Context: an optimization exercise on an open-source flow, tuned for small area. The choices shown serve that exercise and are no tape-out recipe.
RTL that was checked went through simulation tests only; none was proved equivalent to the original.
Some runs may be left out. An edit can pass the tests and still lose a function that they never use.
Function not checked in runs 3 and 10: the RTL went through the layout flow alone.
Power figures rest on the tool's default switching activity, not on a simulated workload.

==> flow/design.v <==
module pipes (clk, rst, imem_addr, imem_data, dmem_addr, dmem_we, dmem_wdata, dmem_rdata);
	input clk;
	input rst;
	output [5:0] imem_addr;
	input [31:0] imem_data;
	output [10:0] dmem_addr;
	output dmem_we;
	output [15:0] dmem_wdata;
	input [15:0] dmem_rdata;
	reg [6:0]  pc;           
	reg [31:0] ir;           
	reg [4:0]  ex_rt;
	reg [15:0] ex_imm;       
	reg [31:0] ex_a, ex_b;   
	reg        ex_we;        
	reg        ex_st;        
	reg        ex_m2r;       
	reg [1:0]  ex_aluop;
	reg        ex_rdst;      
	reg [31:0] me_alu;
	reg [15:0] me_wd;
	reg [4:0]  me_dst;
	reg        me_we, me_st, me_m2r;
	reg [31:0] wb_val;
	reg [4:0]  wb_dst;
	reg        wb_we;
	reg        wb_keep;      
	wire [5:0] op = ir[31:26];
	wire [4:0] rs = ir[25:21];
	wire [4:0] rt = ir[20:16];
	wire [4:0] rd = ir[15:11];
	wire d_bne  = ~op[5] & op[0];
	wire d_jmp  = ~op[5] & (op[1] | op[3]);           
	wire d_jr   = ~op[5] & op[3];
	wire d_st   = op[3] & op[0];
	wire d_src  = (op[1] & (op[0] | ~op[5])) | d_jr;  
	wire d_rdst = ~(op[0] & (op[1] | ~op[5]));        
	wire d_wr   = op[5] ? ~(op[3] & op[0]) : ~(op[1] | op[3]);
	wire d_m2r  = op[0] & (op[1] | ~op[5]);           
	wire d_alu1 = op[5] ? ~(op[1] & op[0]) : ~(op[1] | op[0]);  
	wire [4:0] d_dst = d_rdst ? rd : rt;
	wire [31:0] rf_a, rf_b;
	wire [31:0] rf_q [0:31];
	assign rf_q[0] = 32'b0;
	genvar gi;
	generate
		for (gi = 1; gi < 32; gi = gi + 1) begin: rfr
			reg [31:0] q;
			wire wen  = wb_we & (wb_dst == gi);
			wire keep = wb_keep | (wb_dst != gi);
			always @(posedge clk)
				q <= (q & {32{keep}}) | (wb_val & {32{wen}});
			assign rf_q[gi] = q;
		end
	endgenerate
	wire [31:0] sel_a, sel_b;
	generate
		for (gi = 0; gi < 32; gi = gi + 1) begin: rfdec
			assign sel_a[gi] = (rs == gi);
			assign sel_b[gi] = (rt == gi);
		end
	endgenerate
	reg [31:0] ra, rb;
	integer k;
	always @(*) begin
		ra = 32'b0;
		rb = 32'b0;
		for (k = 1; k < 32; k = k + 1) begin
			ra = ra | (rf_q[k] & {32{sel_a[k]}});
			rb = rb | (rf_q[k] & {32{sel_b[k]}});
		end
	end
	assign rf_a = ra;
	assign rf_b = rb;
	wire stall = me_st & ((ex_rt == rs) | (ex_rt == rt));
	wire [4:0] ex_dst = ex_rdst ? ex_imm[15:11] : ex_rt;
	wire [31:0] A  = ex_a;
	wire [31:0] Bf = ex_b;
	wire [31:0] B  = d_src ? {16'b0, ex_imm} : Bf;
	wire [5:0] fn = ex_imm[5:0];
	wire f_add = ex_aluop[1] ? (fn == 6'b100000) : ~ex_aluop[0];
	wire f_sub = ex_aluop[1] ? (fn == 6'b100010) :  ex_aluop[0];
	wire f_and = ex_aluop[1] & (fn == 6'b100100);
	wire f_or  = ex_aluop[1] & (fn == 6'b100101);
	wire f_xor = ex_aluop[1] & (fn == 6'b100110);
	wire f_slt = ex_aluop[1] & (fn == 6'b101010);
	wire f_sll = ex_aluop[1] & (fn == 6'b000000);
	wire sub = f_sub | f_slt;
	wire [32:0] sum = {1'b0, A} + {1'b0, B ^ {32{sub}}} + {32'b0, sub};
	wire [31:0] shl = A << B[2:0];
	wire [31:0] alu = ({32{f_add | f_sub}} & sum[31:0])
	                | ({32{f_and}} & (A & B))
	                | ({32{f_or}}  & (A | B))
	                | ({32{f_xor}} & (A ^ B))
	                | ({32{f_sll}} & shl)
	                | {31'b0, f_slt & ~sum[32]};
	wire zero = ~|alu;
	wire [31:0] wb_next = me_m2r ? {{16{dmem_rdata[15]}}, dmem_rdata} : me_alu;
	wire fa_me = ex_we & (ex_dst == rs);
	wire fa_wb = me_we & (me_dst == rs);
	wire fb_me = ex_we & (ex_dst == rt);
	wire fb_wb = me_we & (me_dst == rt);
	wire brT = d_bne & ~zero;
	wire [6:0] jt = d_jr ? rf_a[6:0] : ir[6:0];
	wire [6:0] bt = pc + ir[6:0];
	wire [6:0] fa = brT ? bt : d_jmp ? jt : pc;
	assign imem_addr = fa[5:0];
	assign dmem_addr  = me_alu[10:0];
	assign dmem_we    = me_st;
	assign dmem_wdata = me_wd;
	always @(posedge clk) begin
		if (rst)
			pc <= 7'd0;
		else if (!stall)
			pc <= fa + 7'd1;
		if (rst)
			ir <= 32'b0;
		else if (!stall)
			ir <= imem_data;
		ex_rt    <= rt;
		ex_imm   <= ir[15:0];
		ex_a     <= fa_me ? alu : fa_wb ? wb_next : rf_a;
		ex_b     <= fb_me ? alu : fb_wb ? wb_next : rf_b;
		ex_we    <= ~stall & d_wr & (d_dst != 5'd0);
		ex_st    <= ~stall & d_st;
		ex_m2r   <= d_m2r;
		ex_aluop <= stall ? 2'b00 : {d_alu1, d_bne};
		ex_rdst  <= ~stall & d_rdst;
		me_alu <= alu;
		me_wd  <= Bf[15:0];
		me_dst <= ex_dst;
		me_we  <= ex_we;
		me_st  <= ex_st;
		me_m2r <= ex_m2r;
		wb_val <= wb_next;
		wb_dst <= me_dst;
		wb_we  <= me_we;
		wb_keep <= ~me_we;
	end
endmodule
==> flow/run.sh <==
#!/bin/bash
# synth_recipe.tcl (not shown) runs the flow's synth.tcl, then flattens the netlist and writes it again
# the make line also repeats each setting of config.mk as NAME=value (left out here)
make -C /OpenROAD-flow-scripts/flow DESIGN_CONFIG=/design/flow/config.mk WORK_HOME=/design/flow/orfs CLKGATE_MAP_FILE= SYNTH_SCRIPT=/design/flow/synth_recipe.tcl finish
==> flow/config.mk <==
export PLATFORM = sky130hd
export DESIGN_NAME = pipes
export DESIGN_NICKNAME = pipes
export VERILOG_FILES = /design/flow/design.v
export SDC_FILE = /design/flow/constraint.sdc
export NUM_CORES = 4
export LEC_CHECK = 0
export CAP_MARGIN = 20
export CORE_MARGIN = 2
export CORE_UTILIZATION = 40
export PLACE_DENSITY = 0.6
export SLEW_MARGIN = 20
==> flow/constraint.sdc <==
create_clock -name core_clock -period 9.0 [get_ports {clk}]
set_input_delay 1.8000 -clock core_clock [delete_from_list [all_inputs] [get_ports {clk}]]
set_output_delay 1.8000 -clock core_clock [all_outputs]
set_load 0.01 [all_outputs]
Figure 1. M3 wires (run 1).
Drawn at 1.5 px/um.
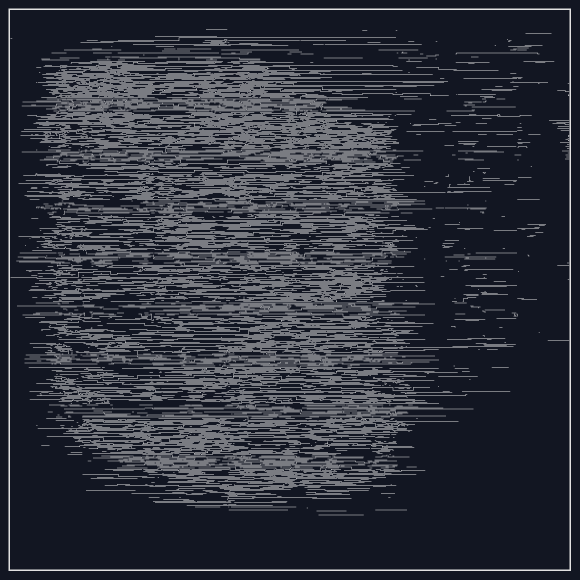
wire length on this layer	57.8 mm
main direction	horizontal
nets with wire on the layer	1102
longest straight run	187 um
share of all routed wire	18%
met3 Usage GRT: 0.247
routed wire length: 322 mm

Figure 2. Zoomed window (run 1).
Region (83, 83) to (103, 103) um. Cells in grey, sequential cells in the stronger grey; small squares are vias.
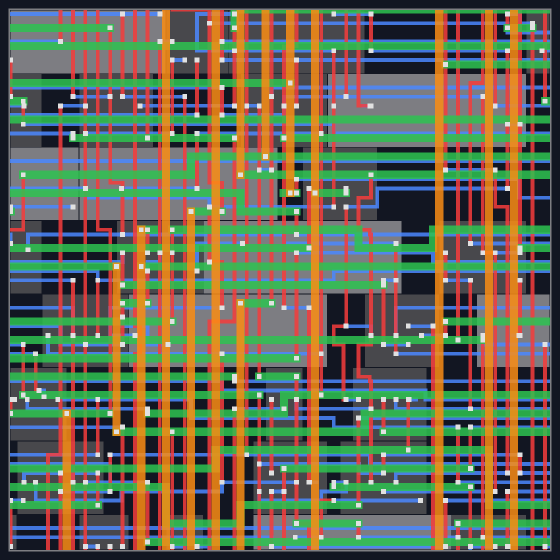
colour	layer
red	metal 2
blue	metal 1
green	metal 3
orange	metal 4
cells with their middle in the window	20
sequential cells in the window	5
netlist names of flops here include	rfr.q (5)
most frequent	a22o_1 (5), dfxtp_1 (5), a22oi_1 (4)

Figure 3. Cell classes on the final placement (run 1).
Drawn at 1 px/um.
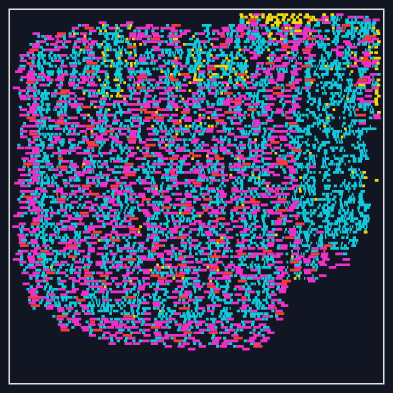
colour	class	cells
red	clock drivers and dummy loads	220
cyan	combinational and other logic	3861
magenta	sequential cells	1214
yellow	remaining buffers and delay cells	262
final design utilization: 0.457
sequential share of cell area: 0.394
final instance area: 61800 sq um

==> run summary, run 1 <==
status=complete, no violations; Compound-Gate Fraction of Synth Area=0.354; GRT Total Usage=0.439; setup bufs post-CTS=0; Slew headroom=0.100; R2R setup slack=2.74 ns; worst setup path startpoint=ir[26]$_SDFFE_PP0N_; Hold EP=me_st$_DFF_P_; Reg-to-Reg Start=ir[26]$_SDFFE_PP0N_; required time of the critical path=7.20 ns; worst hold path class=reg2reg; wire length on met2=120 mm; yosys warns=1; routed vias/inst=between 8 and 9; most frequent cells in the layout=dfxtp_1 (1188), a22o_1 (1116), a22oi_1 (663); Critical Path Stages=22; Top FF cell, synth=dfxtp_1; CP most frequent cell=buf_4; CP Launch Type=flop; worst setup margin=0.398 ns; multiplexer area fraction after synthesis=0.0218; # H-tree levels=3; P_int=11.1 mW; overall power=17.1 mW; core area=135000 sq um; DR iter-0 viols=15200; max-slew violations=0; share of layout cells above drive strength 1=0.103; largest net degree at the start of global routing=65; Comb pwr share=0.206; clock buffer count from CTS=120; synthesized-area fraction occupied by adder cells=0.0242; fin crit period=8.60 ns; clock buffer depth=3; WS Path Type=reg2out; top cells by area, synth=dfxtp_1 (45%), a22o_1 (18%), a22oi_1 (9.1%); drt pass-1 iters=15; Hold WS=0.327 ns; Sw Pwr=around 6.0 mW; highest routed layer=met5; multi-input logic area=28300 sq um; GRT met2 Usage=0.577; post-place instance area=57400 sq um; worst setup path end=imem_addr[3]; Total Neg Setup Slack=0 ns; Cell Area, Synth=approximately 54000 sq um; register area=around 24000 sq um; skew final=0.0926 ns; min-delay src=ex_st$_DFF_P_; register area share after synthesis=0.446; Worst Path Arrival=about 7 ns; final period utilization=0.956; hold_buf cts=0; Worst Max-Slew Pin Slew=roughly 1.3 ns; initial antenna violation count=36; switch share=0.351; Setup-failing EPs final=0; Residual DRC=0; non-filler cells, final=about 7400; Sequential Power Share=0.474; post-detailed-placement half-perimeter wirelength=approximately 180 mm; area added between synthesis and finish=13.5%; Fmax=0.116 GHz; kind of cell adding the most delay to the critical path=compound AO/OA/AOI/OAI gates; WP buf/inv=5; Max-cap violations=0; number of global-route vias before repair=52800; Synth Instances=between 5000 and 6000; placed insts=a little over 7000; number of synthesized register bits=1214; met1 global-route usage=0.520; crit path cell chain=nand2_1 > nand2_4 > buf_4 > mux2i_2 > xnor2_1 > ha_1 > a21oi_1 > o21ai_0 > a2111oi_0 > buf_4 > a2111oi_0 > or3_1 > a31oi_1 > xnor2_1 > a21oi_1 > nand3_1 > nor3_1 > buf_4 > a21o_1 > buf_4 > mux2i_1 > clkdlybuf4s50_1; WL met1=around 110 mm; Post-synth EDFFs=0; Worst-Skew Late Latency=between 0.8 and 0.9 ns; Pwr Density=276 nW/um^2; Pwr top=sequential cells; Hold Path Cell Cnt=0; post-synthesis async set-or-reset flop share=0; most common cell after layout, fill and taps aside=dfxtp_1; # fillers=12800; die area=139000 sq um; worst r2r path cells=26; Pleak=about 24 nW; Critical Path Max Stage Delay=0.59 ns; slowest cell on the critical path=clkdlybuf4s50_1; # rows=between 100 and 150; syn avg cell area=around 9.6 sq um; Crit. End Element=output pin; die width=373 um; RSZ-0062 raised after global routing=false; Root Driver=clkbuf_16; Synth top area share=0.446; Place WS=0.823 ns; syn nets=between 5000 and 6000; clock sinks=1214; Vias=59400; Final Hold Fails=0; simple-gate share of the synthesized area=0.0876; GRT Max-Usage Layer=met2; Clk pin slew, worst setup/hold paths=0.06 ns; met3 WL=a little under 60 mm; Resized cells post-CTS=1; sequential power=approximately 8.1 mW; I/O Buffers=81; Wirelength per Cell=43.7 um; Initial Util=0.403; first-pass GRT wire length=433 mm; RR Endpoint=pc[4]$_SDFFE_PP0N_; top fanout value on the critical path=9; Power Clock=5.47 mW; Synth cell types=79; comb pwr=3.53 mW; largest family of logic cells by synthesized area=compound AO/OA/AOI/OAI gates; worst vdd ir=187 uV; Synth Area in XOR/XNOR=0.0145; Die Span Y=373 um; clock power share=0.320; grt total ovfl=0; fin nets=5613; Synth area leader=dfxtp_1; CTS tree=yes; Post-DRT Antenna Nets=0; I/O pin total=84; gpl congestion=0.992
[run 1: Yosys cell counts, types with 12 or more instances]
cell	instances
and3_1	13
nor2_1	316
mux2_2	15
inv_1	117
nand2b_1	18
nand3_1	134
buf_2	12
a22o_1	1116
nand2_1	274
a222oi_1	64
o21ai_0	105
a21o_1	12
nand4_1	112
dfxtp_1	1214
a21oi_1	139
nor4_1	46
nor3_1	28
and4_1	22
o211ai_1	28
o22ai_1	46
xnor2_1	61
buf_1	45
a211oi_1	32
a221oi_1	130
xor2_1	29
ha_1	102
mux2i_1	102
a22oi_1	663
clkbuf_1	534
[run 1: cell type report]
cell class | instances | share of cell area
antenna | 37 | 0.00150
sequential | 1214 | 0.394
inverter | 119 | 0.00722
tap | 1781 | 0.0360
timing repair buffer | 262 | 0.0357
clock inverter | 43 | 0.0118
multi-input combinational | 3742 | 0.458
clock buffer | 177 | 0.0562
[run 1: flip-flops by register name, summed over array words and instances (netlist names), 2 cells and up]
name      flops
ex_imm       16
ex_rt         5
ex_b         32
rfr.q       992
wb_dst        5
me_dst        5
pc            6
ex_a         32
wb_val       32
ir           30
me_alu       32
me_wd        16
ex_aluop      2
==> inputs of run 2 (changes only) <==
--- a/flow/config.mk
+++ b/flow/config.mk
@@ -6,7 +6,9 @@
 export NUM_CORES = 4
 export LEC_CHECK = 0
-export CAP_MARGIN = 20
+export CAP_MARGIN = 10
 export CORE_MARGIN = 2
 export CORE_UTILIZATION = 40
+export CTS_CLUSTER_DIAMETER = 80
+export CTS_CLUSTER_SIZE = 25
 export PLACE_DENSITY = 0.6
-export SLEW_MARGIN = 20
+export SLEW_MARGIN = 10
Figure 4. M3 wires (run 2).
Drawn at 1.5 px/um.
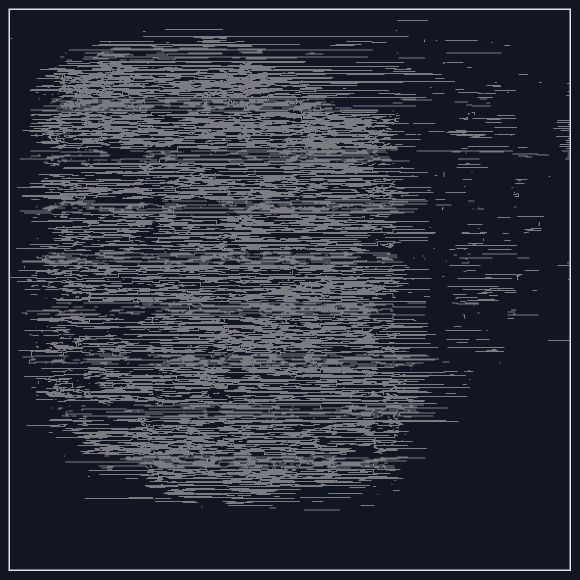
wire length on this layer	57.8 mm
nets with wire on the layer	1020
Vias: 58300
routed wire length: 320 mm

Figure 5. Worst path highlighted (run 2).
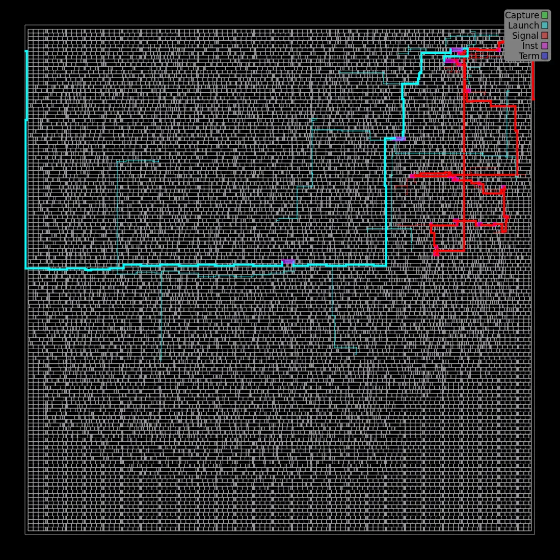
Total Neg Setup Slack: 0 ns
non-filler cells, final: 7225
worst setup margin: 0.395 ns
fin crit period: 8.61 ns
final design utilization: 0.438

Figure 6. Signal wires on met4 (run 2).
Drawn at 1 px/um. Supply wires on this layer in grey. Cells faint in the background.
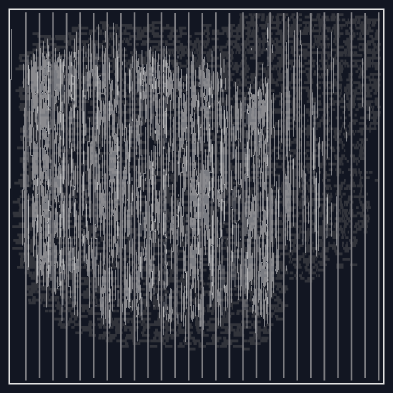
main direction	vertical
wire length on this layer	33.2 mm
longest straight run	171 um
nets with wire on the layer	319

==> run summary, run 2 <==
status=complete, but fails checks; Layout Check Fails=max-capacitance violations, max-slew violations; # H-tree levels=2; worst setup path startpoint=ir[31]$_SDFFE_PP0N_; Largest area class, layout=multi-input combinational cells; top-count cell post-synth=dfxtp_1; routed vias/inst=roughly 8.1; Initial Util=0.403; Synth Instances=5682; worst setup path end=imem_addr[3]; sequential share of cell area=0.410; Synth top cells by count=dfxtp_1 (1214), a22o_1 (1116), a22oi_1 (663); synthesized-area fraction occupied by adder cells=0.0242; most frequent cells in the layout=dfxtp_1 (1210), a22o_1 (1116), a22oi_1 (663); max reg flops=992; I/O pin total=84; Diodes inserted=26; Worst Path Arrival=6.81 ns; Setup-failing EPs final=0; die area=~140000 sq um; grt total ovfl=0; #MultiIn Comb=3742; share of layout cells above drive strength 1=0.0821; number of global-route vias before repair=between 50000 and 60000; multiplexer area fraction after synthesis=0.0218; overall power=14.9 mW; Signal buffers=260; Hold EP=me_m2r$_DFF_P_; RR Endpoint=pc[4]$_SDFFE_PP0N_; # rows=135; Post-DRT Antenna Nets=0; Pwr Density=roughly 250 nW/um^2; top cells by area, synth=dfxtp_1 (45%), a22o_1 (18%), a22oi_1 (9.1%); I/O Buffers=81; Synth top area share=0.446; CP Launch Type=flop; placed insts=7116; syn nets=about 5800; multi-input logic area=28300 sq um; Slew headroom=-0.00300; max-slew violations=18; min-delay src=ex_m2r$_DFF_P_; tap cells=1781; post-detailed-placement half-perimeter wirelength=176 mm; worst hold path class=reg2reg; register area share after synthesis=0.446; first-pass GRT wire length=between 400 and 500 mm; drt pass-1 iters=14; hold_buf cts=0; Residual DRC=0; multi-input gate share of total cell area=0.477; register area=24300 sq um; Synth Area in XOR/XNOR=0.0145; top fanout value on the critical path=14; initial antenna violation count=22; worst r2r path cells=25; Synth area leader=dfxtp_1; FF+latch count=1214; clock buffer count from CTS=60; CLK BUF=62; Final Hold Fails=0; WS Path Type=reg2out; final instance area=~59000 sq um; area added between synthesis and finish=8.87%; Non-clock inverters=~120; syn avg cell area=9.59 sq um; Synth cell types=79; final period utilization=0.956; clock sinks=1214; Root Driver=clkbuf_16; Top FF cell, synth=dfxtp_1; setup bufs post-CTS=0; DR iter-0 viols=14700; GRT Total Usage=0.435; Die Span Y=about 370 um; die width=373 um; Clk pin slew, worst setup/hold paths=~0.090 ns; post-synthesis async set-or-reset flop share=0; clock-cell share of area=0.0301; Pleak=23.1 nW; CTS tree=yes; Fmax=0.116 GHz; yosys warns=1; fin nets=5551; worst vdd ir=186 uV; simple-gate share of the synthesized area=0.0876; Worst Max-Slew Pin Slew=around 1.5 ns; number of synthesized register bits=1214; Hold Path Cell Cnt=0; non-clk buf share=0.0365; Resized cells post-CTS=1; Place WS=about 0.83 ns; gpl congestion=0.992; Worst-Skew Late Latency=0.81 ns; largest net degree at the start of global routing=65; Compound-Gate Fraction of Synth Area=0.354; Max-cap violations=2; Crit. End Element=output pin; RSZ-0062 raised after global routing=false; skew final=0.0833 ns; R2R setup slack=roughly 2.7 ns
==> run 2: cell counts after synthesis <==
Identical to the previous run, type by type.
==> run 2: critical path, cell delays in order, from the launching register on <==
cell             delay [ns]
dfxtp_2                0.40
o21bai_1               0.17
buf_4                  0.18
nand2_4                0.15
buf_4                  0.22
mux2i_1                0.37
xnor2_1                0.11
ha_1                   0.40
a21oi_1                0.33
o211ai_1               0.23
a21oi_1                0.44
nor4_1                 0.11
a311o_1                0.35
a221o_1                0.26
nor2_1                 0.25
nand2_1                0.11
nor4_1                 0.24
and4b_1                0.47
a21o_1                 0.23
buf_4                  0.18
mux2i_1                0.21
clkdlybuf4s50_1        0.59
==> run 2: power breakdown <==
part           switching, mW  internal, mW  total [mW]  leakage [nW]
clock                   2.02          1.27        3.29         0.871
sequential              1.56          6.53        8.09          9.92
combinational           2.05          1.47        3.52          12.4
==> run 2: layer usage <==
layer	track usage	vias to the layer above	routed length, um
li1	-	21600	-
met1	0.518	27600	110000
met2	0.576	6757	119000
met3	0.232	2340	57800
met4	0.333	36	33200
met5	0.0259	-	750
==> inputs of run 3 (changes only) <==
--- a/flow/design.v
+++ b/flow/design.v
@@ -10,5 +10,5 @@
 	reg [6:0]  pc;           
 	reg [31:0] ir;           
-	reg [4:0]  ex_rt;
+	reg [4:0]  ex_rs, ex_rt;
 	reg [15:0] ex_imm;       
 	reg [31:0] ex_a, ex_b;   
@@ -25,5 +25,4 @@
 	reg [4:0]  wb_dst;
 	reg        wb_we;
-	reg        wb_keep;      
 	wire [5:0] op = ir[31:26];
 	wire [4:0] rs = ir[25:21];
@@ -48,5 +47,5 @@
 			reg [31:0] q;
 			wire wen  = wb_we & (wb_dst == gi);
-			wire keep = wb_keep | (wb_dst != gi);
+			wire keep = ~wen;
 			always @(posedge clk)
 				q <= (q & {32{keep}}) | (wb_val & {32{wen}});
@@ -74,7 +73,10 @@
 	assign rf_b = rb;
 	wire stall = me_st & ((ex_rt == rs) | (ex_rt == rt));
-	wire [4:0] ex_dst = ex_rdst ? ex_imm[15:11] : ex_rt;
-	wire [31:0] A  = ex_a;
-	wire [31:0] Bf = ex_b;
+	wire fa_me = me_we & (me_dst == ex_rs);
+	wire fa_wb = wb_we & (wb_dst == ex_rs);
+	wire fb_me = me_we & (me_dst == ex_rt);
+	wire fb_wb = wb_we & (wb_dst == ex_rt);
+	wire [31:0] A  = fa_me ? me_alu : fa_wb ? wb_val : ex_a;
+	wire [31:0] Bf = fb_me ? me_alu : fb_wb ? wb_val : ex_b;
 	wire [31:0] B  = d_src ? {16'b0, ex_imm} : Bf;
 	wire [5:0] fn = ex_imm[5:0];
@@ -96,9 +98,4 @@
 	                | {31'b0, f_slt & ~sum[32]};
 	wire zero = ~|alu;
-	wire [31:0] wb_next = me_m2r ? {{16{dmem_rdata[15]}}, dmem_rdata} : me_alu;
-	wire fa_me = ex_we & (ex_dst == rs);
-	wire fa_wb = me_we & (me_dst == rs);
-	wire fb_me = ex_we & (ex_dst == rt);
-	wire fb_wb = me_we & (me_dst == rt);
 	wire brT = d_bne & ~zero;
 	wire [6:0] jt = d_jr ? rf_a[6:0] : ir[6:0];
@@ -118,8 +115,9 @@
 		else if (!stall)
 			ir <= imem_data;
+		ex_rs    <= rs;
 		ex_rt    <= rt;
 		ex_imm   <= ir[15:0];
-		ex_a     <= fa_me ? alu : fa_wb ? wb_next : rf_a;
-		ex_b     <= fb_me ? alu : fb_wb ? wb_next : rf_b;
+		ex_a     <= rf_a;
+		ex_b     <= rf_b;
 		ex_we    <= ~stall & d_wr & (d_dst != 5'd0);
 		ex_st    <= ~stall & d_st;
@@ -129,12 +127,11 @@
 		me_alu <= alu;
 		me_wd  <= Bf[15:0];
-		me_dst <= ex_dst;
+		me_dst <= ex_rdst ? ex_imm[15:11] : ex_rt;
 		me_we  <= ex_we;
 		me_st  <= ex_st;
 		me_m2r <= ex_m2r;
-		wb_val <= wb_next;
+		wb_val <= me_m2r ? {{16{dmem_rdata[15]}}, dmem_rdata} : me_alu;
 		wb_dst <= me_dst;
 		wb_we  <= me_we;
-		wb_keep <= ~me_we;
 	end
 endmodule
==> flow/config.mk (replaced) <==
export PLATFORM = sky130hd
export DESIGN_NAME = pipes
export DESIGN_NICKNAME = pipes
export VERILOG_FILES = /design/flow/design.v
export SDC_FILE = /design/flow/constraint.sdc
export NUM_CORES = 4
export LEC_CHECK = 0
export CAP_MARGIN = 20
export CORE_MARGIN = 2
export CORE_UTILIZATION = 40
export PLACE_DENSITY = 0.6
export SLEW_MARGIN = 20
Figure 7. Zoomed window (run 3).
Region (84, 84) to (104, 104) um. Cells in grey, sequential cells in the stronger grey; small squares are vias.
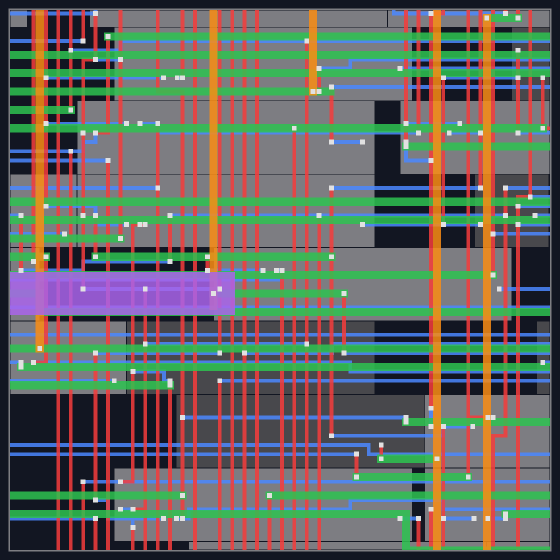
colour	layer
red	metal 2
purple	metal 5
orange	metal 4
blue	metal 1
green	metal 3
cells with their middle in the window	10
most frequent	edfxtp_1 (6), a22oi_1 (2), clkbuf_16 (2)
sequential cells in the window	6

Figure 8. Signal wires on met4 (run 3).
Drawn at 1 px/um. Supply wires on this layer in grey. Cells faint in the background.
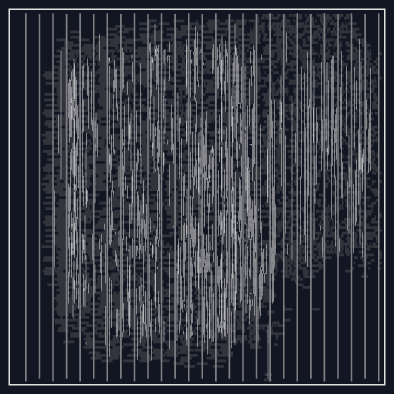
longest straight run	215 um
wire length on this layer	21.0 mm
main direction	vertical
share of all routed wire	8.0%
nets with wire on the layer	240
routed wire length: 261 mm
Vias: 46700

Figure 9. Worst path highlighted (run 3).
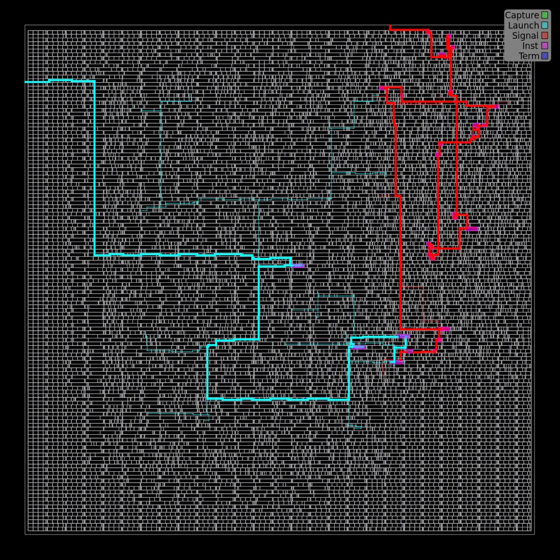
non-filler cells, final: 6460
fin crit period: 8.75 ns
final design utilization: 0.473

==> run summary, run 3 <==
status=complete, no violations; multi-input logic area=19600 sq um; skew final=0.0499 ns; Signal buffers=around 380; worst hold path class=reg2reg; Worst-Skew Late Latency=0.79 ns; min-delay src=ex_st$_DFF_P_; Initial Util=0.404; grt total ovfl=0; worst setup path startpoint=wb_dst[0]$_DFF_P_; required time of the critical path=7.20 ns; CTS tree=yes; I/O pin total=84; post-place instance area=59400 sq um; post-detailed-placement half-perimeter wirelength=about 150 mm; Reg-to-Reg Start=wb_dst[0]$_DFF_P_; wire length on met2=106 mm; Slew headroom=0.155; largest net degree at the start of global routing=57; clock buffer depth=3; WL met1=a little under 90 mm; top cells by area, synth=edfxtp_1 (54%), a22oi_1 (10%), dfxtp_1 (8.3%); multi-input gate share of total cell area=0.305; Worst Max-Slew Pin Slew=1.26 ns; fin nets=4722; DR iter-0 viols=11300; met1 global-route usage=0.442; Non-clock inverters=~120; RR Endpoint=pc[4]$_SDFFE_PP0N_; Clk pin slew, worst setup/hold paths=0.06 ns; area added between synthesis and finish=17.1%; worst vdd ir=218 uV; largest family of logic cells by synthesized area=compound AO/OA/AOI/OAI gates; Max-cap violations=0; post-synthesis async set-or-reset flop share=0; Resized cells post-CTS=38; final instance area=~64000 sq um; Synth top area share=0.544; Root Driver=clkbuf_16; Die Span Y=approximately 370 um; top-count cell post-synth=edfxtp_1; Synth Instances=4383; WS Path Type=reg2out; R2R setup slack=1.80 ns; FF+latch count=~1200; worst setup path end=imem_addr[5]; most common cell after layout, fill and taps aside=edfxtp_1; clock-cell share of area=0.0695; # fillers=about 12000; Crit. End Element=output pin; Pwr Density=between 200 and 300 nW/um^2; GRT Max-Usage Layer=met2; GRT Total Usage=0.360; Cell Area, Synth=54800 sq um; hold_buf cts=0; worst setup margin=0.254 ns; gpl congestion=0.991; Hold EP=me_st$_DFF_P_; top fanout value on the critical path=7; sequential share of cell area=0.535; core area=136000 sq um; Hold WS=0.326 ns; Top FF cell, synth=edfxtp_1; yosys warns=1; first-pass GRT wire length=approximately 350 mm; CP Launch Type=flop; most frequent cells in the layout=edfxtp_1 (992), a22oi_1 (745), nand2_1 (320); number of global-route vias before repair=44200; drt pass-1 iters=12; synthesized-area fraction occupied by adder cells=0.0240; Place WS=0.384 ns; Fmax=0.114 GHz; clock sinks=1218; #MultiIn Comb=2724; initial antenna violation count=12; register area share after synthesis=0.626; overall power=16.1 mW; final period utilization=0.972; Diodes inserted=3; share of layout cells above drive strength 1=0.150; Final Hold Fails=0; Total Neg Setup Slack=0 ns; max-slew violations=0; worst r2r path cells=31; clock buffer count from CTS=130; GRT met2 Usage=0.509; Setup-failing EPs final=0; routed vias/inst=7.23; syn avg cell area=about 12 sq um; Residual DRC=0; tap cells=between 1500 and 2000; # rows=135; Synth top cells by count=edfxtp_1 (992), a22oi_1 (746), nand2_1 (320); Post-DRT Antenna Nets=0; non-clk buf share=0.0483; Pleak=22.1 nW; I/O Buffers=81; CLK BUF=164; Post-synth EDFFs=between 900 and 1000; met3 Usage GRT=0.168; Synth Area in XOR/XNOR=0.0140; number of synthesized register bits=approximately 1200; syn nets=~4500; highest routed layer=met5; Largest area class, layout=sequential cells; met3 WL=~46 mm; register area=roughly 34000 sq um; die area=~140000 sq um; Worst Path Arrival=6.95 ns; die width=374 um; simple-gate share of the synthesized area=0.0899; Hold Path Cell Cnt=0; multiplexer area fraction after synthesis=0.0215; placed insts=between 6000 and 7000; setup bufs post-CTS=9; Synth cell types=91; Synth area leader=edfxtp_1; Compound-Gate Fraction of Synth Area=0.192; # H-tree levels=4; Wirelength per Cell=around 40 um
==> run 3: cell types whose count changed in the layout (fill, tap and decap cells not counted), moves of 27 or more <==
cell and delta:
a221oi_1 -42, a22o_1 -1032, a22oi_1 +82, buf_4 +113, clkbuf_1 +27, clkbuf_16 +76
dfxtp_1 -994, edfxtp_1 +992, nand2_1 +80, nor2_1 -85, nor4_1 -31, or4_1 +47
==> run 3: worst max-delay path: stages, from the launching register on <==
cell and delay, ns:
dfxtp_4 0.37, xnor2_2 0.18, nand4_1 0.19, nor2_4 0.29
buf_12 0.20, mux2i_1 0.10, o21ai_1 0.38, mux2i_1 0.24
xnor2_1 0.18, ha_1 0.34, a21oi_1 0.15, o21ai_0 0.16
a32oi_1 0.27, nand3_2 0.20, a21oi_2 0.21, xor2_1 0.17
nor2_1 0.05, or4_1 0.55, or2_2 0.36, nor4b_4 0.29
nand4_1 0.10, buf_4 0.18, o31a_1 0.30, buf_4 0.16
buf_4 0.14, mux2i_2 0.19, buf_2 0.18
==> run 3: where the power goes <==
part	internal (mW)	switching [mW]	total [mW]
sequential	6.86	0.291	7.15
combinational	1.04	2.17	3.21
clock	3.31	2.38	5.69
total	11.2	4.84	16.1
==> run 4: a larger rewrite; changed files in full <==
==> flow/design.v <==
module pipes (clk, rst, imem_addr, imem_data, dmem_addr, dmem_we, dmem_wdata, dmem_rdata);
	input clk;
	input rst;
	output [5:0] imem_addr;
	input [31:0] imem_data;
	output [10:0] dmem_addr;
	output dmem_we;
	output [15:0] dmem_wdata;
	input [15:0] dmem_rdata;
	reg [6:0]  pc;           
	reg [31:0] ir;           
	reg        ir_src;       
	reg [4:0]  ex_rt;
	reg [15:0] ex_imm;       
	reg [31:0] ex_a, ex_b;   
	reg        ex_we;        
	reg        ex_st;        
	reg        ex_m2r;       
	reg [1:0]  ex_aluop;
	reg        ex_rdst;      
	reg [31:0] me_alu;
	reg [15:0] me_wd;
	reg [4:0]  me_dst;
	reg        me_we, me_st, me_m2r;
	reg [31:0] wb_val;
	reg [4:0]  wb_dst;
	reg        wb_we;
	reg        wb_keep;      
	wire [5:0] op = ir[31:26];
	wire [4:0] rs = ir[25:21];
	wire [4:0] rt = ir[20:16];
	wire [4:0] rd = ir[15:11];
	wire d_bne  = ~op[5] & op[0];
	wire d_jmp  = ~op[5] & (op[1] | op[3]);           
	wire d_jr   = ~op[5] & op[3];
	wire d_st   = op[3] & op[0];
	wire [5:0] iop = imem_data[31:26];
	wire i_src = (iop[1] & (iop[0] | ~iop[5])) | (~iop[5] & iop[3]);  
	wire d_rdst = ~(op[0] & (op[1] | ~op[5]));        
	wire d_wr   = op[5] ? ~(op[3] & op[0]) : ~(op[1] | op[3]);
	wire d_m2r  = op[0] & (op[1] | ~op[5]);           
	wire d_alu1 = op[5] ? ~(op[1] & op[0]) : ~(op[1] | op[0]);  
	wire [4:0] d_dst = d_rdst ? rd : rt;
	wire [31:0] rf_a, rf_b;
	wire [31:0] rf_q [0:31];
	assign rf_q[0] = 32'b0;
	genvar gi;
	generate
		for (gi = 1; gi < 32; gi = gi + 1) begin: rfr
			reg [31:0] q;
			wire wen  = wb_we & (wb_dst == gi);
			wire keep = wb_keep | (wb_dst != gi);
			always @(posedge clk)
				q <= (q & {32{keep}}) | (wb_val & {32{wen}});
			assign rf_q[gi] = q;
		end
	endgenerate
	wire [31:0] sel_a, sel_b;
	generate
		for (gi = 0; gi < 32; gi = gi + 1) begin: rfdec
			assign sel_a[gi] = (rs == gi);
			assign sel_b[gi] = (rt == gi);
		end
	endgenerate
	wire [31:0] ga [0:10];
	wire [31:0] gb [0:10];
	genvar gk;
	generate
		for (gi = 0; gi < 10; gi = gi + 1) begin: grp
			for (gk = 0; gk < 32; gk = gk + 1) begin: bit_
				aoi222 ua (.y(ga[gi][gk]),
					.a(rf_q[3*gi+1][gk]), .sa(sel_a[3*gi+1]),
					.b(rf_q[3*gi+2][gk]), .sb(sel_a[3*gi+2]),
					.c(rf_q[3*gi+3][gk]), .sc(sel_a[3*gi+3]));
				aoi222 ub (.y(gb[gi][gk]),
					.a(rf_q[3*gi+1][gk]), .sa(sel_b[3*gi+1]),
					.b(rf_q[3*gi+2][gk]), .sb(sel_b[3*gi+2]),
					.c(rf_q[3*gi+3][gk]), .sc(sel_b[3*gi+3]));
			end
		end
	endgenerate
	assign ga[10] = ~(rf_q[31] & {32{sel_a[31]}});
	assign gb[10] = ~(rf_q[31] & {32{sel_b[31]}});
	assign rf_a = ~(ga[0] & ga[1] & ga[2] & ga[3]) | ~(ga[4] & ga[5] & ga[6] & ga[7]) | ~(ga[8] & ga[9] & ga[10]);
	assign rf_b = ~(gb[0] & gb[1] & gb[2] & gb[3]) | ~(gb[4] & gb[5] & gb[6] & gb[7]) | ~(gb[8] & gb[9] & gb[10]);
	wire stall = me_st & ((ex_rt == rs) | (ex_rt == rt));
	wire [4:0] ex_dst = ex_rdst ? ex_imm[15:11] : ex_rt;
	wire [31:0] A  = ex_a;
	wire [31:0] Bf = ex_b;
	wire [31:0] B  = ir_src ? {16'b0, ex_imm} : Bf;
	wire [5:0] fn = ex_imm[5:0];
	wire f_add = ex_aluop[1] ? (fn == 6'b100000) : ~ex_aluop[0];
	wire f_sub = ex_aluop[1] ? (fn == 6'b100010) :  ex_aluop[0];
	wire f_and = ex_aluop[1] & (fn == 6'b100100);
	wire f_or  = ex_aluop[1] & (fn == 6'b100101);
	wire f_xor = ex_aluop[1] & (fn == 6'b100110);
	wire f_slt = ex_aluop[1] & (fn == 6'b101010);
	wire f_sll = ex_aluop[1] & (fn == 6'b000000);
	wire sub = f_sub | f_slt;
	wire [31:0] bx = B ^ {32{sub}};
	wire [31:0] p  = A ^ bx;
	wire [31:0] g  = A & bx;
	wire [32:0] c;
	wire [8:0]  cg;
	wire [7:0]  GG, PP;      
	assign cg[0] = sub;
	genvar gj;
	generate
		for (gj = 0; gj < 8; gj = gj + 1) begin: cla
			wire [3:0] gp = p[4*gj+3:4*gj];
			wire [3:0] gg = g[4*gj+3:4*gj];
			assign GG[gj] = gg[3] | (gp[3] & (gg[2] | (gp[2] & (gg[1] | (gp[1] & gg[0])))));
			assign PP[gj] = &gp;
			assign cg[gj+1] = GG[gj] | (PP[gj] & cg[gj]);
			assign c[4*gj]   = cg[gj];
			assign c[4*gj+1] = gg[0] | (gp[0] & cg[gj]);
			assign c[4*gj+2] = gg[1] | (gp[1] & c[4*gj+1]);
			assign c[4*gj+3] = gg[2] | (gp[2] & c[4*gj+2]);
		end
	endgenerate
	assign c[32] = cg[8];
	wire [31:0] sum = p ^ c[31:0];
	wire [31:0] shl = A << B[2:0];
	wire [31:0] alu = ({32{f_add | f_sub}} & sum)
	           | ({32{f_and}} & g)
	           | ({32{f_or}}  & (p | g))
	           | ({32{f_xor}} & p)
	           | ({32{f_sll}} & shl)
	           | {31'b0, f_slt & ~c[32]};
	wire [31:0] xy = p | g;
	wire zero_as = ~(p[0] ^ sub) & ~|(p[31:1] ^ xy[30:0]);
	wire [3:0] G2 = {GG[7] | (PP[7] & GG[6]), GG[5] | (PP[5] & GG[4]), GG[3] | (PP[3] & GG[2]), GG[1] | (PP[1] & GG[0])};
	wire [3:0] P2 = {PP[7] & PP[6], PP[5] & PP[4], PP[3] & PP[2], PP[1] & PP[0]};
	wire [1:0] G4 = {G2[3] | (P2[3] & G2[2]), G2[1] | (P2[1] & G2[0])};
	wire [1:0] P4 = {P2[3] & P2[2], P2[1] & P2[0]};
	wire cout_f = G4[1] | (P4[1] & (G4[0] | (P4[0] & sub)));
	wire zero_lg = ~|(({32{f_and}} & g) | ({32{f_or}} & xy) | ({32{f_xor}} & p) | ({32{f_sll}} & shl));
	wire zero = ((f_add | f_sub) & zero_as) | (f_slt & cout_f) | (~(f_add | f_sub | f_slt) & zero_lg);
	wire [31:0] wb_next = me_m2r ? {{16{dmem_rdata[15]}}, dmem_rdata} : me_alu;
	wire fa_me = ex_we & (ex_dst == rs);
	wire fa_wb = me_we & (me_dst == rs);
	wire fb_me = ex_we & (ex_dst == rt);
	wire fb_wb = me_we & (me_dst == rt);
	wire brT = d_bne & ~zero;
	wire [6:0] jt = d_jr ? rf_a[6:0] : ir[6:0];
	wire [6:0] bt = pc + ir[6:0];
	wire [6:0] fa = brT ? bt : d_jmp ? jt : pc;
	assign imem_addr = fa[5:0];
	assign dmem_addr  = me_alu[10:0];
	assign dmem_we    = me_st;
	assign dmem_wdata = me_wd;
	always @(posedge clk) begin
		if (rst)
			pc <= 7'd0;
		else if (!stall)
			pc <= fa + 7'd1;
		if (rst) begin
			ir <= 32'b0;
			ir_src <= 1'b0;
		end else if (!stall) begin
			ir <= imem_data;
			ir_src <= i_src;
		end
		ex_rt    <= rt;
		ex_imm   <= ir[15:0];
		ex_a     <= fa_me ? alu : fa_wb ? wb_next : rf_a;
		ex_b     <= fb_me ? alu : fb_wb ? wb_next : rf_b;
		ex_we    <= ~stall & d_wr & (d_dst != 5'd0);
		ex_st    <= ~stall & d_st;
		ex_m2r   <= d_m2r;
		ex_aluop <= stall ? 2'b00 : {d_alu1, d_bne};
		ex_rdst  <= ~stall & d_rdst;
		me_alu <= alu;
		me_wd  <= Bf[15:0];
		me_dst <= ex_dst;
		me_we  <= ex_we;
		me_st  <= ex_st;
		me_m2r <= ex_m2r;
		wb_val <= wb_next;
		wb_dst <= me_dst;
		wb_we  <= me_we;
		wb_keep <= ~me_we;
	end
endmodule
module aoi222 (output y, input a, sa, b, sb, c, sc);
	assign y = ~((a & sa) | (b & sb) | (c & sc));
endmodule
==> flow/config.mk <==
export PLATFORM = sky130hd
export DESIGN_NAME = pipes
export DESIGN_NICKNAME = pipes
export VERILOG_FILES = /design/flow/design.v
export SDC_FILE = /design/flow/constraint.sdc
export NUM_CORES = 4
export LEC_CHECK = 0
export CAP_MARGIN = 20
export CORE_MARGIN = 2
export CORE_UTILIZATION = 40
export CTS_CLUSTER_DIAMETER = 80
export CTS_CLUSTER_SIZE = 25
export PLACE_DENSITY = 0.6
export SLEW_MARGIN = 20
export SYNTH_HIERARCHICAL = 1
export SYNTH_MINIMUM_KEEP_SIZE = 0
Figure 10. Cell classes on the final placement (run 4).
Drawn at 1 px/um.
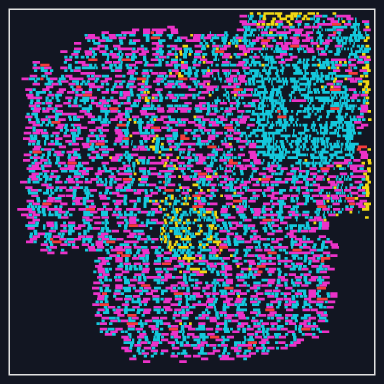
colour	class	cells
red	clock drivers and dummy loads	87
cyan	combinational and other logic	3293
yellow	remaining buffers and delay cells	275
magenta	sequential cells	1215
# rows: 132
final design utilization: 0.444

Figure 11. Worst path highlighted (run 4).
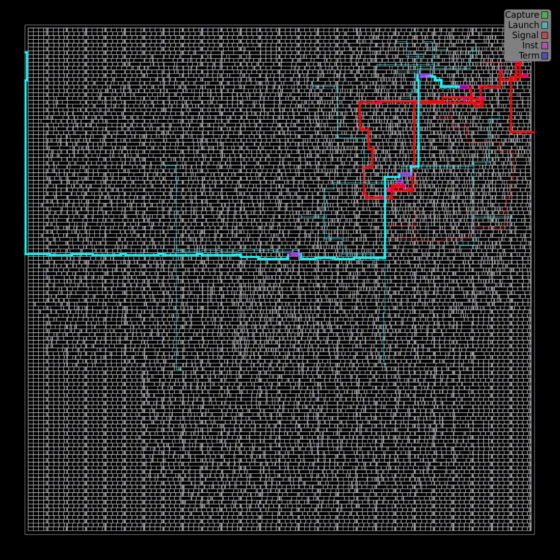
non-filler cells, final: 6614
fin crit period: 8.16 ns

Figure 12. Signal wires on met4 (run 4).
Drawn at 1 px/um. Supply wires on this layer in grey. Cells faint in the background.
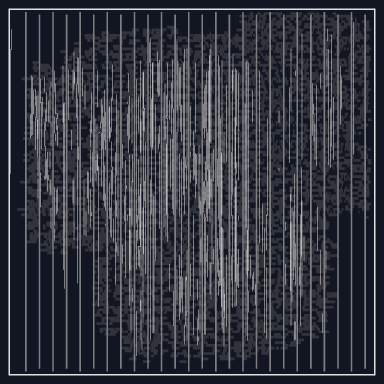
main direction	vertical
wire length on this layer	18100 um
longest straight run	216 um
nets with wire on the layer	200
Vias: 48300
routed wire length: 232 mm

==> run summary, run 4 <==
yosys warns=7; Post-synth EDFFs=0; die width=364 um; CP Launch Type=flop; WS Path Type=reg2out; Hold Path Cell Cnt=0; #MultiIn Comb=3182; post-place instance area=55400 sq um; CLK BUF=68; met3 WL=32.7 mm; crit path cell chain=nor4b_1 > and3_1 > a21o_2 > buf_4 > xor2_1 > inv_1 > ha_1 > a21o_1 > a21o_1 > a21oi_1 > o21ai_0 > a22o_1 > o211ai_1 > nand2_1 > nor2_1 > mux2i_1 > clkdlybuf4s50_1; clock buffer count from CTS=60; most frequent cells in the layout=dfxtp_1 (1211), a22o_1 (993), a222oi_1 (643); Residual DRC=0; worst hold path class=reg2reg; Synth cell types=61; clock sinks=1215; die area=132000 sq um; I/O pin total=84; Final Hold Fails=0; top cells by area, synth=dfxtp_1 (47%), a22o_1 (17%), a222oi_1 (12%); routed vias/inst=7.31; WL met1=86.9 mm; syn avg cell area=10.5 sq um; Cell Area, Synth=51800 sq um; area added between synthesis and finish=10.6%; gpl congestion=0.999; Pleak=about 22 nW; clock power share=0.229; FF+latch count=~1200; top-count cell post-synth=dfxtp_1; Top FF cell, synth=dfxtp_1; Die Span Y=364 um; Root Driver=clkbuf_16; P_int=9.23 mW; met3 Usage GRT=0.0951; worst vdd ir=between 150 and 200 uV; Post-DRT Antenna Nets=0; Largest area class, layout=multi-input combinational cells; final period utilization=0.907; Initial Util=0.402; WP buf/inv=3; Synth top cells by count=dfxtp_1 (1215), a22o_1 (993), a222oi_1 (643); register area share after synthesis=0.469; skew final=around 0.039 ns; worst setup path startpoint=ex_aluop[1]$_SDFF_PP0_; top fanout value on the critical path=23; share of layout cells above drive strength 1=0.0906; Signal buffers=275; GRT met2 Usage=0.482; Slew headroom=0.198; post-detailed-placement half-perimeter wirelength=139 mm; Critical Path Stages=17; Fmax=between 0.1 and 0.15 GHz; switch share=0.352; RR Endpoint=pc[4]$_SDFFE_PP0N_; clock-cell share of area=0.0323; GRT Max-Usage Layer=met2; Hold EP=me_st$_DFF_P_; Comb pwr share=0.259; comb pwr=3.69 mW; Synth Instances=roughly 4900; status=complete, no violations; worst r2r path cells=21; fin nets=4989; final instance area=between 50000 and 60000 sq um; Compound-Gate Fraction of Synth Area=0.343; DR iter-0 viols=10100; Hold WS=0.335 ns
run 4: cell types whose count changed after synthesis, moves of 47 or more:
cell | previous run | this run
a222oi_1 | 63 | 643
a221oi_1 | 88 | 3
nand2b_1 | 14 | 67
clkbuf_1 | 247 | 371
nor2_1 | 235 | 182
nand3_1 | 108 | 24
dfxtp_1 | 226 | 1215
nand2_1 | 320 | 272
a22o_1 | 84 | 993
edfxtp_1 | 992 | 0
or4_1 | 50 | 3
a2111oi_0 | 1 | 60
o21ai_0 | 85 | 168
a22oi_1 | 746 | 21
run 4: worst register-to-register path, stage by stage, from the launching register on:
cell and delay, ns:
dfxtp_1 0.43, nor4b_1 0.36, and3_1 0.25, a21o_2 0.65, buf_4 0.38, xor2_1 0.34, inv_1 0.08, ha_1 0.34
and2_1 0.15, o21ai_0 0.16, o2111ai_1 0.30, nor4_1 0.27, nand2_1 0.15, nor4_4 0.60, nor2_1 0.27, o21ai_1 0.27
ha_1 0.28, nand2_1 0.09, nor2_1 0.12, xor2_1 0.16, nor3_1 0.07, o41ai_1 0.24
==> inputs of run 5 (changes only) <==
==> flow/flow/run.sh (new file) <==
#!/bin/bash
# The standard layout, with two changes: the clock tree gets no dummy
# loads (and larger leaf clusters), and the port buffers are buf_1 cells.
# The full make output goes to flow_make.log in this folder; each ORFS step
# also writes its own log under orfs/logs.
set -euo pipefail
bash standard.sh \
  "CTS_ARGS=-sink_clustering_enable -repair_clock_nets -dont_use_dummy_load -sink_clustering_size 25 -sink_clustering_max_diameter 80" \
  "BUFFER_PORTS_ARGS=-buffer_cell sky130_fd_sc_hd__buf_1" \
  finish > flow_make.log 2>&1
==> flow/standard.sh (new file) <==
#!/bin/bash
# synth_recipe.tcl (not shown) runs the flow's synth.tcl, then flattens the netlist and writes it again
# the make line also repeats each setting of config.mk as NAME=value (left out here)
make -C /OpenROAD-flow-scripts/flow DESIGN_CONFIG=/design/flow/config.mk WORK_HOME=/design/flow/orfs CLKGATE_MAP_FILE= SYNTH_SCRIPT=/design/flow/synth_recipe.tcl "${@:-finish}"
removed: flow/run.sh
Figure 13. Cell classes on the final placement (run 5).
Drawn at 1 px/um.
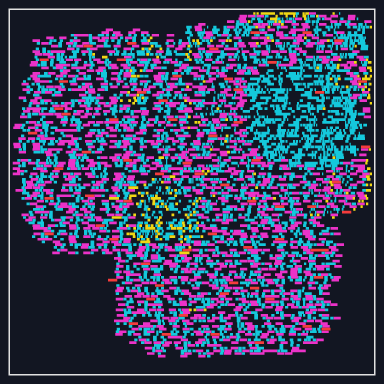
colour	class	cells
red	clock drivers	66
yellow	remaining buffers and delay cells	258
magenta	sequential cells	1215
cyan	combinational and other logic	3293
core area: 129000 sq um
final design utilization: 0.438
final instance area: 56600 sq um

Figure 14. Register map, names as in the netlist (run 5).
Drawn at 1 px/um. Other sequential cells in the stronger grey, the rest of the logic in the fainter grey.
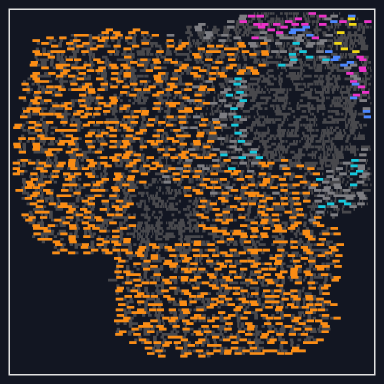
colour	name in the netlist	flops
blue	ex_imm	16
yellow	pc	6
cyan	ex_b	32
magenta	ir	30
orange	rfr.q	992
register area: 24300 sq um
sequential share of cell area: 0.430
sequential power: 7.28 mW

Figure 15. Signal wires on met4 (run 5).
Drawn at 1 px/um. Supply wires on this layer in grey. Cells faint in the background.
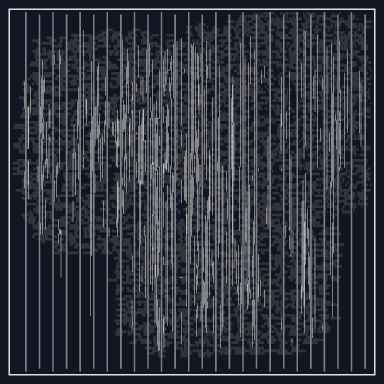
longest straight run	215 um
wire length on this layer	16000 um
share of all routed wire	7.0%
routed wire length: 227 mm
Vias: 48000

==> run summary, run 5 <==
status=complete, no violations; Reg-to-Reg Start=ex_imm[1]$_DFF_P_; multi-input logic area=~26000 sq um; post-detailed-placement half-perimeter wirelength=approximately 140 mm; # H-tree levels=3; top cells by area, synth=dfxtp_1 (47%), a22o_1 (17%), a222oi_1 (12%); number of global-route vias before repair=45300; Hold Path Cell Cnt=0; skew final=0.104 ns; # fillers=12100; met3 WL=32.1 mm; Hold WS=0.340 ns; non-clk buf share=0.0316; Synth top cells by count=dfxtp_1 (1215), a22o_1 (993), a222oi_1 (643); clock buffer depth=3; Max-cap violations=0; register area share after synthesis=0.469; yosys warns=7; final period utilization=0.867; placed insts=6506; top fanout value on the critical path=40; Worst-Skew Late Latency=0.74 ns; WP buf/inv=4; Worst Max-Slew Pin Slew=1.25 ns; highest routed layer=met5; setup bufs post-CTS=0; clock power share=0.224; Wirelength per Cell=34.5 um; top-count cell post-synth=dfxtp_1; Initial Util=0.402; min-delay src=ex_st$_DFF_P_; # rows=132; max reg flops=992; die area=132000 sq um; Worst Path Arrival=6.00 ns; post-synthesis async set-or-reset flop share=0; Root Driver=clkbuf_16; I/O pin total=84; #MultiIn Comb=between 3000 and 4000; post-place instance area=54800 sq um; max-slew violations=0; worst hold path class=reg2reg; RR Endpoint=pc[4]$_SDFFE_PP0N_; Post-synth EDFFs=0; Final Hold Fails=0; area added between synthesis and finish=9.16%; Place WS=2.05 ns; kind of cell adding the most delay to the critical path=compound AO/OA/AOI/OAI gates; Top reg by flops=rfr.q; RSZ-0062 raised after global routing=false; fin nets=roughly 5000; CTS tree=yes; WS Path Type=reg2out; Sequential Power Share=0.520; fin crit period=7.80 ns; most frequent cells in the layout=dfxtp_1 (1211), a22o_1 (993), a222oi_1 (643); die width=approximately 360 um; grt total ovfl=0; largest net degree at the start of global routing=69; Total Neg Setup Slack=0 ns; GRT Total Usage=0.330; Synth Instances=just under 5000; required time of the critical path=approximately 7 ns; clock sinks=1215; comb pwr=3.58 mW; drt pass-1 iters=13; Critical Path Max Stage Delay=0.47 ns; Synth cell types=61; Power Clock=3.14 mW; clock buffer count from CTS=66; met1 global-route usage=0.429; worst r2r path cells=22; worst setup margin=between 1 and 1.5 ns; Residual DRC=0; DR iter-0 viols=about 10000; slowest cell on the critical path=buf_4; worst vdd ir=around 150 uV; Synth area leader=dfxtp_1; CLK BUF=66; Non-clock inverters=111; Clk pin slew, worst setup/hold paths=0.10 ns; number of synthesized register bits=between 1000 and 1500; routed vias/inst=about 7.3; Die Span Y=about 360 um; Critical Path Stages=17; Post-DRT Antenna Nets=0; Pleak=21.2 nW; met3 Usage GRT=0.116; Hold EP=me_st$_DFF_P_; Fmax=approximately 0.13 GHz; initial antenna violation count=16; overall power=14.0 mW; crit path cell chain=buf_4 > and3_1 > a21o_2 > buf_4 > xor2_1 > inv_1 > ha_1 > a21o_1 > a21o_1 > a21oi_1 > o21ai_0 > a22o_1 > o211ai_1 > nand2_1 > nor2_1 > mux2_1 > buf_1; Sw Pwr=4.89 mW; WL met1=87.5 mm; P_int=about 9 mW; syn avg cell area=10.5 sq um; non-filler cells, final=6586; Largest area class, layout=multi-input combinational cells; wire length on met2=91.4 mm; Synth top area share=0.469; tap cells=1742; I/O Buffers=81; multi-input gate share of total cell area=0.463; Diodes inserted=12; R2R setup slack=between 2 and 3 ns; CP Launch Type=flop; Signal buffers=between 200 and 300; Pwr Density=247 nW/um^2; hold_buf cts=0; switch share=0.349; first-pass GRT wire length=322 mm; Crit. End Element=output pin; Slew headroom=0.162; syn nets=5062; Resized cells post-CTS=0; Top FF cell, synth=dfxtp_1; Comb pwr share=0.255; Setup-failing EPs final=0; Pwr top=sequential cells; most common cell after layout, fill and taps aside=dfxtp_1; GRT met2 Usage=0.461; clock-cell share of area=0.0292; FF+latch count=approximately 1200; share of layout cells above drive strength 1=0.0846; Cell Area, Synth=51800 sq um; gpl congestion=between 1 and 1.5; GRT Max-Usage Layer=met2
run 5: how the worst max path moves through the flow:
stage / start / to / slack, ns
2_1_floorplan: ex_imm[0]$_DFF_P_ / imem_addr[4] / 2.85
3_3_place_gp: ex_imm[1]$_DFF_P_ / imem_addr[4] / 2.07
3_5_place_dp: ex_imm[1]$_DFF_P_ / imem_addr[4] / 2.05
4_1_cts: ex_imm[1]$_DFF_P_ / imem_addr[4] / 1.29
5_1_grt: ex_imm[1]$_DFF_P_ / imem_addr[4] / 0.95
6_report: ex_imm[1]$_DFF_P_ / imem_addr[4] / 1.20
run 5: kinds of logic after synthesis:
group	count (synthesis)	share of synthesized area
AND/OR/NAND/NOR	800	0.0747
adder cells (fa/ha/maj)	94	0.0262
buffers and inverters	521	0.0390
multiplexers	110	0.0280
flip-flops	1215	0.469
XOR/XNOR	114	0.0193
AO/OA/AOI/OAI	2064	0.343
run 5: per-module statistics from Yosys (local to each module, per instance):
module	copies in the design	flip-flops and latches	cell area [sq um]	cells
aoi222	640	0	10.0	1
pipes	1	1215	45400	4278
==> inputs of run 6 (changes only) <==
--- a/flow/design.v
+++ b/flow/design.v
@@ -13,5 +13,5 @@
 	reg [4:0]  ex_rt;
 	reg [15:0] ex_imm;       
-	reg [31:0] ex_a, ex_b;   
+	reg [31:0] ex_an, ex_bn;  
 	reg        ex_we;        
 	reg        ex_st;        
@@ -86,6 +86,6 @@
 	wire stall = me_st & ((ex_rt == rs) | (ex_rt == rt));
 	wire [4:0] ex_dst = ex_rdst ? ex_imm[15:11] : ex_rt;
-	wire [31:0] A  = ex_a;
-	wire [31:0] Bf = ex_b;
+	wire [31:0] A  = ~ex_an;
+	wire [31:0] Bf = ~ex_bn;
 	wire [31:0] B  = ir_src ? {16'b0, ex_imm} : Bf;
 	wire [5:0] fn = ex_imm[5:0];
@@ -150,4 +150,23 @@
 	assign dmem_we    = me_st;
 	assign dmem_wdata = me_wd;
+	wire fa_w = fa_wb & ~fa_me;
+	wire fb_w = fb_wb & ~fb_me;
+	wire fa_r = ~(fa_me | fa_wb);
+	wire fb_r = ~(fb_me | fb_wb);
+	wire [31:0] fwd_an, fwd_bn;
+	generate
+		for (gi = 0; gi < 32; gi = gi + 1) begin: fwd
+			aoi222 ua (.y(fwd_an[gi]), .a(alu[gi]), .sa(fa_me), .b(wb_next[gi]), .sb(fa_w), .c(rf_a[gi]), .sc(fa_r));
+			aoi222 ub (.y(fwd_bn[gi]), .a(alu[gi]), .sa(fb_me), .b(wb_next[gi]), .sb(fb_w), .c(rf_b[gi]), .sc(fb_r));
+		end
+	endgenerate
+	wire ir_hold = ~rst & stall;
+	wire ir_load = ~rst & ~stall;
+	wire [31:0] ir_d;
+	generate
+		for (gi = 0; gi < 32; gi = gi + 1) begin: ifid
+			ao22 u (.y(ir_d[gi]), .a(ir[gi]), .sa(ir_hold), .b(imem_data[gi]), .sb(ir_load));
+		end
+	endgenerate
 	always @(posedge clk) begin
 		if (rst)
@@ -155,15 +174,10 @@
 		else if (!stall)
 			pc <= fa + 7'd1;
-		if (rst) begin
-			ir <= 32'b0;
-			ir_src <= 1'b0;
-		end else if (!stall) begin
-			ir <= imem_data;
-			ir_src <= i_src;
-		end
+		ir     <= ir_d;
+		ir_src <= (ir_src & ir_hold) | (i_src & ir_load);
 		ex_rt    <= rt;
 		ex_imm   <= ir[15:0];
-		ex_a     <= fa_me ? alu : fa_wb ? wb_next : rf_a;
-		ex_b     <= fb_me ? alu : fb_wb ? wb_next : rf_b;
+		ex_an    <= fwd_an;
+		ex_bn    <= fwd_bn;
 		ex_we    <= ~stall & d_wr & (d_dst != 5'd0);
 		ex_st    <= ~stall & d_st;
@@ -186,2 +200,5 @@
 	assign y = ~((a & sa) | (b & sb) | (c & sc));
 endmodule
+module ao22 (output y, input a, sa, b, sb);
+	assign y = (a & sa) | (b & sb);
+endmodule
Figure 16. M3 wires (run 6).
Drawn at 1.5 px/um.
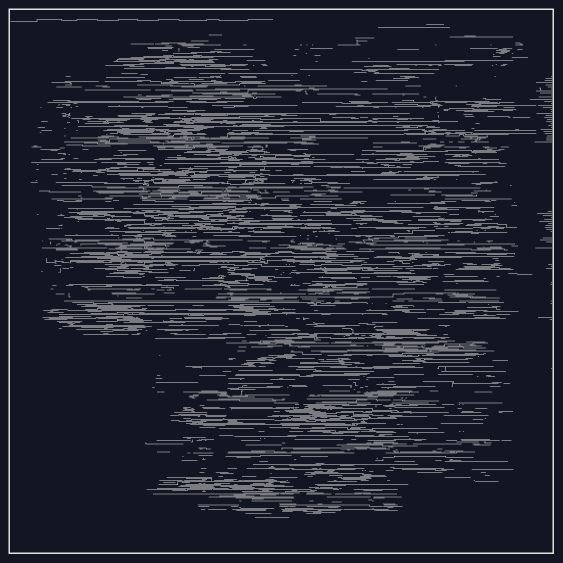
main direction	horizontal
longest straight run	165 um
share of all routed wire	14%
met3 Usage GRT: 0.109
Vias: 48300

Figure 17. Signal wires on met4 (run 6).
Drawn at 1 px/um. Supply wires on this layer in grey. Cells faint in the background.
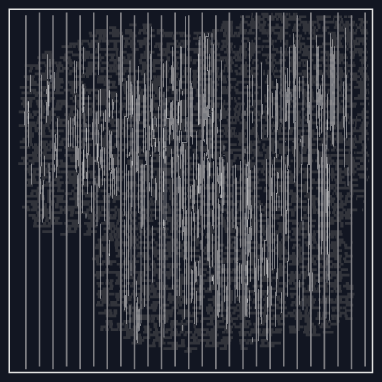
wire length on this layer	18500 um
nets with wire on the layer	263
share of all routed wire	7.9%
longest straight run	171 um
routed wire length: 235 mm

Figure 18. Zoomed window (run 6).
Region (80, 80) to (100, 100) um. Cells in grey, sequential cells in the stronger grey; small squares are vias.
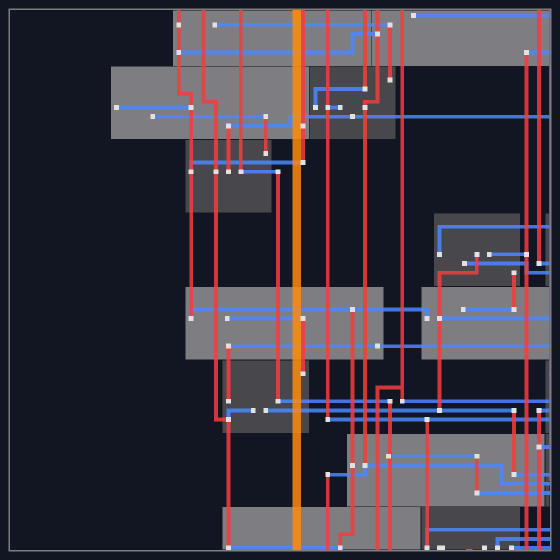
colour	layer
blue	metal 1
orange	metal 4
red	metal 2
cells with their middle in the window	12
most frequent	dfxtp_1 (7), a22o_1 (4), a222oi_1 (1)
sequential cells in the window	7
netlist names of flops here include	rfr.q (7)

==> run summary, run 6 <==
CP most frequent cell=a21oi_2; Post-synth EDFFs=0; die area=131000 sq um; multi-input logic area=around 26000 sq um; Worst Path Arrival=roughly 5.7 ns; Crit. End Element=output pin; largest net degree at the start of global routing=57; top cells by area, synth=dfxtp_1 (48%), a22o_1 (17%), a222oi_1 (14%); Critical Path Max Stage Delay=0.80 ns; final period utilization=0.833; setup bufs post-CTS=0; syn avg cell area=10.9 sq um; Wirelength per Cell=37.3 um; Synth top area share=0.475; highest routed layer=met5; register area share after synthesis=0.475; CP Launch Type=flop; min-delay src=ex_st$_DFF_P_; status=complete, no violations; RSZ-0062 raised after global routing=false; DR iter-0 viols=10900; Pleak=21.0 nW; Post-DRT Antenna Nets=0; Root Driver=clkbuf_16; gpl congestion=1.02; # H-tree levels=2; Sequential Power Share=0.533; GRT Total Usage=0.341; # rows=~130; Signal buffers=around 270; GRT Max-Usage Layer=met2; Initial Util=0.402; max reg flops=992; Power Clock=2.92 mW; Synth Instances=4689; Setup-failing EPs final=0; clock-cell share of area=0.0261; Fmax=roughly 0.13 GHz; CTS tree=yes; comb pwr=3.30 mW; #MultiIn Comb=around 3000; Synth top cells by count=dfxtp_1 (1215), a22o_1 (1022), a222oi_1 (704); fin crit period=7.49 ns; slowest cell on the critical path=nor4_1; Top reg by flops=rfr.q; worst vdd ir=182 uV; routed vias/inst=7.66; required time of the critical path=roughly 7.2 ns; placed insts=6244; top fanout value on the critical path=20; post-synthesis async set-or-reset flop share=0; area added between synthesis and finish=8.75%; Worst Max-Slew Pin Slew=about 1.3 ns; top-count cell post-synth=dfxtp_1; most common cell after layout, fill and taps aside=dfxtp_1; non-clk buf share=0.0314; WP buf/inv=2; crit path cell chain=or4b_4 > o22ai_4 > buf_4 > xnor2_1 > ha_1 > nand2_1 > o21ai_0 > a21oi_2 > o21bai_4 > a21oi_2 > o21a_1 > o31a_1 > nor4_1 > nor3_1 > or2_2 > buf_1; Diodes inserted=6; post-detailed-placement half-perimeter wirelength=~140 mm; Reg-to-Reg Start=ex_imm[5]$_DFF_P_; Largest area class, layout=multi-input combinational cells; WL met1=87.4 mm; met3 WL=34.1 mm; clock buffer depth=3; met1 global-route usage=0.440; # fillers=11900; register area=24300 sq um; Residual DRC=0; Clk pin slew, worst setup/hold paths=0.09 ns; hold_buf cts=0; clock power share=0.219; tap cells=1662; R2R setup slack=2.99 ns; Place WS=2.31 ns; Top FF cell, synth=dfxtp_1; Worst-Skew Late Latency=0.76 ns; worst setup path startpoint=ex_imm[5]$_DFF_P_
[run 6: per-module statistics from Yosys (local to each module, per instance)]
| module | flops+latches | times used |
|---|---|---|
| aoi222 | 0 | 704 |
| ao22 | 0 | 30 |
| pipes | 1215 | 1 |
[run 6: final timing paths]
kind                  endpoint  cells after the start
max               imem_addr[4]                     16
min              me_st$_DFF_P_                      0
max reg2reg  ex_bn[30]$_DFF_P_                     19
min reg2reg      me_st$_DFF_P_                      0
[run 6: cell families after synthesis]
group | after synthesis | share of synthesized area
and+or+nand+nor | 663 | 0.0650
AOI/OAI and AO/OA | 2055 | 0.360
adders and majority gates | 94 | 0.0265
xor gates and xnor gates | 111 | 0.0190
buffers and inverters | 494 | 0.0374
muxes | 57 | 0.0172
DFF | 1215 | 0.475
[run 6: stage by stage]
stage | area, sq um | total power [mW] | hold WS [ns] | util
2_1_floorplan | 51200 | 9.05 | 0.310 | -
3_3_place_gp | 54100 | 10.3 | 0.310 | 0.426
3_5_place_dp | 54100 | 10.3 | 0.312 | 0.426
4_1_cts | 55600 | 13.2 | 0.335 | 0.437
5_1_grt | 55600 | 13.7 | 0.339 | 0.437
6_report | 55700 | 13.3 | 0.334 | 0.438
==> inputs of run 7 (changes only) <==
==> flow/flow/run.sh (replaced) <==
#!/bin/bash
# The standard layout, with three changes: the clock tree gets no dummy
# loads (and larger leaf clusters), the port buffers are buf_1 cells, and
# after global routing gates off the critical paths are sized down
# (RECOVER_POWER). The full make output goes to flow_make.log in this
# folder; each ORFS step also writes its own log under orfs/logs.
set -euo pipefail
bash standard.sh \
  "CTS_ARGS=-sink_clustering_enable -repair_clock_nets -dont_use_dummy_load -sink_clustering_size 25 -sink_clustering_max_diameter 80" \
  "BUFFER_PORTS_ARGS=-buffer_cell sky130_fd_sc_hd__buf_1" \
  "RECOVER_POWER=100" \
  finish > flow_make.log 2>&1
Figure 19. Zoomed window (run 7).
Region (80, 80) to (100, 100) um. Cells in grey, sequential cells in the stronger grey; small squares are vias.
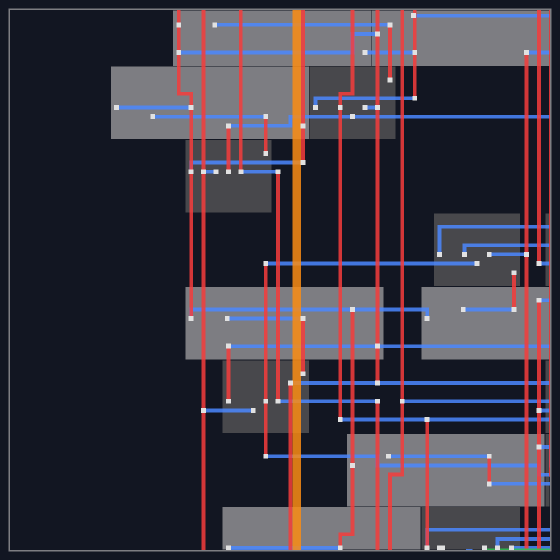
colour	layer
blue	metal 1
red	metal 2
orange	metal 4
green	metal 3
sequential cells in the window	7
most frequent	dfxtp_1 (7), a22o_1 (4), a222oi_1 (1)
cells with their middle in the window	12
netlist names of flops here include	rfr.q (7)

Figure 20. Worst path highlighted (run 7).
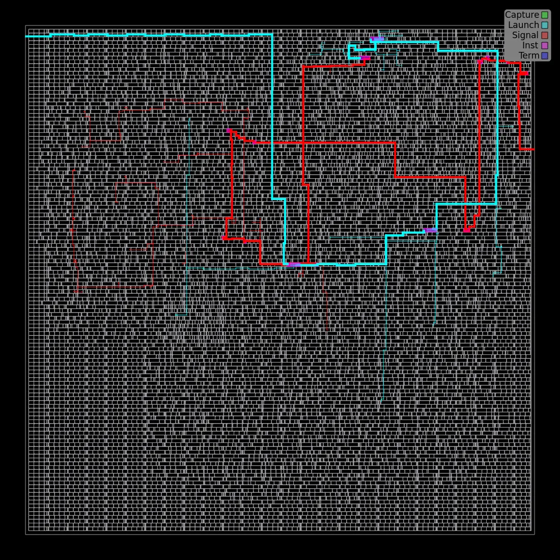
final design utilization: 0.436
fin crit period: 8.45 ns
worst setup margin: 0.549 ns

Figure 21. M3 wires (run 7).
Drawn at 1.5 px/um.
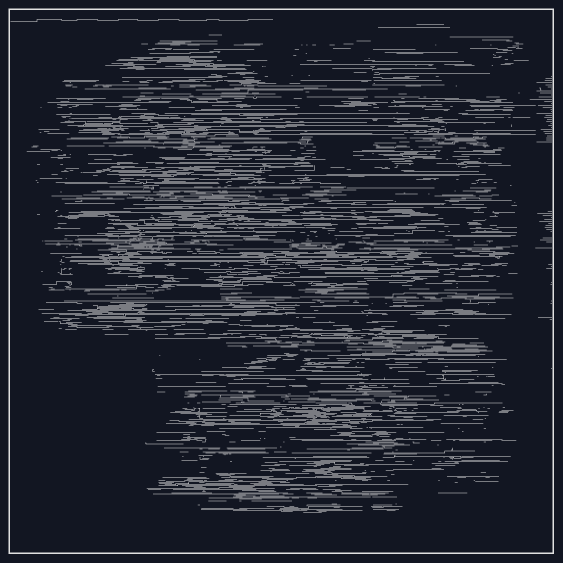
main direction	horizontal
longest straight run	165 um
wire length on this layer	34.2 mm
Vias: 48100
routed wire length: 235 mm

==> run summary, run 7 <==
status=complete, but fails checks; Layout Check Fails=max-capacitance violations, max-slew violations; die area=131000 sq um; drt pass-1 iters=14; Hold Path Cell Cnt=0; WP buf/inv=2; Root Driver=clkbuf_16; die width=between 300 and 400 um; Clk pin slew, worst setup/hold paths=0.10 ns; most frequent cells in the layout=dfxtp_1 (1213), a22o_1 (1022), a222oi_1 (704); Pleak=20.8 nW; number of synthesized register bits=1215; max-slew violations=1100; Worst Max-Slew Pin Slew=3.60 ns; Synth cell types=66; Total Neg Setup Slack=0 ns; R2R setup slack=2.52 ns; area added between synthesis and finish=8.29%; largest net degree at the start of global routing=57; GRT Total Usage=0.341; setup bufs post-CTS=0; Residual DRC=0; Worst Path Arrival=6.65 ns; RSZ-0062 raised after global routing=false; clock sinks=between 1000 and 1500; top fanout value on the critical path=22; slowest cell on the critical path=clkbuf_1; top cells by area, synth=dfxtp_1 (48%), a22o_1 (17%), a222oi_1 (14%); Synth Area in XOR/XNOR=0.0190; Synth top area share=0.475; clock buffer depth=3; DR iter-0 viols=10700; Synth area leader=dfxtp_1; Fmax=0.118 GHz; I/O Buffers=81; kind of cell adding the most delay to the critical path=simple AND/OR/NAND/NOR gates; Hold EP=me_st$_DFF_P_; top-count cell post-synth=dfxtp_1; first-pass GRT wire length=330 mm; Critical Path Max Stage Delay=1.41 ns; fin nets=roughly 4800; Worst-Skew Late Latency=roughly 0.76 ns; Synth top cells by count=dfxtp_1 (1215), a22o_1 (1022), a222oi_1 (704); WS Path Type=reg2out; Synth Instances=around 4700; register area share after synthesis=0.475; overall power=around 13 mW; skew final=approximately 0.10 ns; worst setup path end=imem_addr[1]; Slew headroom=-1.41; largest family of logic cells by synthesized area=compound AO/OA/AOI/OAI gates; Max-cap violations=36; routed vias/inst=7.63; final period utilization=0.939; most common cell after layout, fill and taps aside=dfxtp_1; Pwr Density=about 240 nW/um^2; Critical Path Stages=10; worst vdd ir=177 uV; number of global-route vias before repair=roughly 45000; syn avg cell area=10.9 sq um; worst setup path startpoint=ir[21]$_DFF_P_; clock buffer count from CTS=58; multiplexer area fraction after synthesis=0.0172; Initial Util=0.402; yosys warns=7; worst hold path class=reg2reg; CTS tree=yes; min-delay src=ex_st$_DFF_P_; Cell Area, Synth=51200 sq um; core area=127000 sq um; share of layout cells above drive strength 1=0.0741; synthesized-area fraction occupied by adder cells=0.0265; syn nets=4833; Top reg by flops=rfr.q; simple-gate share of the synthesized area=0.0650; Reg-to-Reg Start=ir[21]$_DFF_P_; Resized cells post-CTS=0; Compound-Gate Fraction of Synth Area=0.360; worst r2r path cells=14; max reg flops=992; Post-synth EDFFs=0; required time of the critical path=7.20 ns; Wirelength per Cell=37.3 um; Final Hold Fails=0; Die Span Y=362 um; Setup-failing EPs final=0; post-synthesis async set-or-reset flop share=0; # H-tree levels=2
-- run 7: per-stage QoR --
stage                     cell area, sq um   util  hold WS, ns  instances
after global routing                 55400  0.436        0.339       6304
after floorplan                      51200      -        0.310       4689
after global placement               54100  0.426        0.310       6244
after CTS                            55600  0.437        0.335       6302
final                                55400  0.436        0.334       6308
after detailed placement             54100  0.426        0.312       6244
-- run 7: layer usage --
metal | GRT usage | vias to the layer above | wire, um
li1 | - | 19600 | -
met1 | 0.440 | 23500 | 87100
met2 | 0.482 | 4113 | 94900
met3 | 0.109 | 909 | 34200
met4 | 0.235 | 26 | 18700
met5 | 0 | - | 190
-- run 7: power by group --
group | switching, mW | internal, mW
combinational | 2.05 | 1.24
clock | 1.78 | 1.15
sequential | 0.791 | 6.30
-- run 7: cell type report --
cell class / count / area, sq um
Antenna cell: 4 / 10.0
Clock buffer: 58 / 1450
Fill cell: 12000 / 71800
Inverter: 120 / 450
Multi-Input combinational cell: 2980 / 25500
Sequential cell: 1215 / 24300
Tap cell: 1662 / 2080
Timing Repair Buffer: 269 / 1600
-- run 7: per-module statistics from Yosys, one instance, submodules excluded --
module	times used	area, sq um
aoi222	704	10.0
pipes	1	43900
ao22	30	8.76
==> inputs of run 8 (changes only) <==
--- a/flow/config.mk
+++ b/flow/config.mk
@@ -8,8 +8,8 @@
 export CAP_MARGIN = 20
 export CORE_MARGIN = 2
-export CORE_UTILIZATION = 40
+export CORE_UTILIZATION = 45
 export CTS_CLUSTER_DIAMETER = 80
 export CTS_CLUSTER_SIZE = 25
-export PLACE_DENSITY = 0.6
+export PLACE_DENSITY = 0.62
 export SLEW_MARGIN = 20
 export SYNTH_HIERARCHICAL = 1
Figure 22. Signal wires on met4 (run 8).
Drawn at 1.5 px/um. Supply wires on this layer in grey. Cells faint in the background.
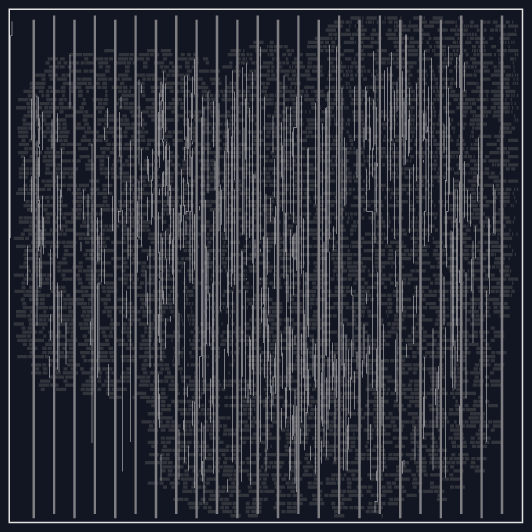
main direction	vertical
nets with wire on the layer	229
longest straight run	207 um
share of all routed wire	7.9%
wire length on this layer	18200 um
Vias: 47900
routed wire length: 230 mm

Figure 23. M3 wires (run 8).
Drawn at 1.5 px/um.
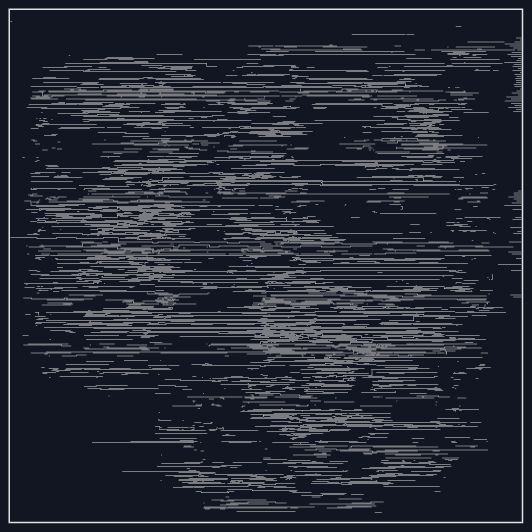
wire length on this layer	34.9 mm
nets with wire on the layer	781
longest straight run	227 um
met3 Usage GRT: 0.127

Figure 24. Worst path highlighted (run 8).
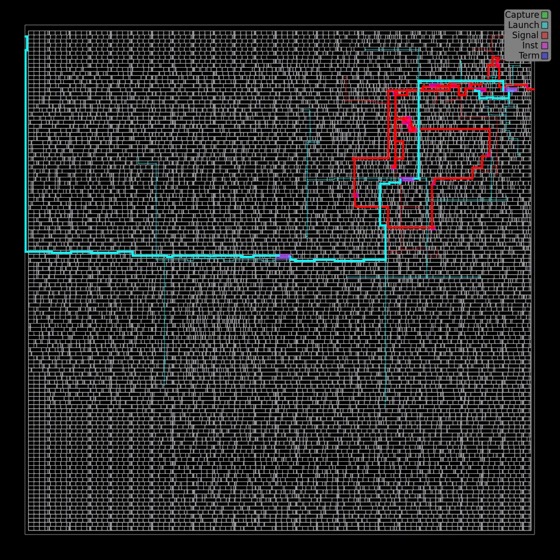
fin crit period: 8.28 ns
non-filler cells, final: 6150

==> run summary, run 8 <==
Critical Path Stages=17; WS Path Type=reg2out; Total Neg Setup Slack=0 ns; drt pass-1 iters=14; Synth Instances=4689; Hold WS=0.334 ns; CP Launch Type=flop; Residual DRC=0; Synth Area in XOR/XNOR=0.0190; Largest area class, layout=multi-input combinational cells; clock sinks=1215; post-detailed-placement half-perimeter wirelength=136 mm; routed vias/inst=7.79; Hold Path Cell Cnt=0; non-clk buf share=0.0321; Compound-Gate Fraction of Synth Area=0.360; fin nets=4794; multiplexer area fraction after synthesis=0.0172; syn nets=4833; CP most frequent cell=a21oi_1; Worst-Skew Late Latency=0.77 ns; Crit. End Element=output pin; GRT Total Usage=0.378; Synth cell types=66; Wirelength per Cell=37.4 um; Pwr Density=between 200 and 250 nW/um^2; RSZ-0062 raised after global routing=false; clock-cell share of area=0.0271; slowest cell on the critical path=or4_1; Setup-failing EPs final=0; DR iter-0 viols=between 10000 and 15000; skew final=0.111 ns; RR Endpoint=ex_an[31]$_DFF_P_; Synth top cells by count=dfxtp_1 (1215), a22o_1 (1022), a222oi_1 (704); Synth area leader=dfxtp_1; hold_buf cts=0; Worst Path Arrival=6.48 ns; worst setup margin=0.719 ns; final design utilization=0.492; grt total ovfl=0; die width=341 um; Hold EP=me_m2r$_DFF_P_; Max-cap violations=33; # rows=123; max-slew violations=895; # fillers=10300; worst r2r path cells=20; overall power=13.3 mW; worst setup path startpoint=ex_imm[5]$_DFF_P_; Layout Check Fails=max-capacitance violations, max-slew violations; area added between synthesis and finish=8.24%; largest family of logic cells by synthesized area=compound AO/OA/AOI/OAI gates; largest net degree at the start of global routing=57; Cell Area, Synth=slightly above 50000 sq um; top fanout value on the critical path=13; top-count cell post-synth=dfxtp_1; multi-input gate share of total cell area=0.460; register area=roughly 24000 sq um; initial antenna violation count=8; R2R setup slack=2.51 ns; crit path cell chain=or4b_1 > o22ai_4 > buf_4 > xnor2_1 > ha_1 > a21oi_1 > o21ai_0 > a21oi_1 > o21bai_1 > a21oi_1 > o21a_1 > o31a_1 > or4_1 > nand2_1 > nor2_1 > a21oi_1 > buf_1; Resized cells post-CTS=0; yosys warns=7; #MultiIn Comb=2980; I/O Buffers=81; Post-DRT Antenna Nets=0; Die Span Y=341 um; worst vdd ir=171 uV; Diodes inserted=2; syn avg cell area=10.9 sq um; Initial Util=0.454; register area share after synthesis=0.475; Pleak=roughly 21 nW; Worst Max-Slew Pin Slew=3.43 ns; core area=113000 sq um; worst hold path class=reg2reg; Final Hold Fails=0; # H-tree levels=2; Top FF cell, synth=dfxtp_1; status=complete, but fails checks; Clk pin slew, worst setup/hold paths=0.09 ns; Critical Path Max Stage Delay=0.67 ns; most frequent cells in the layout=dfxtp_1 (1212), a22o_1 (1022), a222oi_1 (704); Fmax=0.121 GHz; share of layout cells above drive strength 1=0.0738; Signal buffers=273; WP buf/inv=2; Non-clock inverters=120; top cells by area, synth=dfxtp_1 (48%), a22o_1 (17%), a222oi_1 (14%); worst setup path end=imem_addr[1]; die area=between 100000 and 150000 sq um; post-synthesis async set-or-reset flop share=0; sequential share of cell area=0.439; Reg-to-Reg Start=ex_imm[5]$_DFF_P_; final period utilization=0.920; clock buffer depth=3; Slew headroom=-1.29
==> run 8: cell types whose count changed in the layout (fill, tap and decap cells not counted), sizes merged <==
cell    previous run  this run
buf              234       238
diode              4         2
inv              120       119
clkbuf            93        95
clkinv             0         1
==> run 8: kinds of logic after synthesis <==
kind of cell | Yosys count
AO/OA/AOI/OAI | 2055
flip-flops | 1215
AND/OR/NAND/NOR | 663
buffers and inverters | 494
XOR/XNOR | 111
adder cells (fa/ha/maj) | 94
multiplexers | 57
==> run 8: per-layer routing <==
| layer | GRT usage | up-vias | routed length (um) |
|---|---|---|---|
| met5 | 0 | - | 35 |
| met3 | 0.127 | 906 | 34900 |
| met4 | 0.256 | 6 | 18200 |
| li1 | - | 19600 | - |
| met1 | 0.489 | 23400 | 85300 |
| met2 | 0.531 | 4041 | 91900 |
==> run 8: where the power goes <==
part	internal (mW)	switching, mW
logic	1.24	2.03
registers	6.30	0.785
clock network	1.18	1.78
==> run 8: modules after synthesis (local to each module, per instance) <==
module,flops+latches,cells inside,copies in the design,area [sq um]
aoi222,0,1,704,10.0
pipes,1215,3955,1,43900
ao22,0,1,30,8.76
==> inputs of run 9 (changes only) <==
==> flow/flow/run.sh (replaced) <==
#!/bin/bash
# The standard layout, with these changes: the clock tree gets no dummy
# loads (and larger leaf clusters), the port buffers are buf_1 cells, gates
# off the critical paths are sized down after global routing (RECOVER_POWER),
# and max slew and capacitance are repaired again after that (post_grt.tcl).
# The full make output goes to flow_make.log in this folder; each ORFS step
# also writes its own log under orfs/logs.
set -euo pipefail
here=$(pwd)
bash standard.sh \
  "CTS_ARGS=-sink_clustering_enable -repair_clock_nets -dont_use_dummy_load -sink_clustering_size 25 -sink_clustering_max_diameter 80" \
  "BUFFER_PORTS_ARGS=-buffer_cell sky130_fd_sc_hd__buf_1" \
  "RECOVER_POWER=100" \
  "POST_GLOBAL_ROUTE_TCL=$here/flow/post_grt.tcl" \
  finish > flow_make.log 2>&1
==> flow/flow/post_grt.tcl (new file) <==
# Runs at the end of ORFS's global route step (POST_GLOBAL_ROUTE_TCL), after
# the power recovery that RECOVER_POWER turns on: that recovery sizes gates
# down without regard to max slew or capacitance, so repair those again, with
# the same margins as the rest of the flow, and reroute the nets it touched.
estimate_parasitics -global_routing
repair_design_helper
global_route -start_incremental
detailed_placement
global_route -end_incremental \
  -congestion_report_file $::env(REPORTS_DIR)/congestion_post_grt_hook.rpt
estimate_parasitics -global_routing
report_check_types -max_slew -max_capacitance -violators
write_guides $::env(RESULTS_DIR)/route.guide
--- a/flow/config.mk
+++ b/flow/config.mk
@@ -8,8 +8,8 @@
 export CAP_MARGIN = 20
 export CORE_MARGIN = 2
-export CORE_UTILIZATION = 45
+export CORE_UTILIZATION = 40
 export CTS_CLUSTER_DIAMETER = 80
 export CTS_CLUSTER_SIZE = 25
-export PLACE_DENSITY = 0.62
+export PLACE_DENSITY = 0.6
 export SLEW_MARGIN = 20
 export SYNTH_HIERARCHICAL = 1
Figure 25. M3 wires (run 9).
Drawn at 1.5 px/um.
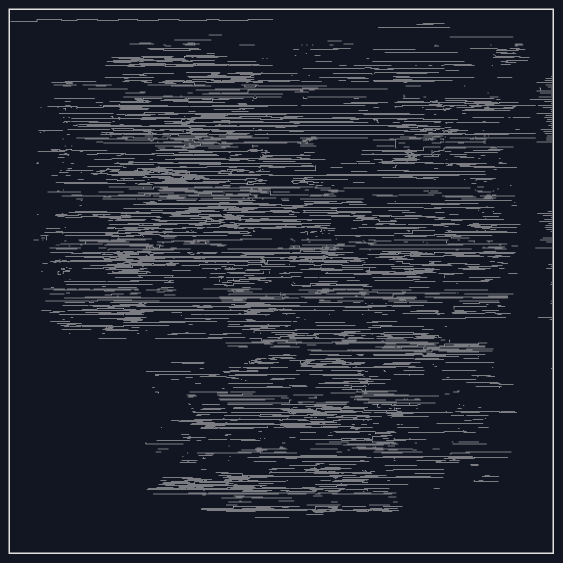
share of all routed wire	14%
longest straight run	167 um
nets with wire on the layer	891
wire length on this layer	33.9 mm
met3 Usage GRT: 0.109
routed wire length: 235 mm
Vias: 48300

Figure 26. Signal wires on met4 (run 9).
Drawn at 1 px/um. Supply wires on this layer in grey. Cells faint in the background.
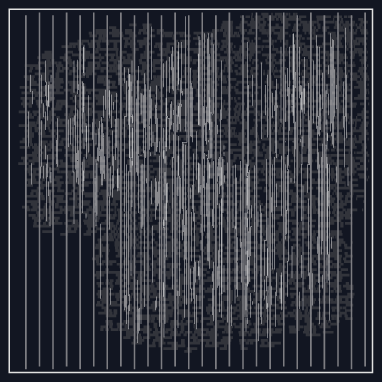
share of all routed wire	7.9%
wire length on this layer	18500 um
longest straight run	171 um

Figure 27. Zoomed window (run 9).
Region (80, 80) to (100, 100) um. Cells in grey, sequential cells in the stronger grey; small squares are vias.
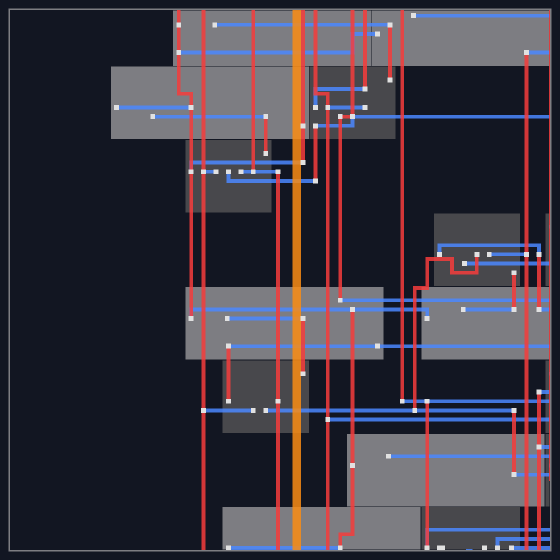
colour	layer
red	metal 2
orange	metal 4
blue	metal 1
most frequent	dfxtp_1 (7), a22o_1 (4), a222oi_1 (1)
netlist names of flops here include	rfr.q (7)
sequential cells in the window	7
cells with their middle in the window	12

==> run summary, run 9 <==
non-filler cells, final=about 6300; multiplexer area fraction after synthesis=0.0172; register area share after synthesis=0.475; Sw Pwr=between 4 and 5 mW; Synth Area in XOR/XNOR=0.0190; Resized cells post-CTS=0; post-place instance area=54100 sq um; top cells by area, synth=dfxtp_1 (48%), a22o_1 (17%), a222oi_1 (14%); Hold EP=me_st$_DFF_P_; first-pass GRT wire length=330 mm; top-count cell post-synth=dfxtp_1; Max-cap violations=0; placed insts=6244; Top reg by flops=rfr.q; Synth top cells by count=dfxtp_1 (1215), a22o_1 (1022), a222oi_1 (704); Synth area leader=dfxtp_1; Initial Util=0.402; Crit. End Element=output pin; number of synthesized register bits=1215; Residual DRC=0; Pwr Density=237 nW/um^2; syn avg cell area=10.9 sq um; highest routed layer=met5; final period utilization=0.870; syn nets=4833; Reg-to-Reg Start=ex_imm[5]$_DFF_P_; Worst Max-Slew Pin Slew=1.12 ns; # rows=131; status=complete, no violations; Worst-Skew Late Latency=0.76 ns; grt total ovfl=0; worst hold path class=reg2reg; DR iter-0 viols=10600; post-detailed-placement half-perimeter wirelength=around 140 mm; Final Hold Fails=0; worst r2r path cells=18; final instance area=56200 sq um; worst vdd ir=182 uV; Slew headroom=0.250; Sequential Power Share=0.533; WP buf/inv=2; hold_buf cts=0; Synth cell types=66; Comb pwr share=0.248; required time of the critical path=7.20 ns; yosys warns=7; largest family of logic cells by synthesized area=compound AO/OA/AOI/OAI gates; Worst Path Arrival=6.03 ns; CP most frequent cell=a21oi_1; Cell Area, Synth=a little over 50000 sq um; Pleak=21.2 nW; clock power share=0.220; kind of cell adding the most delay to the critical path=simple AND/OR/NAND/NOR gates; overall power=~13 mW; CTS tree=yes; I/O Buffers=81; Wirelength per Cell=37.1 um; Post-synth EDFFs=0; clock buffer depth=3; gpl congestion=about 1; min-delay src=ex_st$_DFF_P_; post-synthesis async set-or-reset flop share=0; GRT Max-Usage Layer=met2; Hold WS=0.334 ns; P_int=about 8.7 mW; GRT Total Usage=0.341; Post-DRT Antenna Nets=0; CP Launch Type=flop; crit path cell chain=or4b_1 > o22ai_1 > buf_4 > xnor2_1 > ha_1 > and4_1 > a21oi_1 > o21bai_4 > a21oi_1 > o21a_1 > o31a_1 > or4_1 > nand2_1 > mux2i_1 > buf_1; switch share=0.347; slowest cell on the critical path=or4_1; wire length on met2=95.0 mm; Setup-failing EPs final=0; setup bufs post-CTS=0; GRT met2 Usage=0.482; Critical Path Stages=15; fin nets=4818; drt pass-1 iters=14; RR Endpoint=ex_bn[30]$_DFF_P_; max reg flops=between 900 and 1000; Die Span Y=~360 um; Fmax=roughly 0.13 GHz; max-slew violations=0; fin crit period=~8 ns; # H-tree levels=2; Top FF cell, synth=dfxtp_1; met1 global-route usage=0.440; Hold Path Cell Cnt=0; die width=362 um; clock buffer count from CTS=58; routed vias/inst=roughly 7.6; synthesized-area fraction occupied by adder cells=0.0265; simple-gate share of the synthesized area=0.0650; WS Path Type=reg2out; core area=between 100000 and 150000 sq um; initial antenna violation count=23; Total Neg Setup Slack=0 ns; die area=131000 sq um; Compound-Gate Fraction of Synth Area=0.360; WL met1=87.4 mm; top fanout value on the critical path=20; Clk pin slew, worst setup/hold paths=0.09 ns; most frequent cells in the layout=dfxtp_1 (1213), a22o_1 (1022), a222oi_1 (704); share of layout cells above drive strength 1=0.0882; R2R setup slack=2.81 ns; largest net degree at the start of global routing=57; area added between synthesis and finish=9.72%; Root Driver=clkbuf_16; met3 WL=33.9 mm; clock sinks=1215; Critical Path Max Stage Delay=0.64 ns; I/O pin total=84; Synth top area share=0.475; number of global-route vias before repair=45000; skew final=0.108 ns; most common cell after layout, fill and taps aside=dfxtp_1; Synth Instances=4689
==> run 9: cell counts after synthesis <==
Identical to the previous run, type by type.
==> run 9: stage by stage <==
stage	setup WS [ns]	util
floorplan	2.93	-
global placement	2.29	0.426
detailed placement	2.31	0.426
CTS	1.57	0.437
finish	1.17	0.442
==> run 9: final cells by class <==
type	instances	area (sq um)
Fill cell	11900	71000
Multi-Input combinational cell	2980	25500
Tap cell	1662	2080
Clock buffer	58	1450
Sequential cell	1215	24300
Timing Repair Buffer	299	2300
Inverter	120	450
Antenna cell	7	17.5
==> run 9: how the worst max path moves through the flow <==
stage                                  from      endpoint  slack [ns]
after detailed placement  ex_imm[5]$_DFF_P_  imem_addr[4]        2.31
final                     ex_imm[5]$_DFF_P_  imem_addr[5]        1.17
after CTS                 ex_imm[5]$_DFF_P_  imem_addr[4]        1.57
after global placement    ex_imm[5]$_DFF_P_  imem_addr[5]        2.29
after floorplan           ex_imm[5]$_DFF_P_  imem_addr[1]        2.93
==> run 9: power groups by stage <==
stage	Clock [mW]	Sequential [mW]	Combinational, mW
floorplan	0	6.93	2.11
global placement	0	7.14	3.14
detailed placement	0	7.15	3.17
CTS	2.93	7.05	3.18
finish	2.92	7.09	3.30
==> run 10: too many edits to list; what changed since run 9 <==
flow/design.v: 204 -> 755 lines; modules unchanged: 0
  flag: new, 10 lines
  addition: new, 8 lines
  subtract: new, 8 lines
  andGate: new, 9 lines
  orGate: new, 9 lines
  xorGate: new, 9 lines
  setLT: new, 10 lines
  shiftll: new, 36 lines
  mux2_1: new, 9 lines
  mux4_1: new, 8 lines
  mux8_1: new, 9 lines
  mux32_1: new, 12 lines
  mux32bit4_1: new, 15 lines
  DFlipFlop: new, 13 lines
  registerSingle: new, 12 lines
  register: new, 14 lines
  decoder5_32: new, 50 lines
  registerFile: new, 46 lines
  ProgCountReg: new, 22 lines
  IFIDReg: new, 15 lines
  IDEXReg: new, 25 lines
  EXMEMReg: new, 20 lines
  MEMWBReg: new, 16 lines
  InstrucDecoder: new, 166 lines
  ALUcontrol: new, 25 lines
  ALUnit: new, 88 lines
  hazardDetectU: new, 18 lines
  forwardUnit: new, 23 lines
  pipes: edited, 198 -> 50 lines
  removed: aoi222, ao22
==> module mux8_1 as of run 10 <==
module mux8_1(out, i000, i001, i010, i011, i100, i101, i110, i111, sel0, sel1, sel2);
		output out;
		input i000, i001, i010, i011, i100, i101, i110, i111;
		input sel0, sel1, sel2;
		wire v0, v1;
		mux4_1 m0(.out(v0), .i00(i000), .i01(i001), .i10(i010), .i11(i011), .sel0(sel0), .sel1(sel1));
		mux4_1 m1(.out(v1), .i00(i100), .i01(i101), .i10(i110), .i11(i111), .sel0(sel0), .sel1(sel1));
		mux2_1 m(.out(out), .i0(v0) , .i1(v1) , .sel(sel2));
endmodule 
==> module mux4_1 as of run 10 <==
module mux4_1(out, i00, i01, i10, i11, sel0, sel1);
		output out;
		input i00, i01, i10, i11, sel0, sel1;
		wire v0, v1;
		mux2_1 m0(.out(v0), .i0(i00), .i1(i01), .sel(sel0));
		mux2_1 m1(.out(v1), .i0(i10), .i1(i11), .sel(sel0));
		mux2_1 m(.out(out), .i0(v0) , .i1(v1) , .sel(sel1));
endmodule 
==> module hazardDetectU as of run 10 <==
module hazardDetectU(IFIDRegRs,IFIDRegRt,IDEXRegRt,IDEXMemRead,IFIDWr,PCWr,hazCtrl);
  input [4:0]IFIDRegRs,IFIDRegRt,IDEXRegRt;
  input IDEXMemRead;
  output reg IFIDWr,PCWr, hazCtrl;
  always @(IFIDRegRs,IFIDRegRt,IDEXRegRt,IDEXMemRead)
    if (~IDEXMemRead & ((IDEXRegRt == IFIDRegRs) | (IDEXRegRt == IFIDRegRt)))
      begin
        IFIDWr = 0;
        PCWr = 0;
        hazCtrl = 1;
      end
    else
      begin
        IFIDWr = 1;
        PCWr = 1;
        hazCtrl= 0;
      end
endmodule
==> module pipes as of run 10 <==
module pipes (clk, rst, imem_addr, imem_data, dmem_addr, dmem_we, dmem_wdata, dmem_rdata);
	input clk;
	input rst;
	output [5:0] imem_addr;
	input [31:0] imem_data;
	output [10:0] dmem_addr;
	output dmem_we;
	output [15:0] dmem_wdata;
	input [15:0] dmem_rdata;
	wire [31:0] jAdx, JRAdx, brAdx, instrD, instrQ, IDbusA, IDbusB, writeData, EXbusA, EXbusB, EXbusOut, ALUB, busA, busB, busALU, WrData, busALUWB;
	wire [15:0] IDimd, EXimd, data, ReadData;
	wire [6:0] prgCD, prgCQ;
	wire [4:0] RsID, RtID, RdID, RsEX, RtEX, RdEX, dstReg, RdRtEX, RdRtME;
	wire [3:0] IDEX, EX;
	wire [2:0] control;
	wire [1:0] ALUop, IDWB, WBEX, WBME, WB, fwdA, fwdB;
	wire IFIDWr, PCWr, hazCtrl, flush, JR, regWR, RegDst, ALUsrc, MemWrEn, Mem2Reg, br, j, IDM, MEX, ME, zero, overflow, carryout, negative;
	assign flush = rst;
	assign jAdx = instrQ[25:0];
	assign JRAdx = IDbusA;
	assign brAdx = {{16{instrQ[15]}}, instrQ[15:0]};
	hazardDetectU hazItAll(instrQ[25:21], instrQ[20:16], RtEX, ME, IFIDWr, PCWr, hazCtrl);
	ProgCountReg pc(clk, rst, jAdx, JRAdx, brAdx, j, JR, br, zero, prgCD, PCWr);
	assign imem_addr = prgCD[5:0];
	assign instrD = imem_data;
	IFIDReg IFID (clk, flush, IFIDWr, instrD, prgCD, prgCQ, instrQ);
	registerFile regs(clk, instrQ[25:21], instrQ[20:16], dstReg, WB[0], writeData, IDbusA, IDbusB);
	InstrucDecoder decoder(instrQ[31:26], j, br, Mem2Reg, ALUop, MemWrEn, ALUsrc, RegDst, regWR, JR);
	assign {IDWB, IDM, IDEX} = hazCtrl ? 7'b0110000 : {{Mem2Reg, regWR}, MemWrEn, {ALUop, ALUsrc, RegDst}};
	assign RsID  = instrQ[25:21];
	assign RtID  = instrQ[20:16];
	assign RdID  = instrQ[15:11];
	assign IDimd = instrQ[15:0];
	IDEXReg IDEXReg (clk, RsID, RtID, RdID, IDWB, IDM, IDEX, IDbusA, IDbusB, IDimd, 
							 RsEX, RtEX, RdEX, WBEX, MEX, EX,   EXbusA, EXbusB, EXimd);
	assign ALUB = (ALUsrc) ? EXimd : busB;
	assign RdRtEX = EX[0] ? RdEX : RtEX;
	mux32bit4_1 busAfwd(busA, EXbusA, writeData, busALU, 0, fwdA);
	mux32bit4_1 busBfwd(busB, EXbusB, writeData, busALU, 0, fwdB);
	forwardUnit movinFWD(RsEX, RtEX, RdRtME, dstReg, ~WBME[0], ~WB[0], fwdA, fwdB);
	ALUcontrol translate(EX[3:2], EXimd[5:0], control);
	ALUnit logicUnit(control, busA, ALUB, EXbusOut, zero, overflow, carryout, negative);
	EXMEMReg EXMEM(clk, WBEX, MEX, busB, EXbusOut, RdRtEX, WBME, ME, WrData, busALU, RdRtME);
	assign data = ME ? dmem_rdata : WrData[15:0];
	assign dmem_addr = busALU[10:0];
	assign dmem_we = ~ME;
	assign dmem_wdata = WrData[15:0];
	MEMWBReg MEMWB(clk, WBME, RdRtME, data, busALU, WB, dstReg, ReadData, busALUWB);
	assign writeData = WB[1] ? {{16{ReadData[15]}}, ReadData[15:0]} : busALUWB;
endmodule
==> module mux2_1 as of run 10 <==
module mux2_1(out, i0, i1, sel);
		output out;
		input i0, i1, sel;
		wire out1, out2, NOTsel;
		not n(NOTsel, sel);
		and a1(out1, i1, sel);
		and a2(out2, i0, NOTsel);
		or o(out, out1, out2);
endmodule
==> module mux32bit4_1 as of run 10 <==
module mux32bit4_1 (
	output reg [31:0] out,
	input [31:0] i00, i01, i10, i11,
	input [1:0] sel
);
	always @(sel or i00 or i01 or i10 or i11) begin
		case (sel)
			2'b00	: out = i00;
			2'b01	: out = i01;
			2'b10	: out = i10;
			2'b11	: out = i11;
			default : out = 32'bx;
		endcase
	end
endmodule 
==> module IFIDReg as of run 10 <==
module IFIDReg (clk,flush,IFIDWr,instr, progCD, progCQ, instrReg);
  input clk,flush,IFIDWr;
  input [31:0] instr;
  input [6:0] progCD;
  output reg [6:0] progCQ;
  output reg [31:0] instrReg;
  always @(posedge clk)
  begin
	progCQ <= progCD;
    if(flush)
      instrReg<=0;
    else if(IFIDWr)
      instrReg <= instr;
  end
endmodule
==> module EXMEMReg as of run 10 <==
module EXMEMReg(clk,WB, M, DataIn,ALURes,RdRt,
  WBReg, MReg, DataOut,ALUReg, RdRtReg);
  input clk;
  input [1:0] WB;
  input [2:0] M;
  input [4:0] RdRt;
  input [31:0] DataIn,ALURes;
  output reg [1:0] WBReg;
  output reg [2:0] MReg;
  output reg [4:0] RdRtReg;
  output reg [31:0] DataOut,ALUReg;
  always @(posedge clk)
  begin  
    WBReg <= WB;
    MReg <= M;
    ALUReg <= ALURes;
    DataOut <= DataIn;
    RdRtReg <= RdRt;
  end
endmodule
==> module shiftll as of run 10 <==
module shiftll (busSLL, busA, sel, zSLL, oSLL, cSLL, nSLL);
	output [31:0] busSLL;
	input  [31:0] busA, sel;
    output zSLL, nSLL;
    output reg oSLL, cSLL;
    assign busSLL = busA << sel[2:0];
    assign zSLL = ~|busSLL[31:0];
    assign nSLL = busSLL[31];
    always @(*) begin
    	if (sel[2:0] == 3'b0) begin
    		cSLL = 1'b0;
    		oSLL = 1'b0;
    	end else if (sel[2:0] == 3'b1) begin
    		cSLL = busSLL[31];
    		oSLL = busSLL[31];
    	end else if (sel[2:0] == 3'b10) begin
    		cSLL = busSLL[30];
            oSLL = |busSLL[31:30];
        end else if (sel[2:0] == 3'b11) begin
            cSLL = busSLL[29];
            oSLL = |busSLL[31:29];
        end else if (sel[2:0] == 3'b100) begin
            cSLL = busSLL[28];
            oSLL = |busSLL[31:28];
        end else if (sel[2:0] == 3'b101) begin
            cSLL = busSLL[27];
            oSLL = |busSLL[31:27];
        end else if (sel[2:0] == 3'b110) begin
            cSLL = busSLL[26];
            oSLL = |busSLL[31:26];
    	end	else begin
    		cSLL = busSLL[25];
    		oSLL = |busSLL[31:25];
    	end
    end
endmodule
==> flow/run.sh (new file) <==
#!/bin/bash
# synth_recipe.tcl (not shown) runs the flow's synth.tcl, then flattens the netlist and writes it again
# the make line also repeats each setting of config.mk as NAME=value (left out here)
make -C /OpenROAD-flow-scripts/flow DESIGN_CONFIG=/design/flow/config.mk WORK_HOME=/design/flow/orfs CLKGATE_MAP_FILE= SYNTH_SCRIPT=/design/flow/synth_recipe.tcl finish
--- a/flow/config.mk
+++ b/flow/config.mk
@@ -9,8 +9,4 @@
 export CORE_MARGIN = 2
 export CORE_UTILIZATION = 40
-export CTS_CLUSTER_DIAMETER = 80
-export CTS_CLUSTER_SIZE = 25
 export PLACE_DENSITY = 0.6
 export SLEW_MARGIN = 20
-export SYNTH_HIERARCHICAL = 1
-export SYNTH_MINIMUM_KEEP_SIZE = 0
removed: flow/flow/run.sh
removed: flow/flow/post_grt.tcl
removed: flow/standard.sh
Figure 28. M3 wires (run 10).
Drawn at 1.5 px/um.
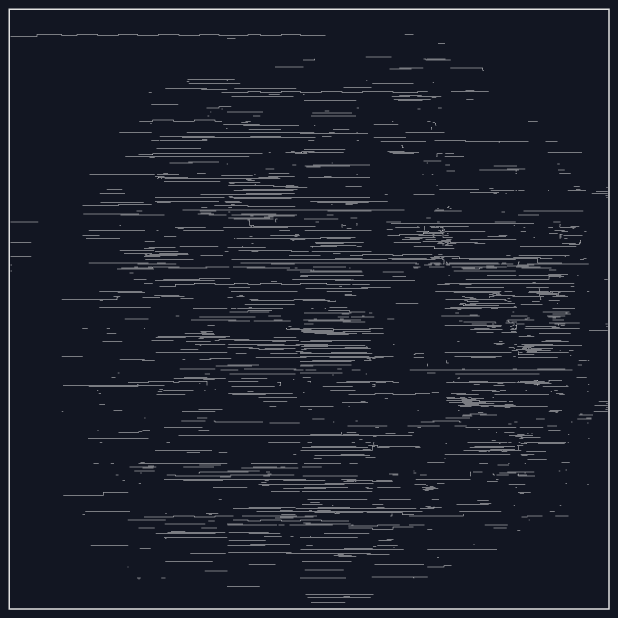
wire length on this layer	17500 um
share of all routed wire	8.4%
main direction	horizontal
Vias: 40800
met3 Usage GRT: 0.0464
routed wire length: 210 mm

Figure 29. Cell classes on the final placement (run 10).
Drawn at 1 px/um.
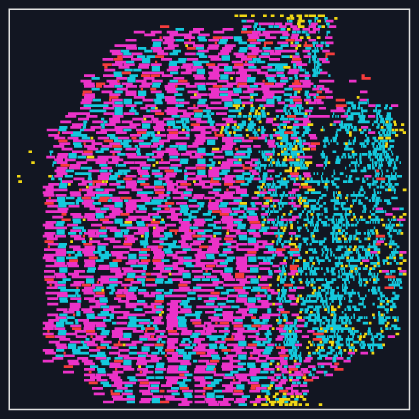
colour	class	cells
magenta	sequential cells	1246
cyan	combinational and other logic	2500
yellow	remaining buffers and delay cells	369
red	clock drivers and dummy loads	246
core area: 154000 sq um
# rows: 144
sequential share of cell area: 0.483
final design utilization: 0.468

Figure 30. Signal wires on met4 (run 10).
Drawn at 1 px/um. Supply wires on this layer in grey. Cells faint in the background.
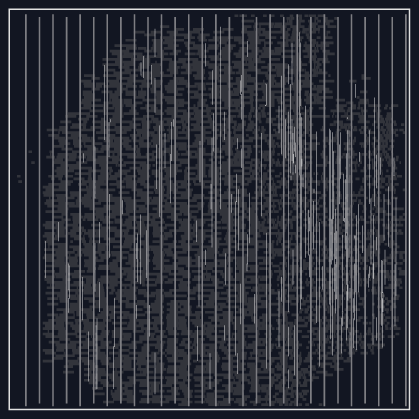
wire length on this layer	8270 um
main direction	vertical
longest straight run	209 um
nets with wire on the layer	122
share of all routed wire	3.9%

==> run summary, run 10 <==
largest net degree at the start of global routing=90; yosys warns=22; Wirelength per Cell=between 30 and 40 um; number of global-route vias before repair=40300; Root Driver=clkbuf_16; WP buf/inv=3; GRT Total Usage=0.262; first-pass GRT wire length=297 mm; skew final=0.0343 ns; Clk pin slew, worst setup/hold paths=0.06 ns; final instance area=72200 sq um; clock power share=0.316; Post-synth EDFFs=992; worst vdd ir=190 uV; Worst Max-Slew Pin Slew=around 1.2 ns; Post-DRT Antenna Nets=0; syn nets=roughly 4200; Fmax=between 0.1 and 0.15 GHz; post-synthesis async set-or-reset flop share=0; slowest cell on the critical path=or4_4; clock sinks=1246; Power Clock=between 5 and 6 mW; Worst-Skew Late Latency=0.79 ns; Place WS=0.118 ns; fin crit period=between 8 and 9 ns; area added between synthesis and finish=15.9%; Synth Instances=just over 4000; non-filler cells, final=6408; min-delay src=IDEXReg.WBReg[1]$_SDFF_PP0_; R2R setup slack=2.56 ns; most common cell after layout, fill and taps aside=edfxtp_1; Pleak=approximately 24 nW; routed vias/inst=roughly 6.4; number of synthesized register bits=1246; Reg-to-Reg Start=EXMEM.RdRtReg[2]$_DFF_P_; Top FF cell, synth=edfxtp_1; Comb pwr share=0.264; Synth top cells by count=edfxtp_1 (992), mux4_2 (580), dfxtp_1 (254); Crit. End Element=output pin; overall power=17.6 mW; RR Endpoint=pc.prgCount[2]$_SDFFE_PP0N_; Hold WS=0.327 ns; worst r2r path cells=23; comb pwr=between 4 and 5 mW; Critical Path Stages=22; Sequential Power Share=0.420; CTS tree=yes; final period utilization=0.979; Setup-failing EPs final=0; # H-tree levels=4; post-detailed-placement half-perimeter wirelength=132 mm; Critical Path Max Stage Delay=0.57 ns; CP Launch Type=flop; Die Span Y=399 um; register area share after synthesis=0.559; Total Neg Setup Slack=0 ns; status=complete, no violations; Final Hold Fails=0; drt pass-1 iters=6; DR iter-0 viols=just under 5000; placed insts=roughly 6100; share of layout cells above drive strength 1=0.333; clock buffer depth=3; sequential power=approximately 7.4 mW; crit path cell chain=or4_4 > o21bai_4 > nor3_4 > buf_4 > buf_4 > o311ai_4 > nand2_2 > ha_4 > nor2_1 > a211oi_2 > o21a_1 > a41oi_4 > a31o_4 > o311ai_4 > a211oi_2 > a311o_1 > or4_4 > nor4_4 > and3_4 > a31oi_4 > mux2_4 > dlygate4sd2_1; syn avg cell area=15.4 sq um; post-place instance area=66900 sq um; worst setup margin=0.185 ns; switch share=0.318; top-count cell post-synth=edfxtp_1; Hold Path Cell Cnt=0; required time of the critical path=between 7 and 8 ns; initial antenna violation count=5; top cells by area, synth=edfxtp_1 (48%), mux4_2 (21%), dfxtp_1 (8.2%); most frequent cells in the layout=edfxtp_1 (992), mux4_2 (580), buf_4 (268); die width=399 um; Hold EP=EXMEM.WBReg[1]$_DFF_P_; Synth top area share=0.478; Pwr Density=~240 nW/um^2; Max-cap violations=0; kind of cell adding the most delay to the critical path=compound AO/OA/AOI/OAI gates; worst setup path startpoint=EXMEM.RdRtReg[2]$_DFF_P_; Slew headroom=0.171; Initial Util=0.404; I/O Buffers=83; Synth cell types=96; Worst Path Arrival=7.02 ns; Pwr top=sequential cells; worst hold path class=reg2reg; top fanout value on the critical path=7; I/O pin total=between 80 and 90; worst setup path end=imem_addr[4]; gpl congestion=between 0.9 and 1
==> run 10: layout make-up <==
type / instances / area [sq um]
fillers: 13300 / 82200
flip-flops and latches: 1246 / 34900
multi-input cells: 2382 / 26800
clock buffers: 202 / 3990
repair buffers: 369 / 3140
well taps: 2044 / 2560
inverters: 118 / 443
clock inverters: 44 / 408
diodes: 3 / 7.51
==> run 10: what timing repair did <==
item,CTS,global route
endpoints found under the setup margin,6,6
gates cloned,1,0
gates resized for setup,69,82
pin swaps,13,30
buffers inserted,14,20
==> run 10: logic make-up (layout without fill, tap and decap cells) <==
kind of cell,after synthesis,after routing,share of synthesized area
flip-flops,1246,1246,0.559
multiplexers,849,849,0.256
AND/OR/NAND/NOR,688,688,0.0541
AO/OA/AOI/OAI,667,667,0.0731
buffers and inverters,422,733,0.0269
XOR/XNOR,92,92,0.0129
adder cells (fa/ha/maj),86,86,0.0176
other,0,3,0
==> run 10: routing by layer <==
metal,vias up,global-route usage,wire [um]
met5,-,0,11
met4,2,0.0941,8270
met3,369,0.0464,17500
met2,2149,0.434,102000
met1,21400,0.346,81700
li1,16900,-,-

==> notes/layouts.md <==
Pictures saved along the way, in no particular order.

Zoomed window.
panel A
Region (81, 81) to (101, 101) um. Cells in grey, sequential cells in the stronger grey; small squares are vias.
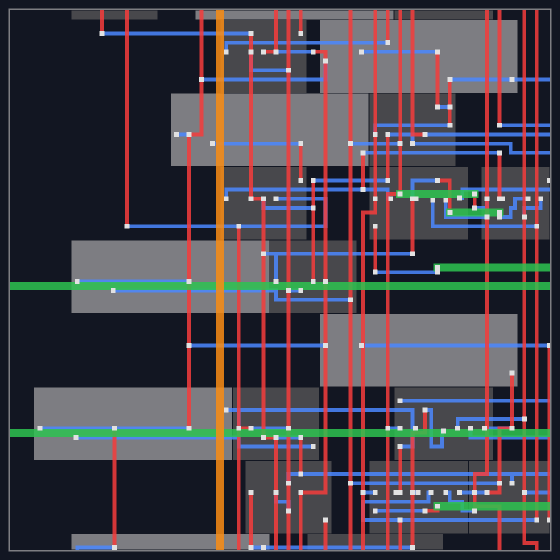
panel B
Region (83, 83) to (103, 103) um. Cells in grey, sequential cells in the stronger grey; small squares are vias.
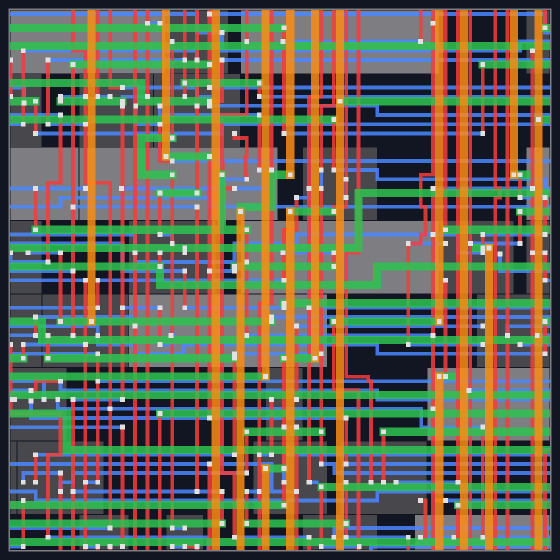
panel C
Region (90, 90) to (110, 110) um. Cells in grey, sequential cells in the stronger grey; small squares are vias.
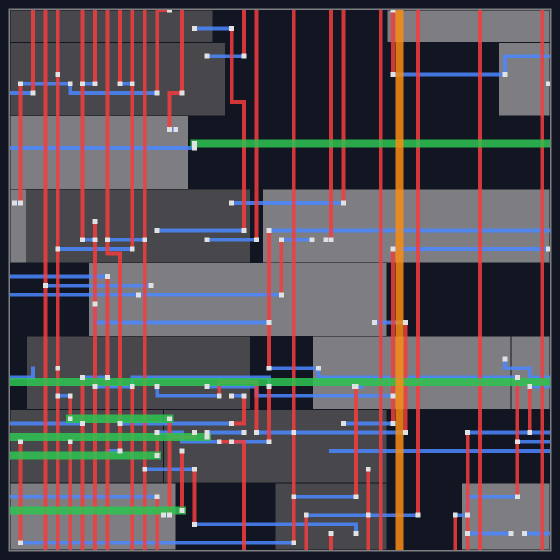
panel D
Region (75, 75) to (95, 95) um. Cells in grey, sequential cells in the stronger grey; small squares are vias.
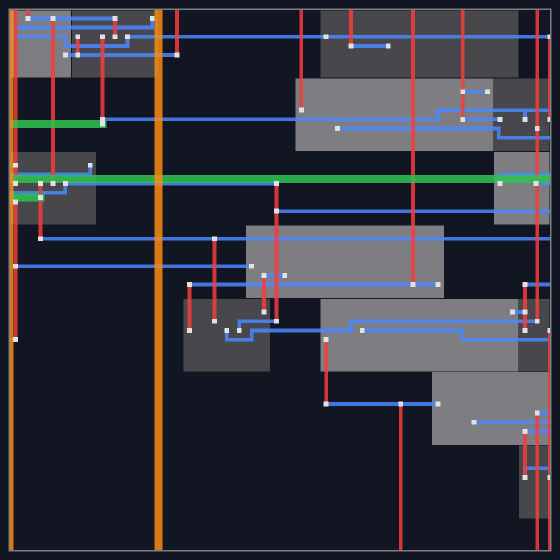
Panel A is run 4.
Panel D is run 8.
Panel B is run 2.
Panel C is run 10.

Key to panel C:
colour	layer
orange	metal 4
red	metal 2
blue	metal 1
green	metal 3
cells with their middle in the window	11
netlist names of flops here include	IDEXReg.busAReg (1)
sequential cells in the window	5
most frequent	mux4_2 (5), edfxtp_1 (4)

-- re-timing with driven ports --
How much do the figures lean on ideal ports? The routed layouts below were timed once more, with nothing changed but the port constraints.
Step 1 (the two cells are an assumption about what drives the block):
set clk [get_ports {clk}]
set_driving_cell -lib_cell sky130_fd_sc_hd__clkbuf_16 $clk
set_driving_cell -lib_cell sky130_fd_sc_hd__buf_2 [delete_from_list [all_inputs] $clk]
Step 2 times the ports against the registers' clock, not the clock port: input delays grow and output delays shrink by t, the midpoint of the rising clock arrivals with the driver on.
a / b / c = no drivers / after step 1 / after step 2; a / b = the first two.
run	t, ns	setup WS [ns]	worst setup path at the end	slew at the worst register clock pin (ns)	worst slew at a driven data input, ns
run 1	0.855	0.398 / 0.318 / 1.173	register to output	0.07 / 0.07	0.06
run 2	0.857	0.395 / 0.313 / 1.170	register to output	0.11 / 0.11	0.06
run 3	0.845	0.254 / 0.170 / 1.015	register to output	0.07 / 0.07	0.05
run 4	0.794	0.841 / 0.767 / 1.561	register to output	0.11 / 0.11	0.06
run 5	0.765	1.195 / 1.114 / 1.880	register to output	0.10 / 0.10	0.07
run 6	0.778	1.507 / 1.432 / 2.211	register to output	0.11 / 0.11	0.05
run 7	0.774	0.549 / 0.473 / 1.248	register to output	0.11 / 0.11	0.05
run 8	0.786	0.719 / 0.648 / 1.434	register to output	0.11 / 0.11	0.05
run 9	0.774	1.169 / 1.094 / 1.868	register to output	0.11 / 0.11	0.05
run 10	0.855	0.185 / 0.099 / 0.953	register to output	0.07 / 0.07	0.06
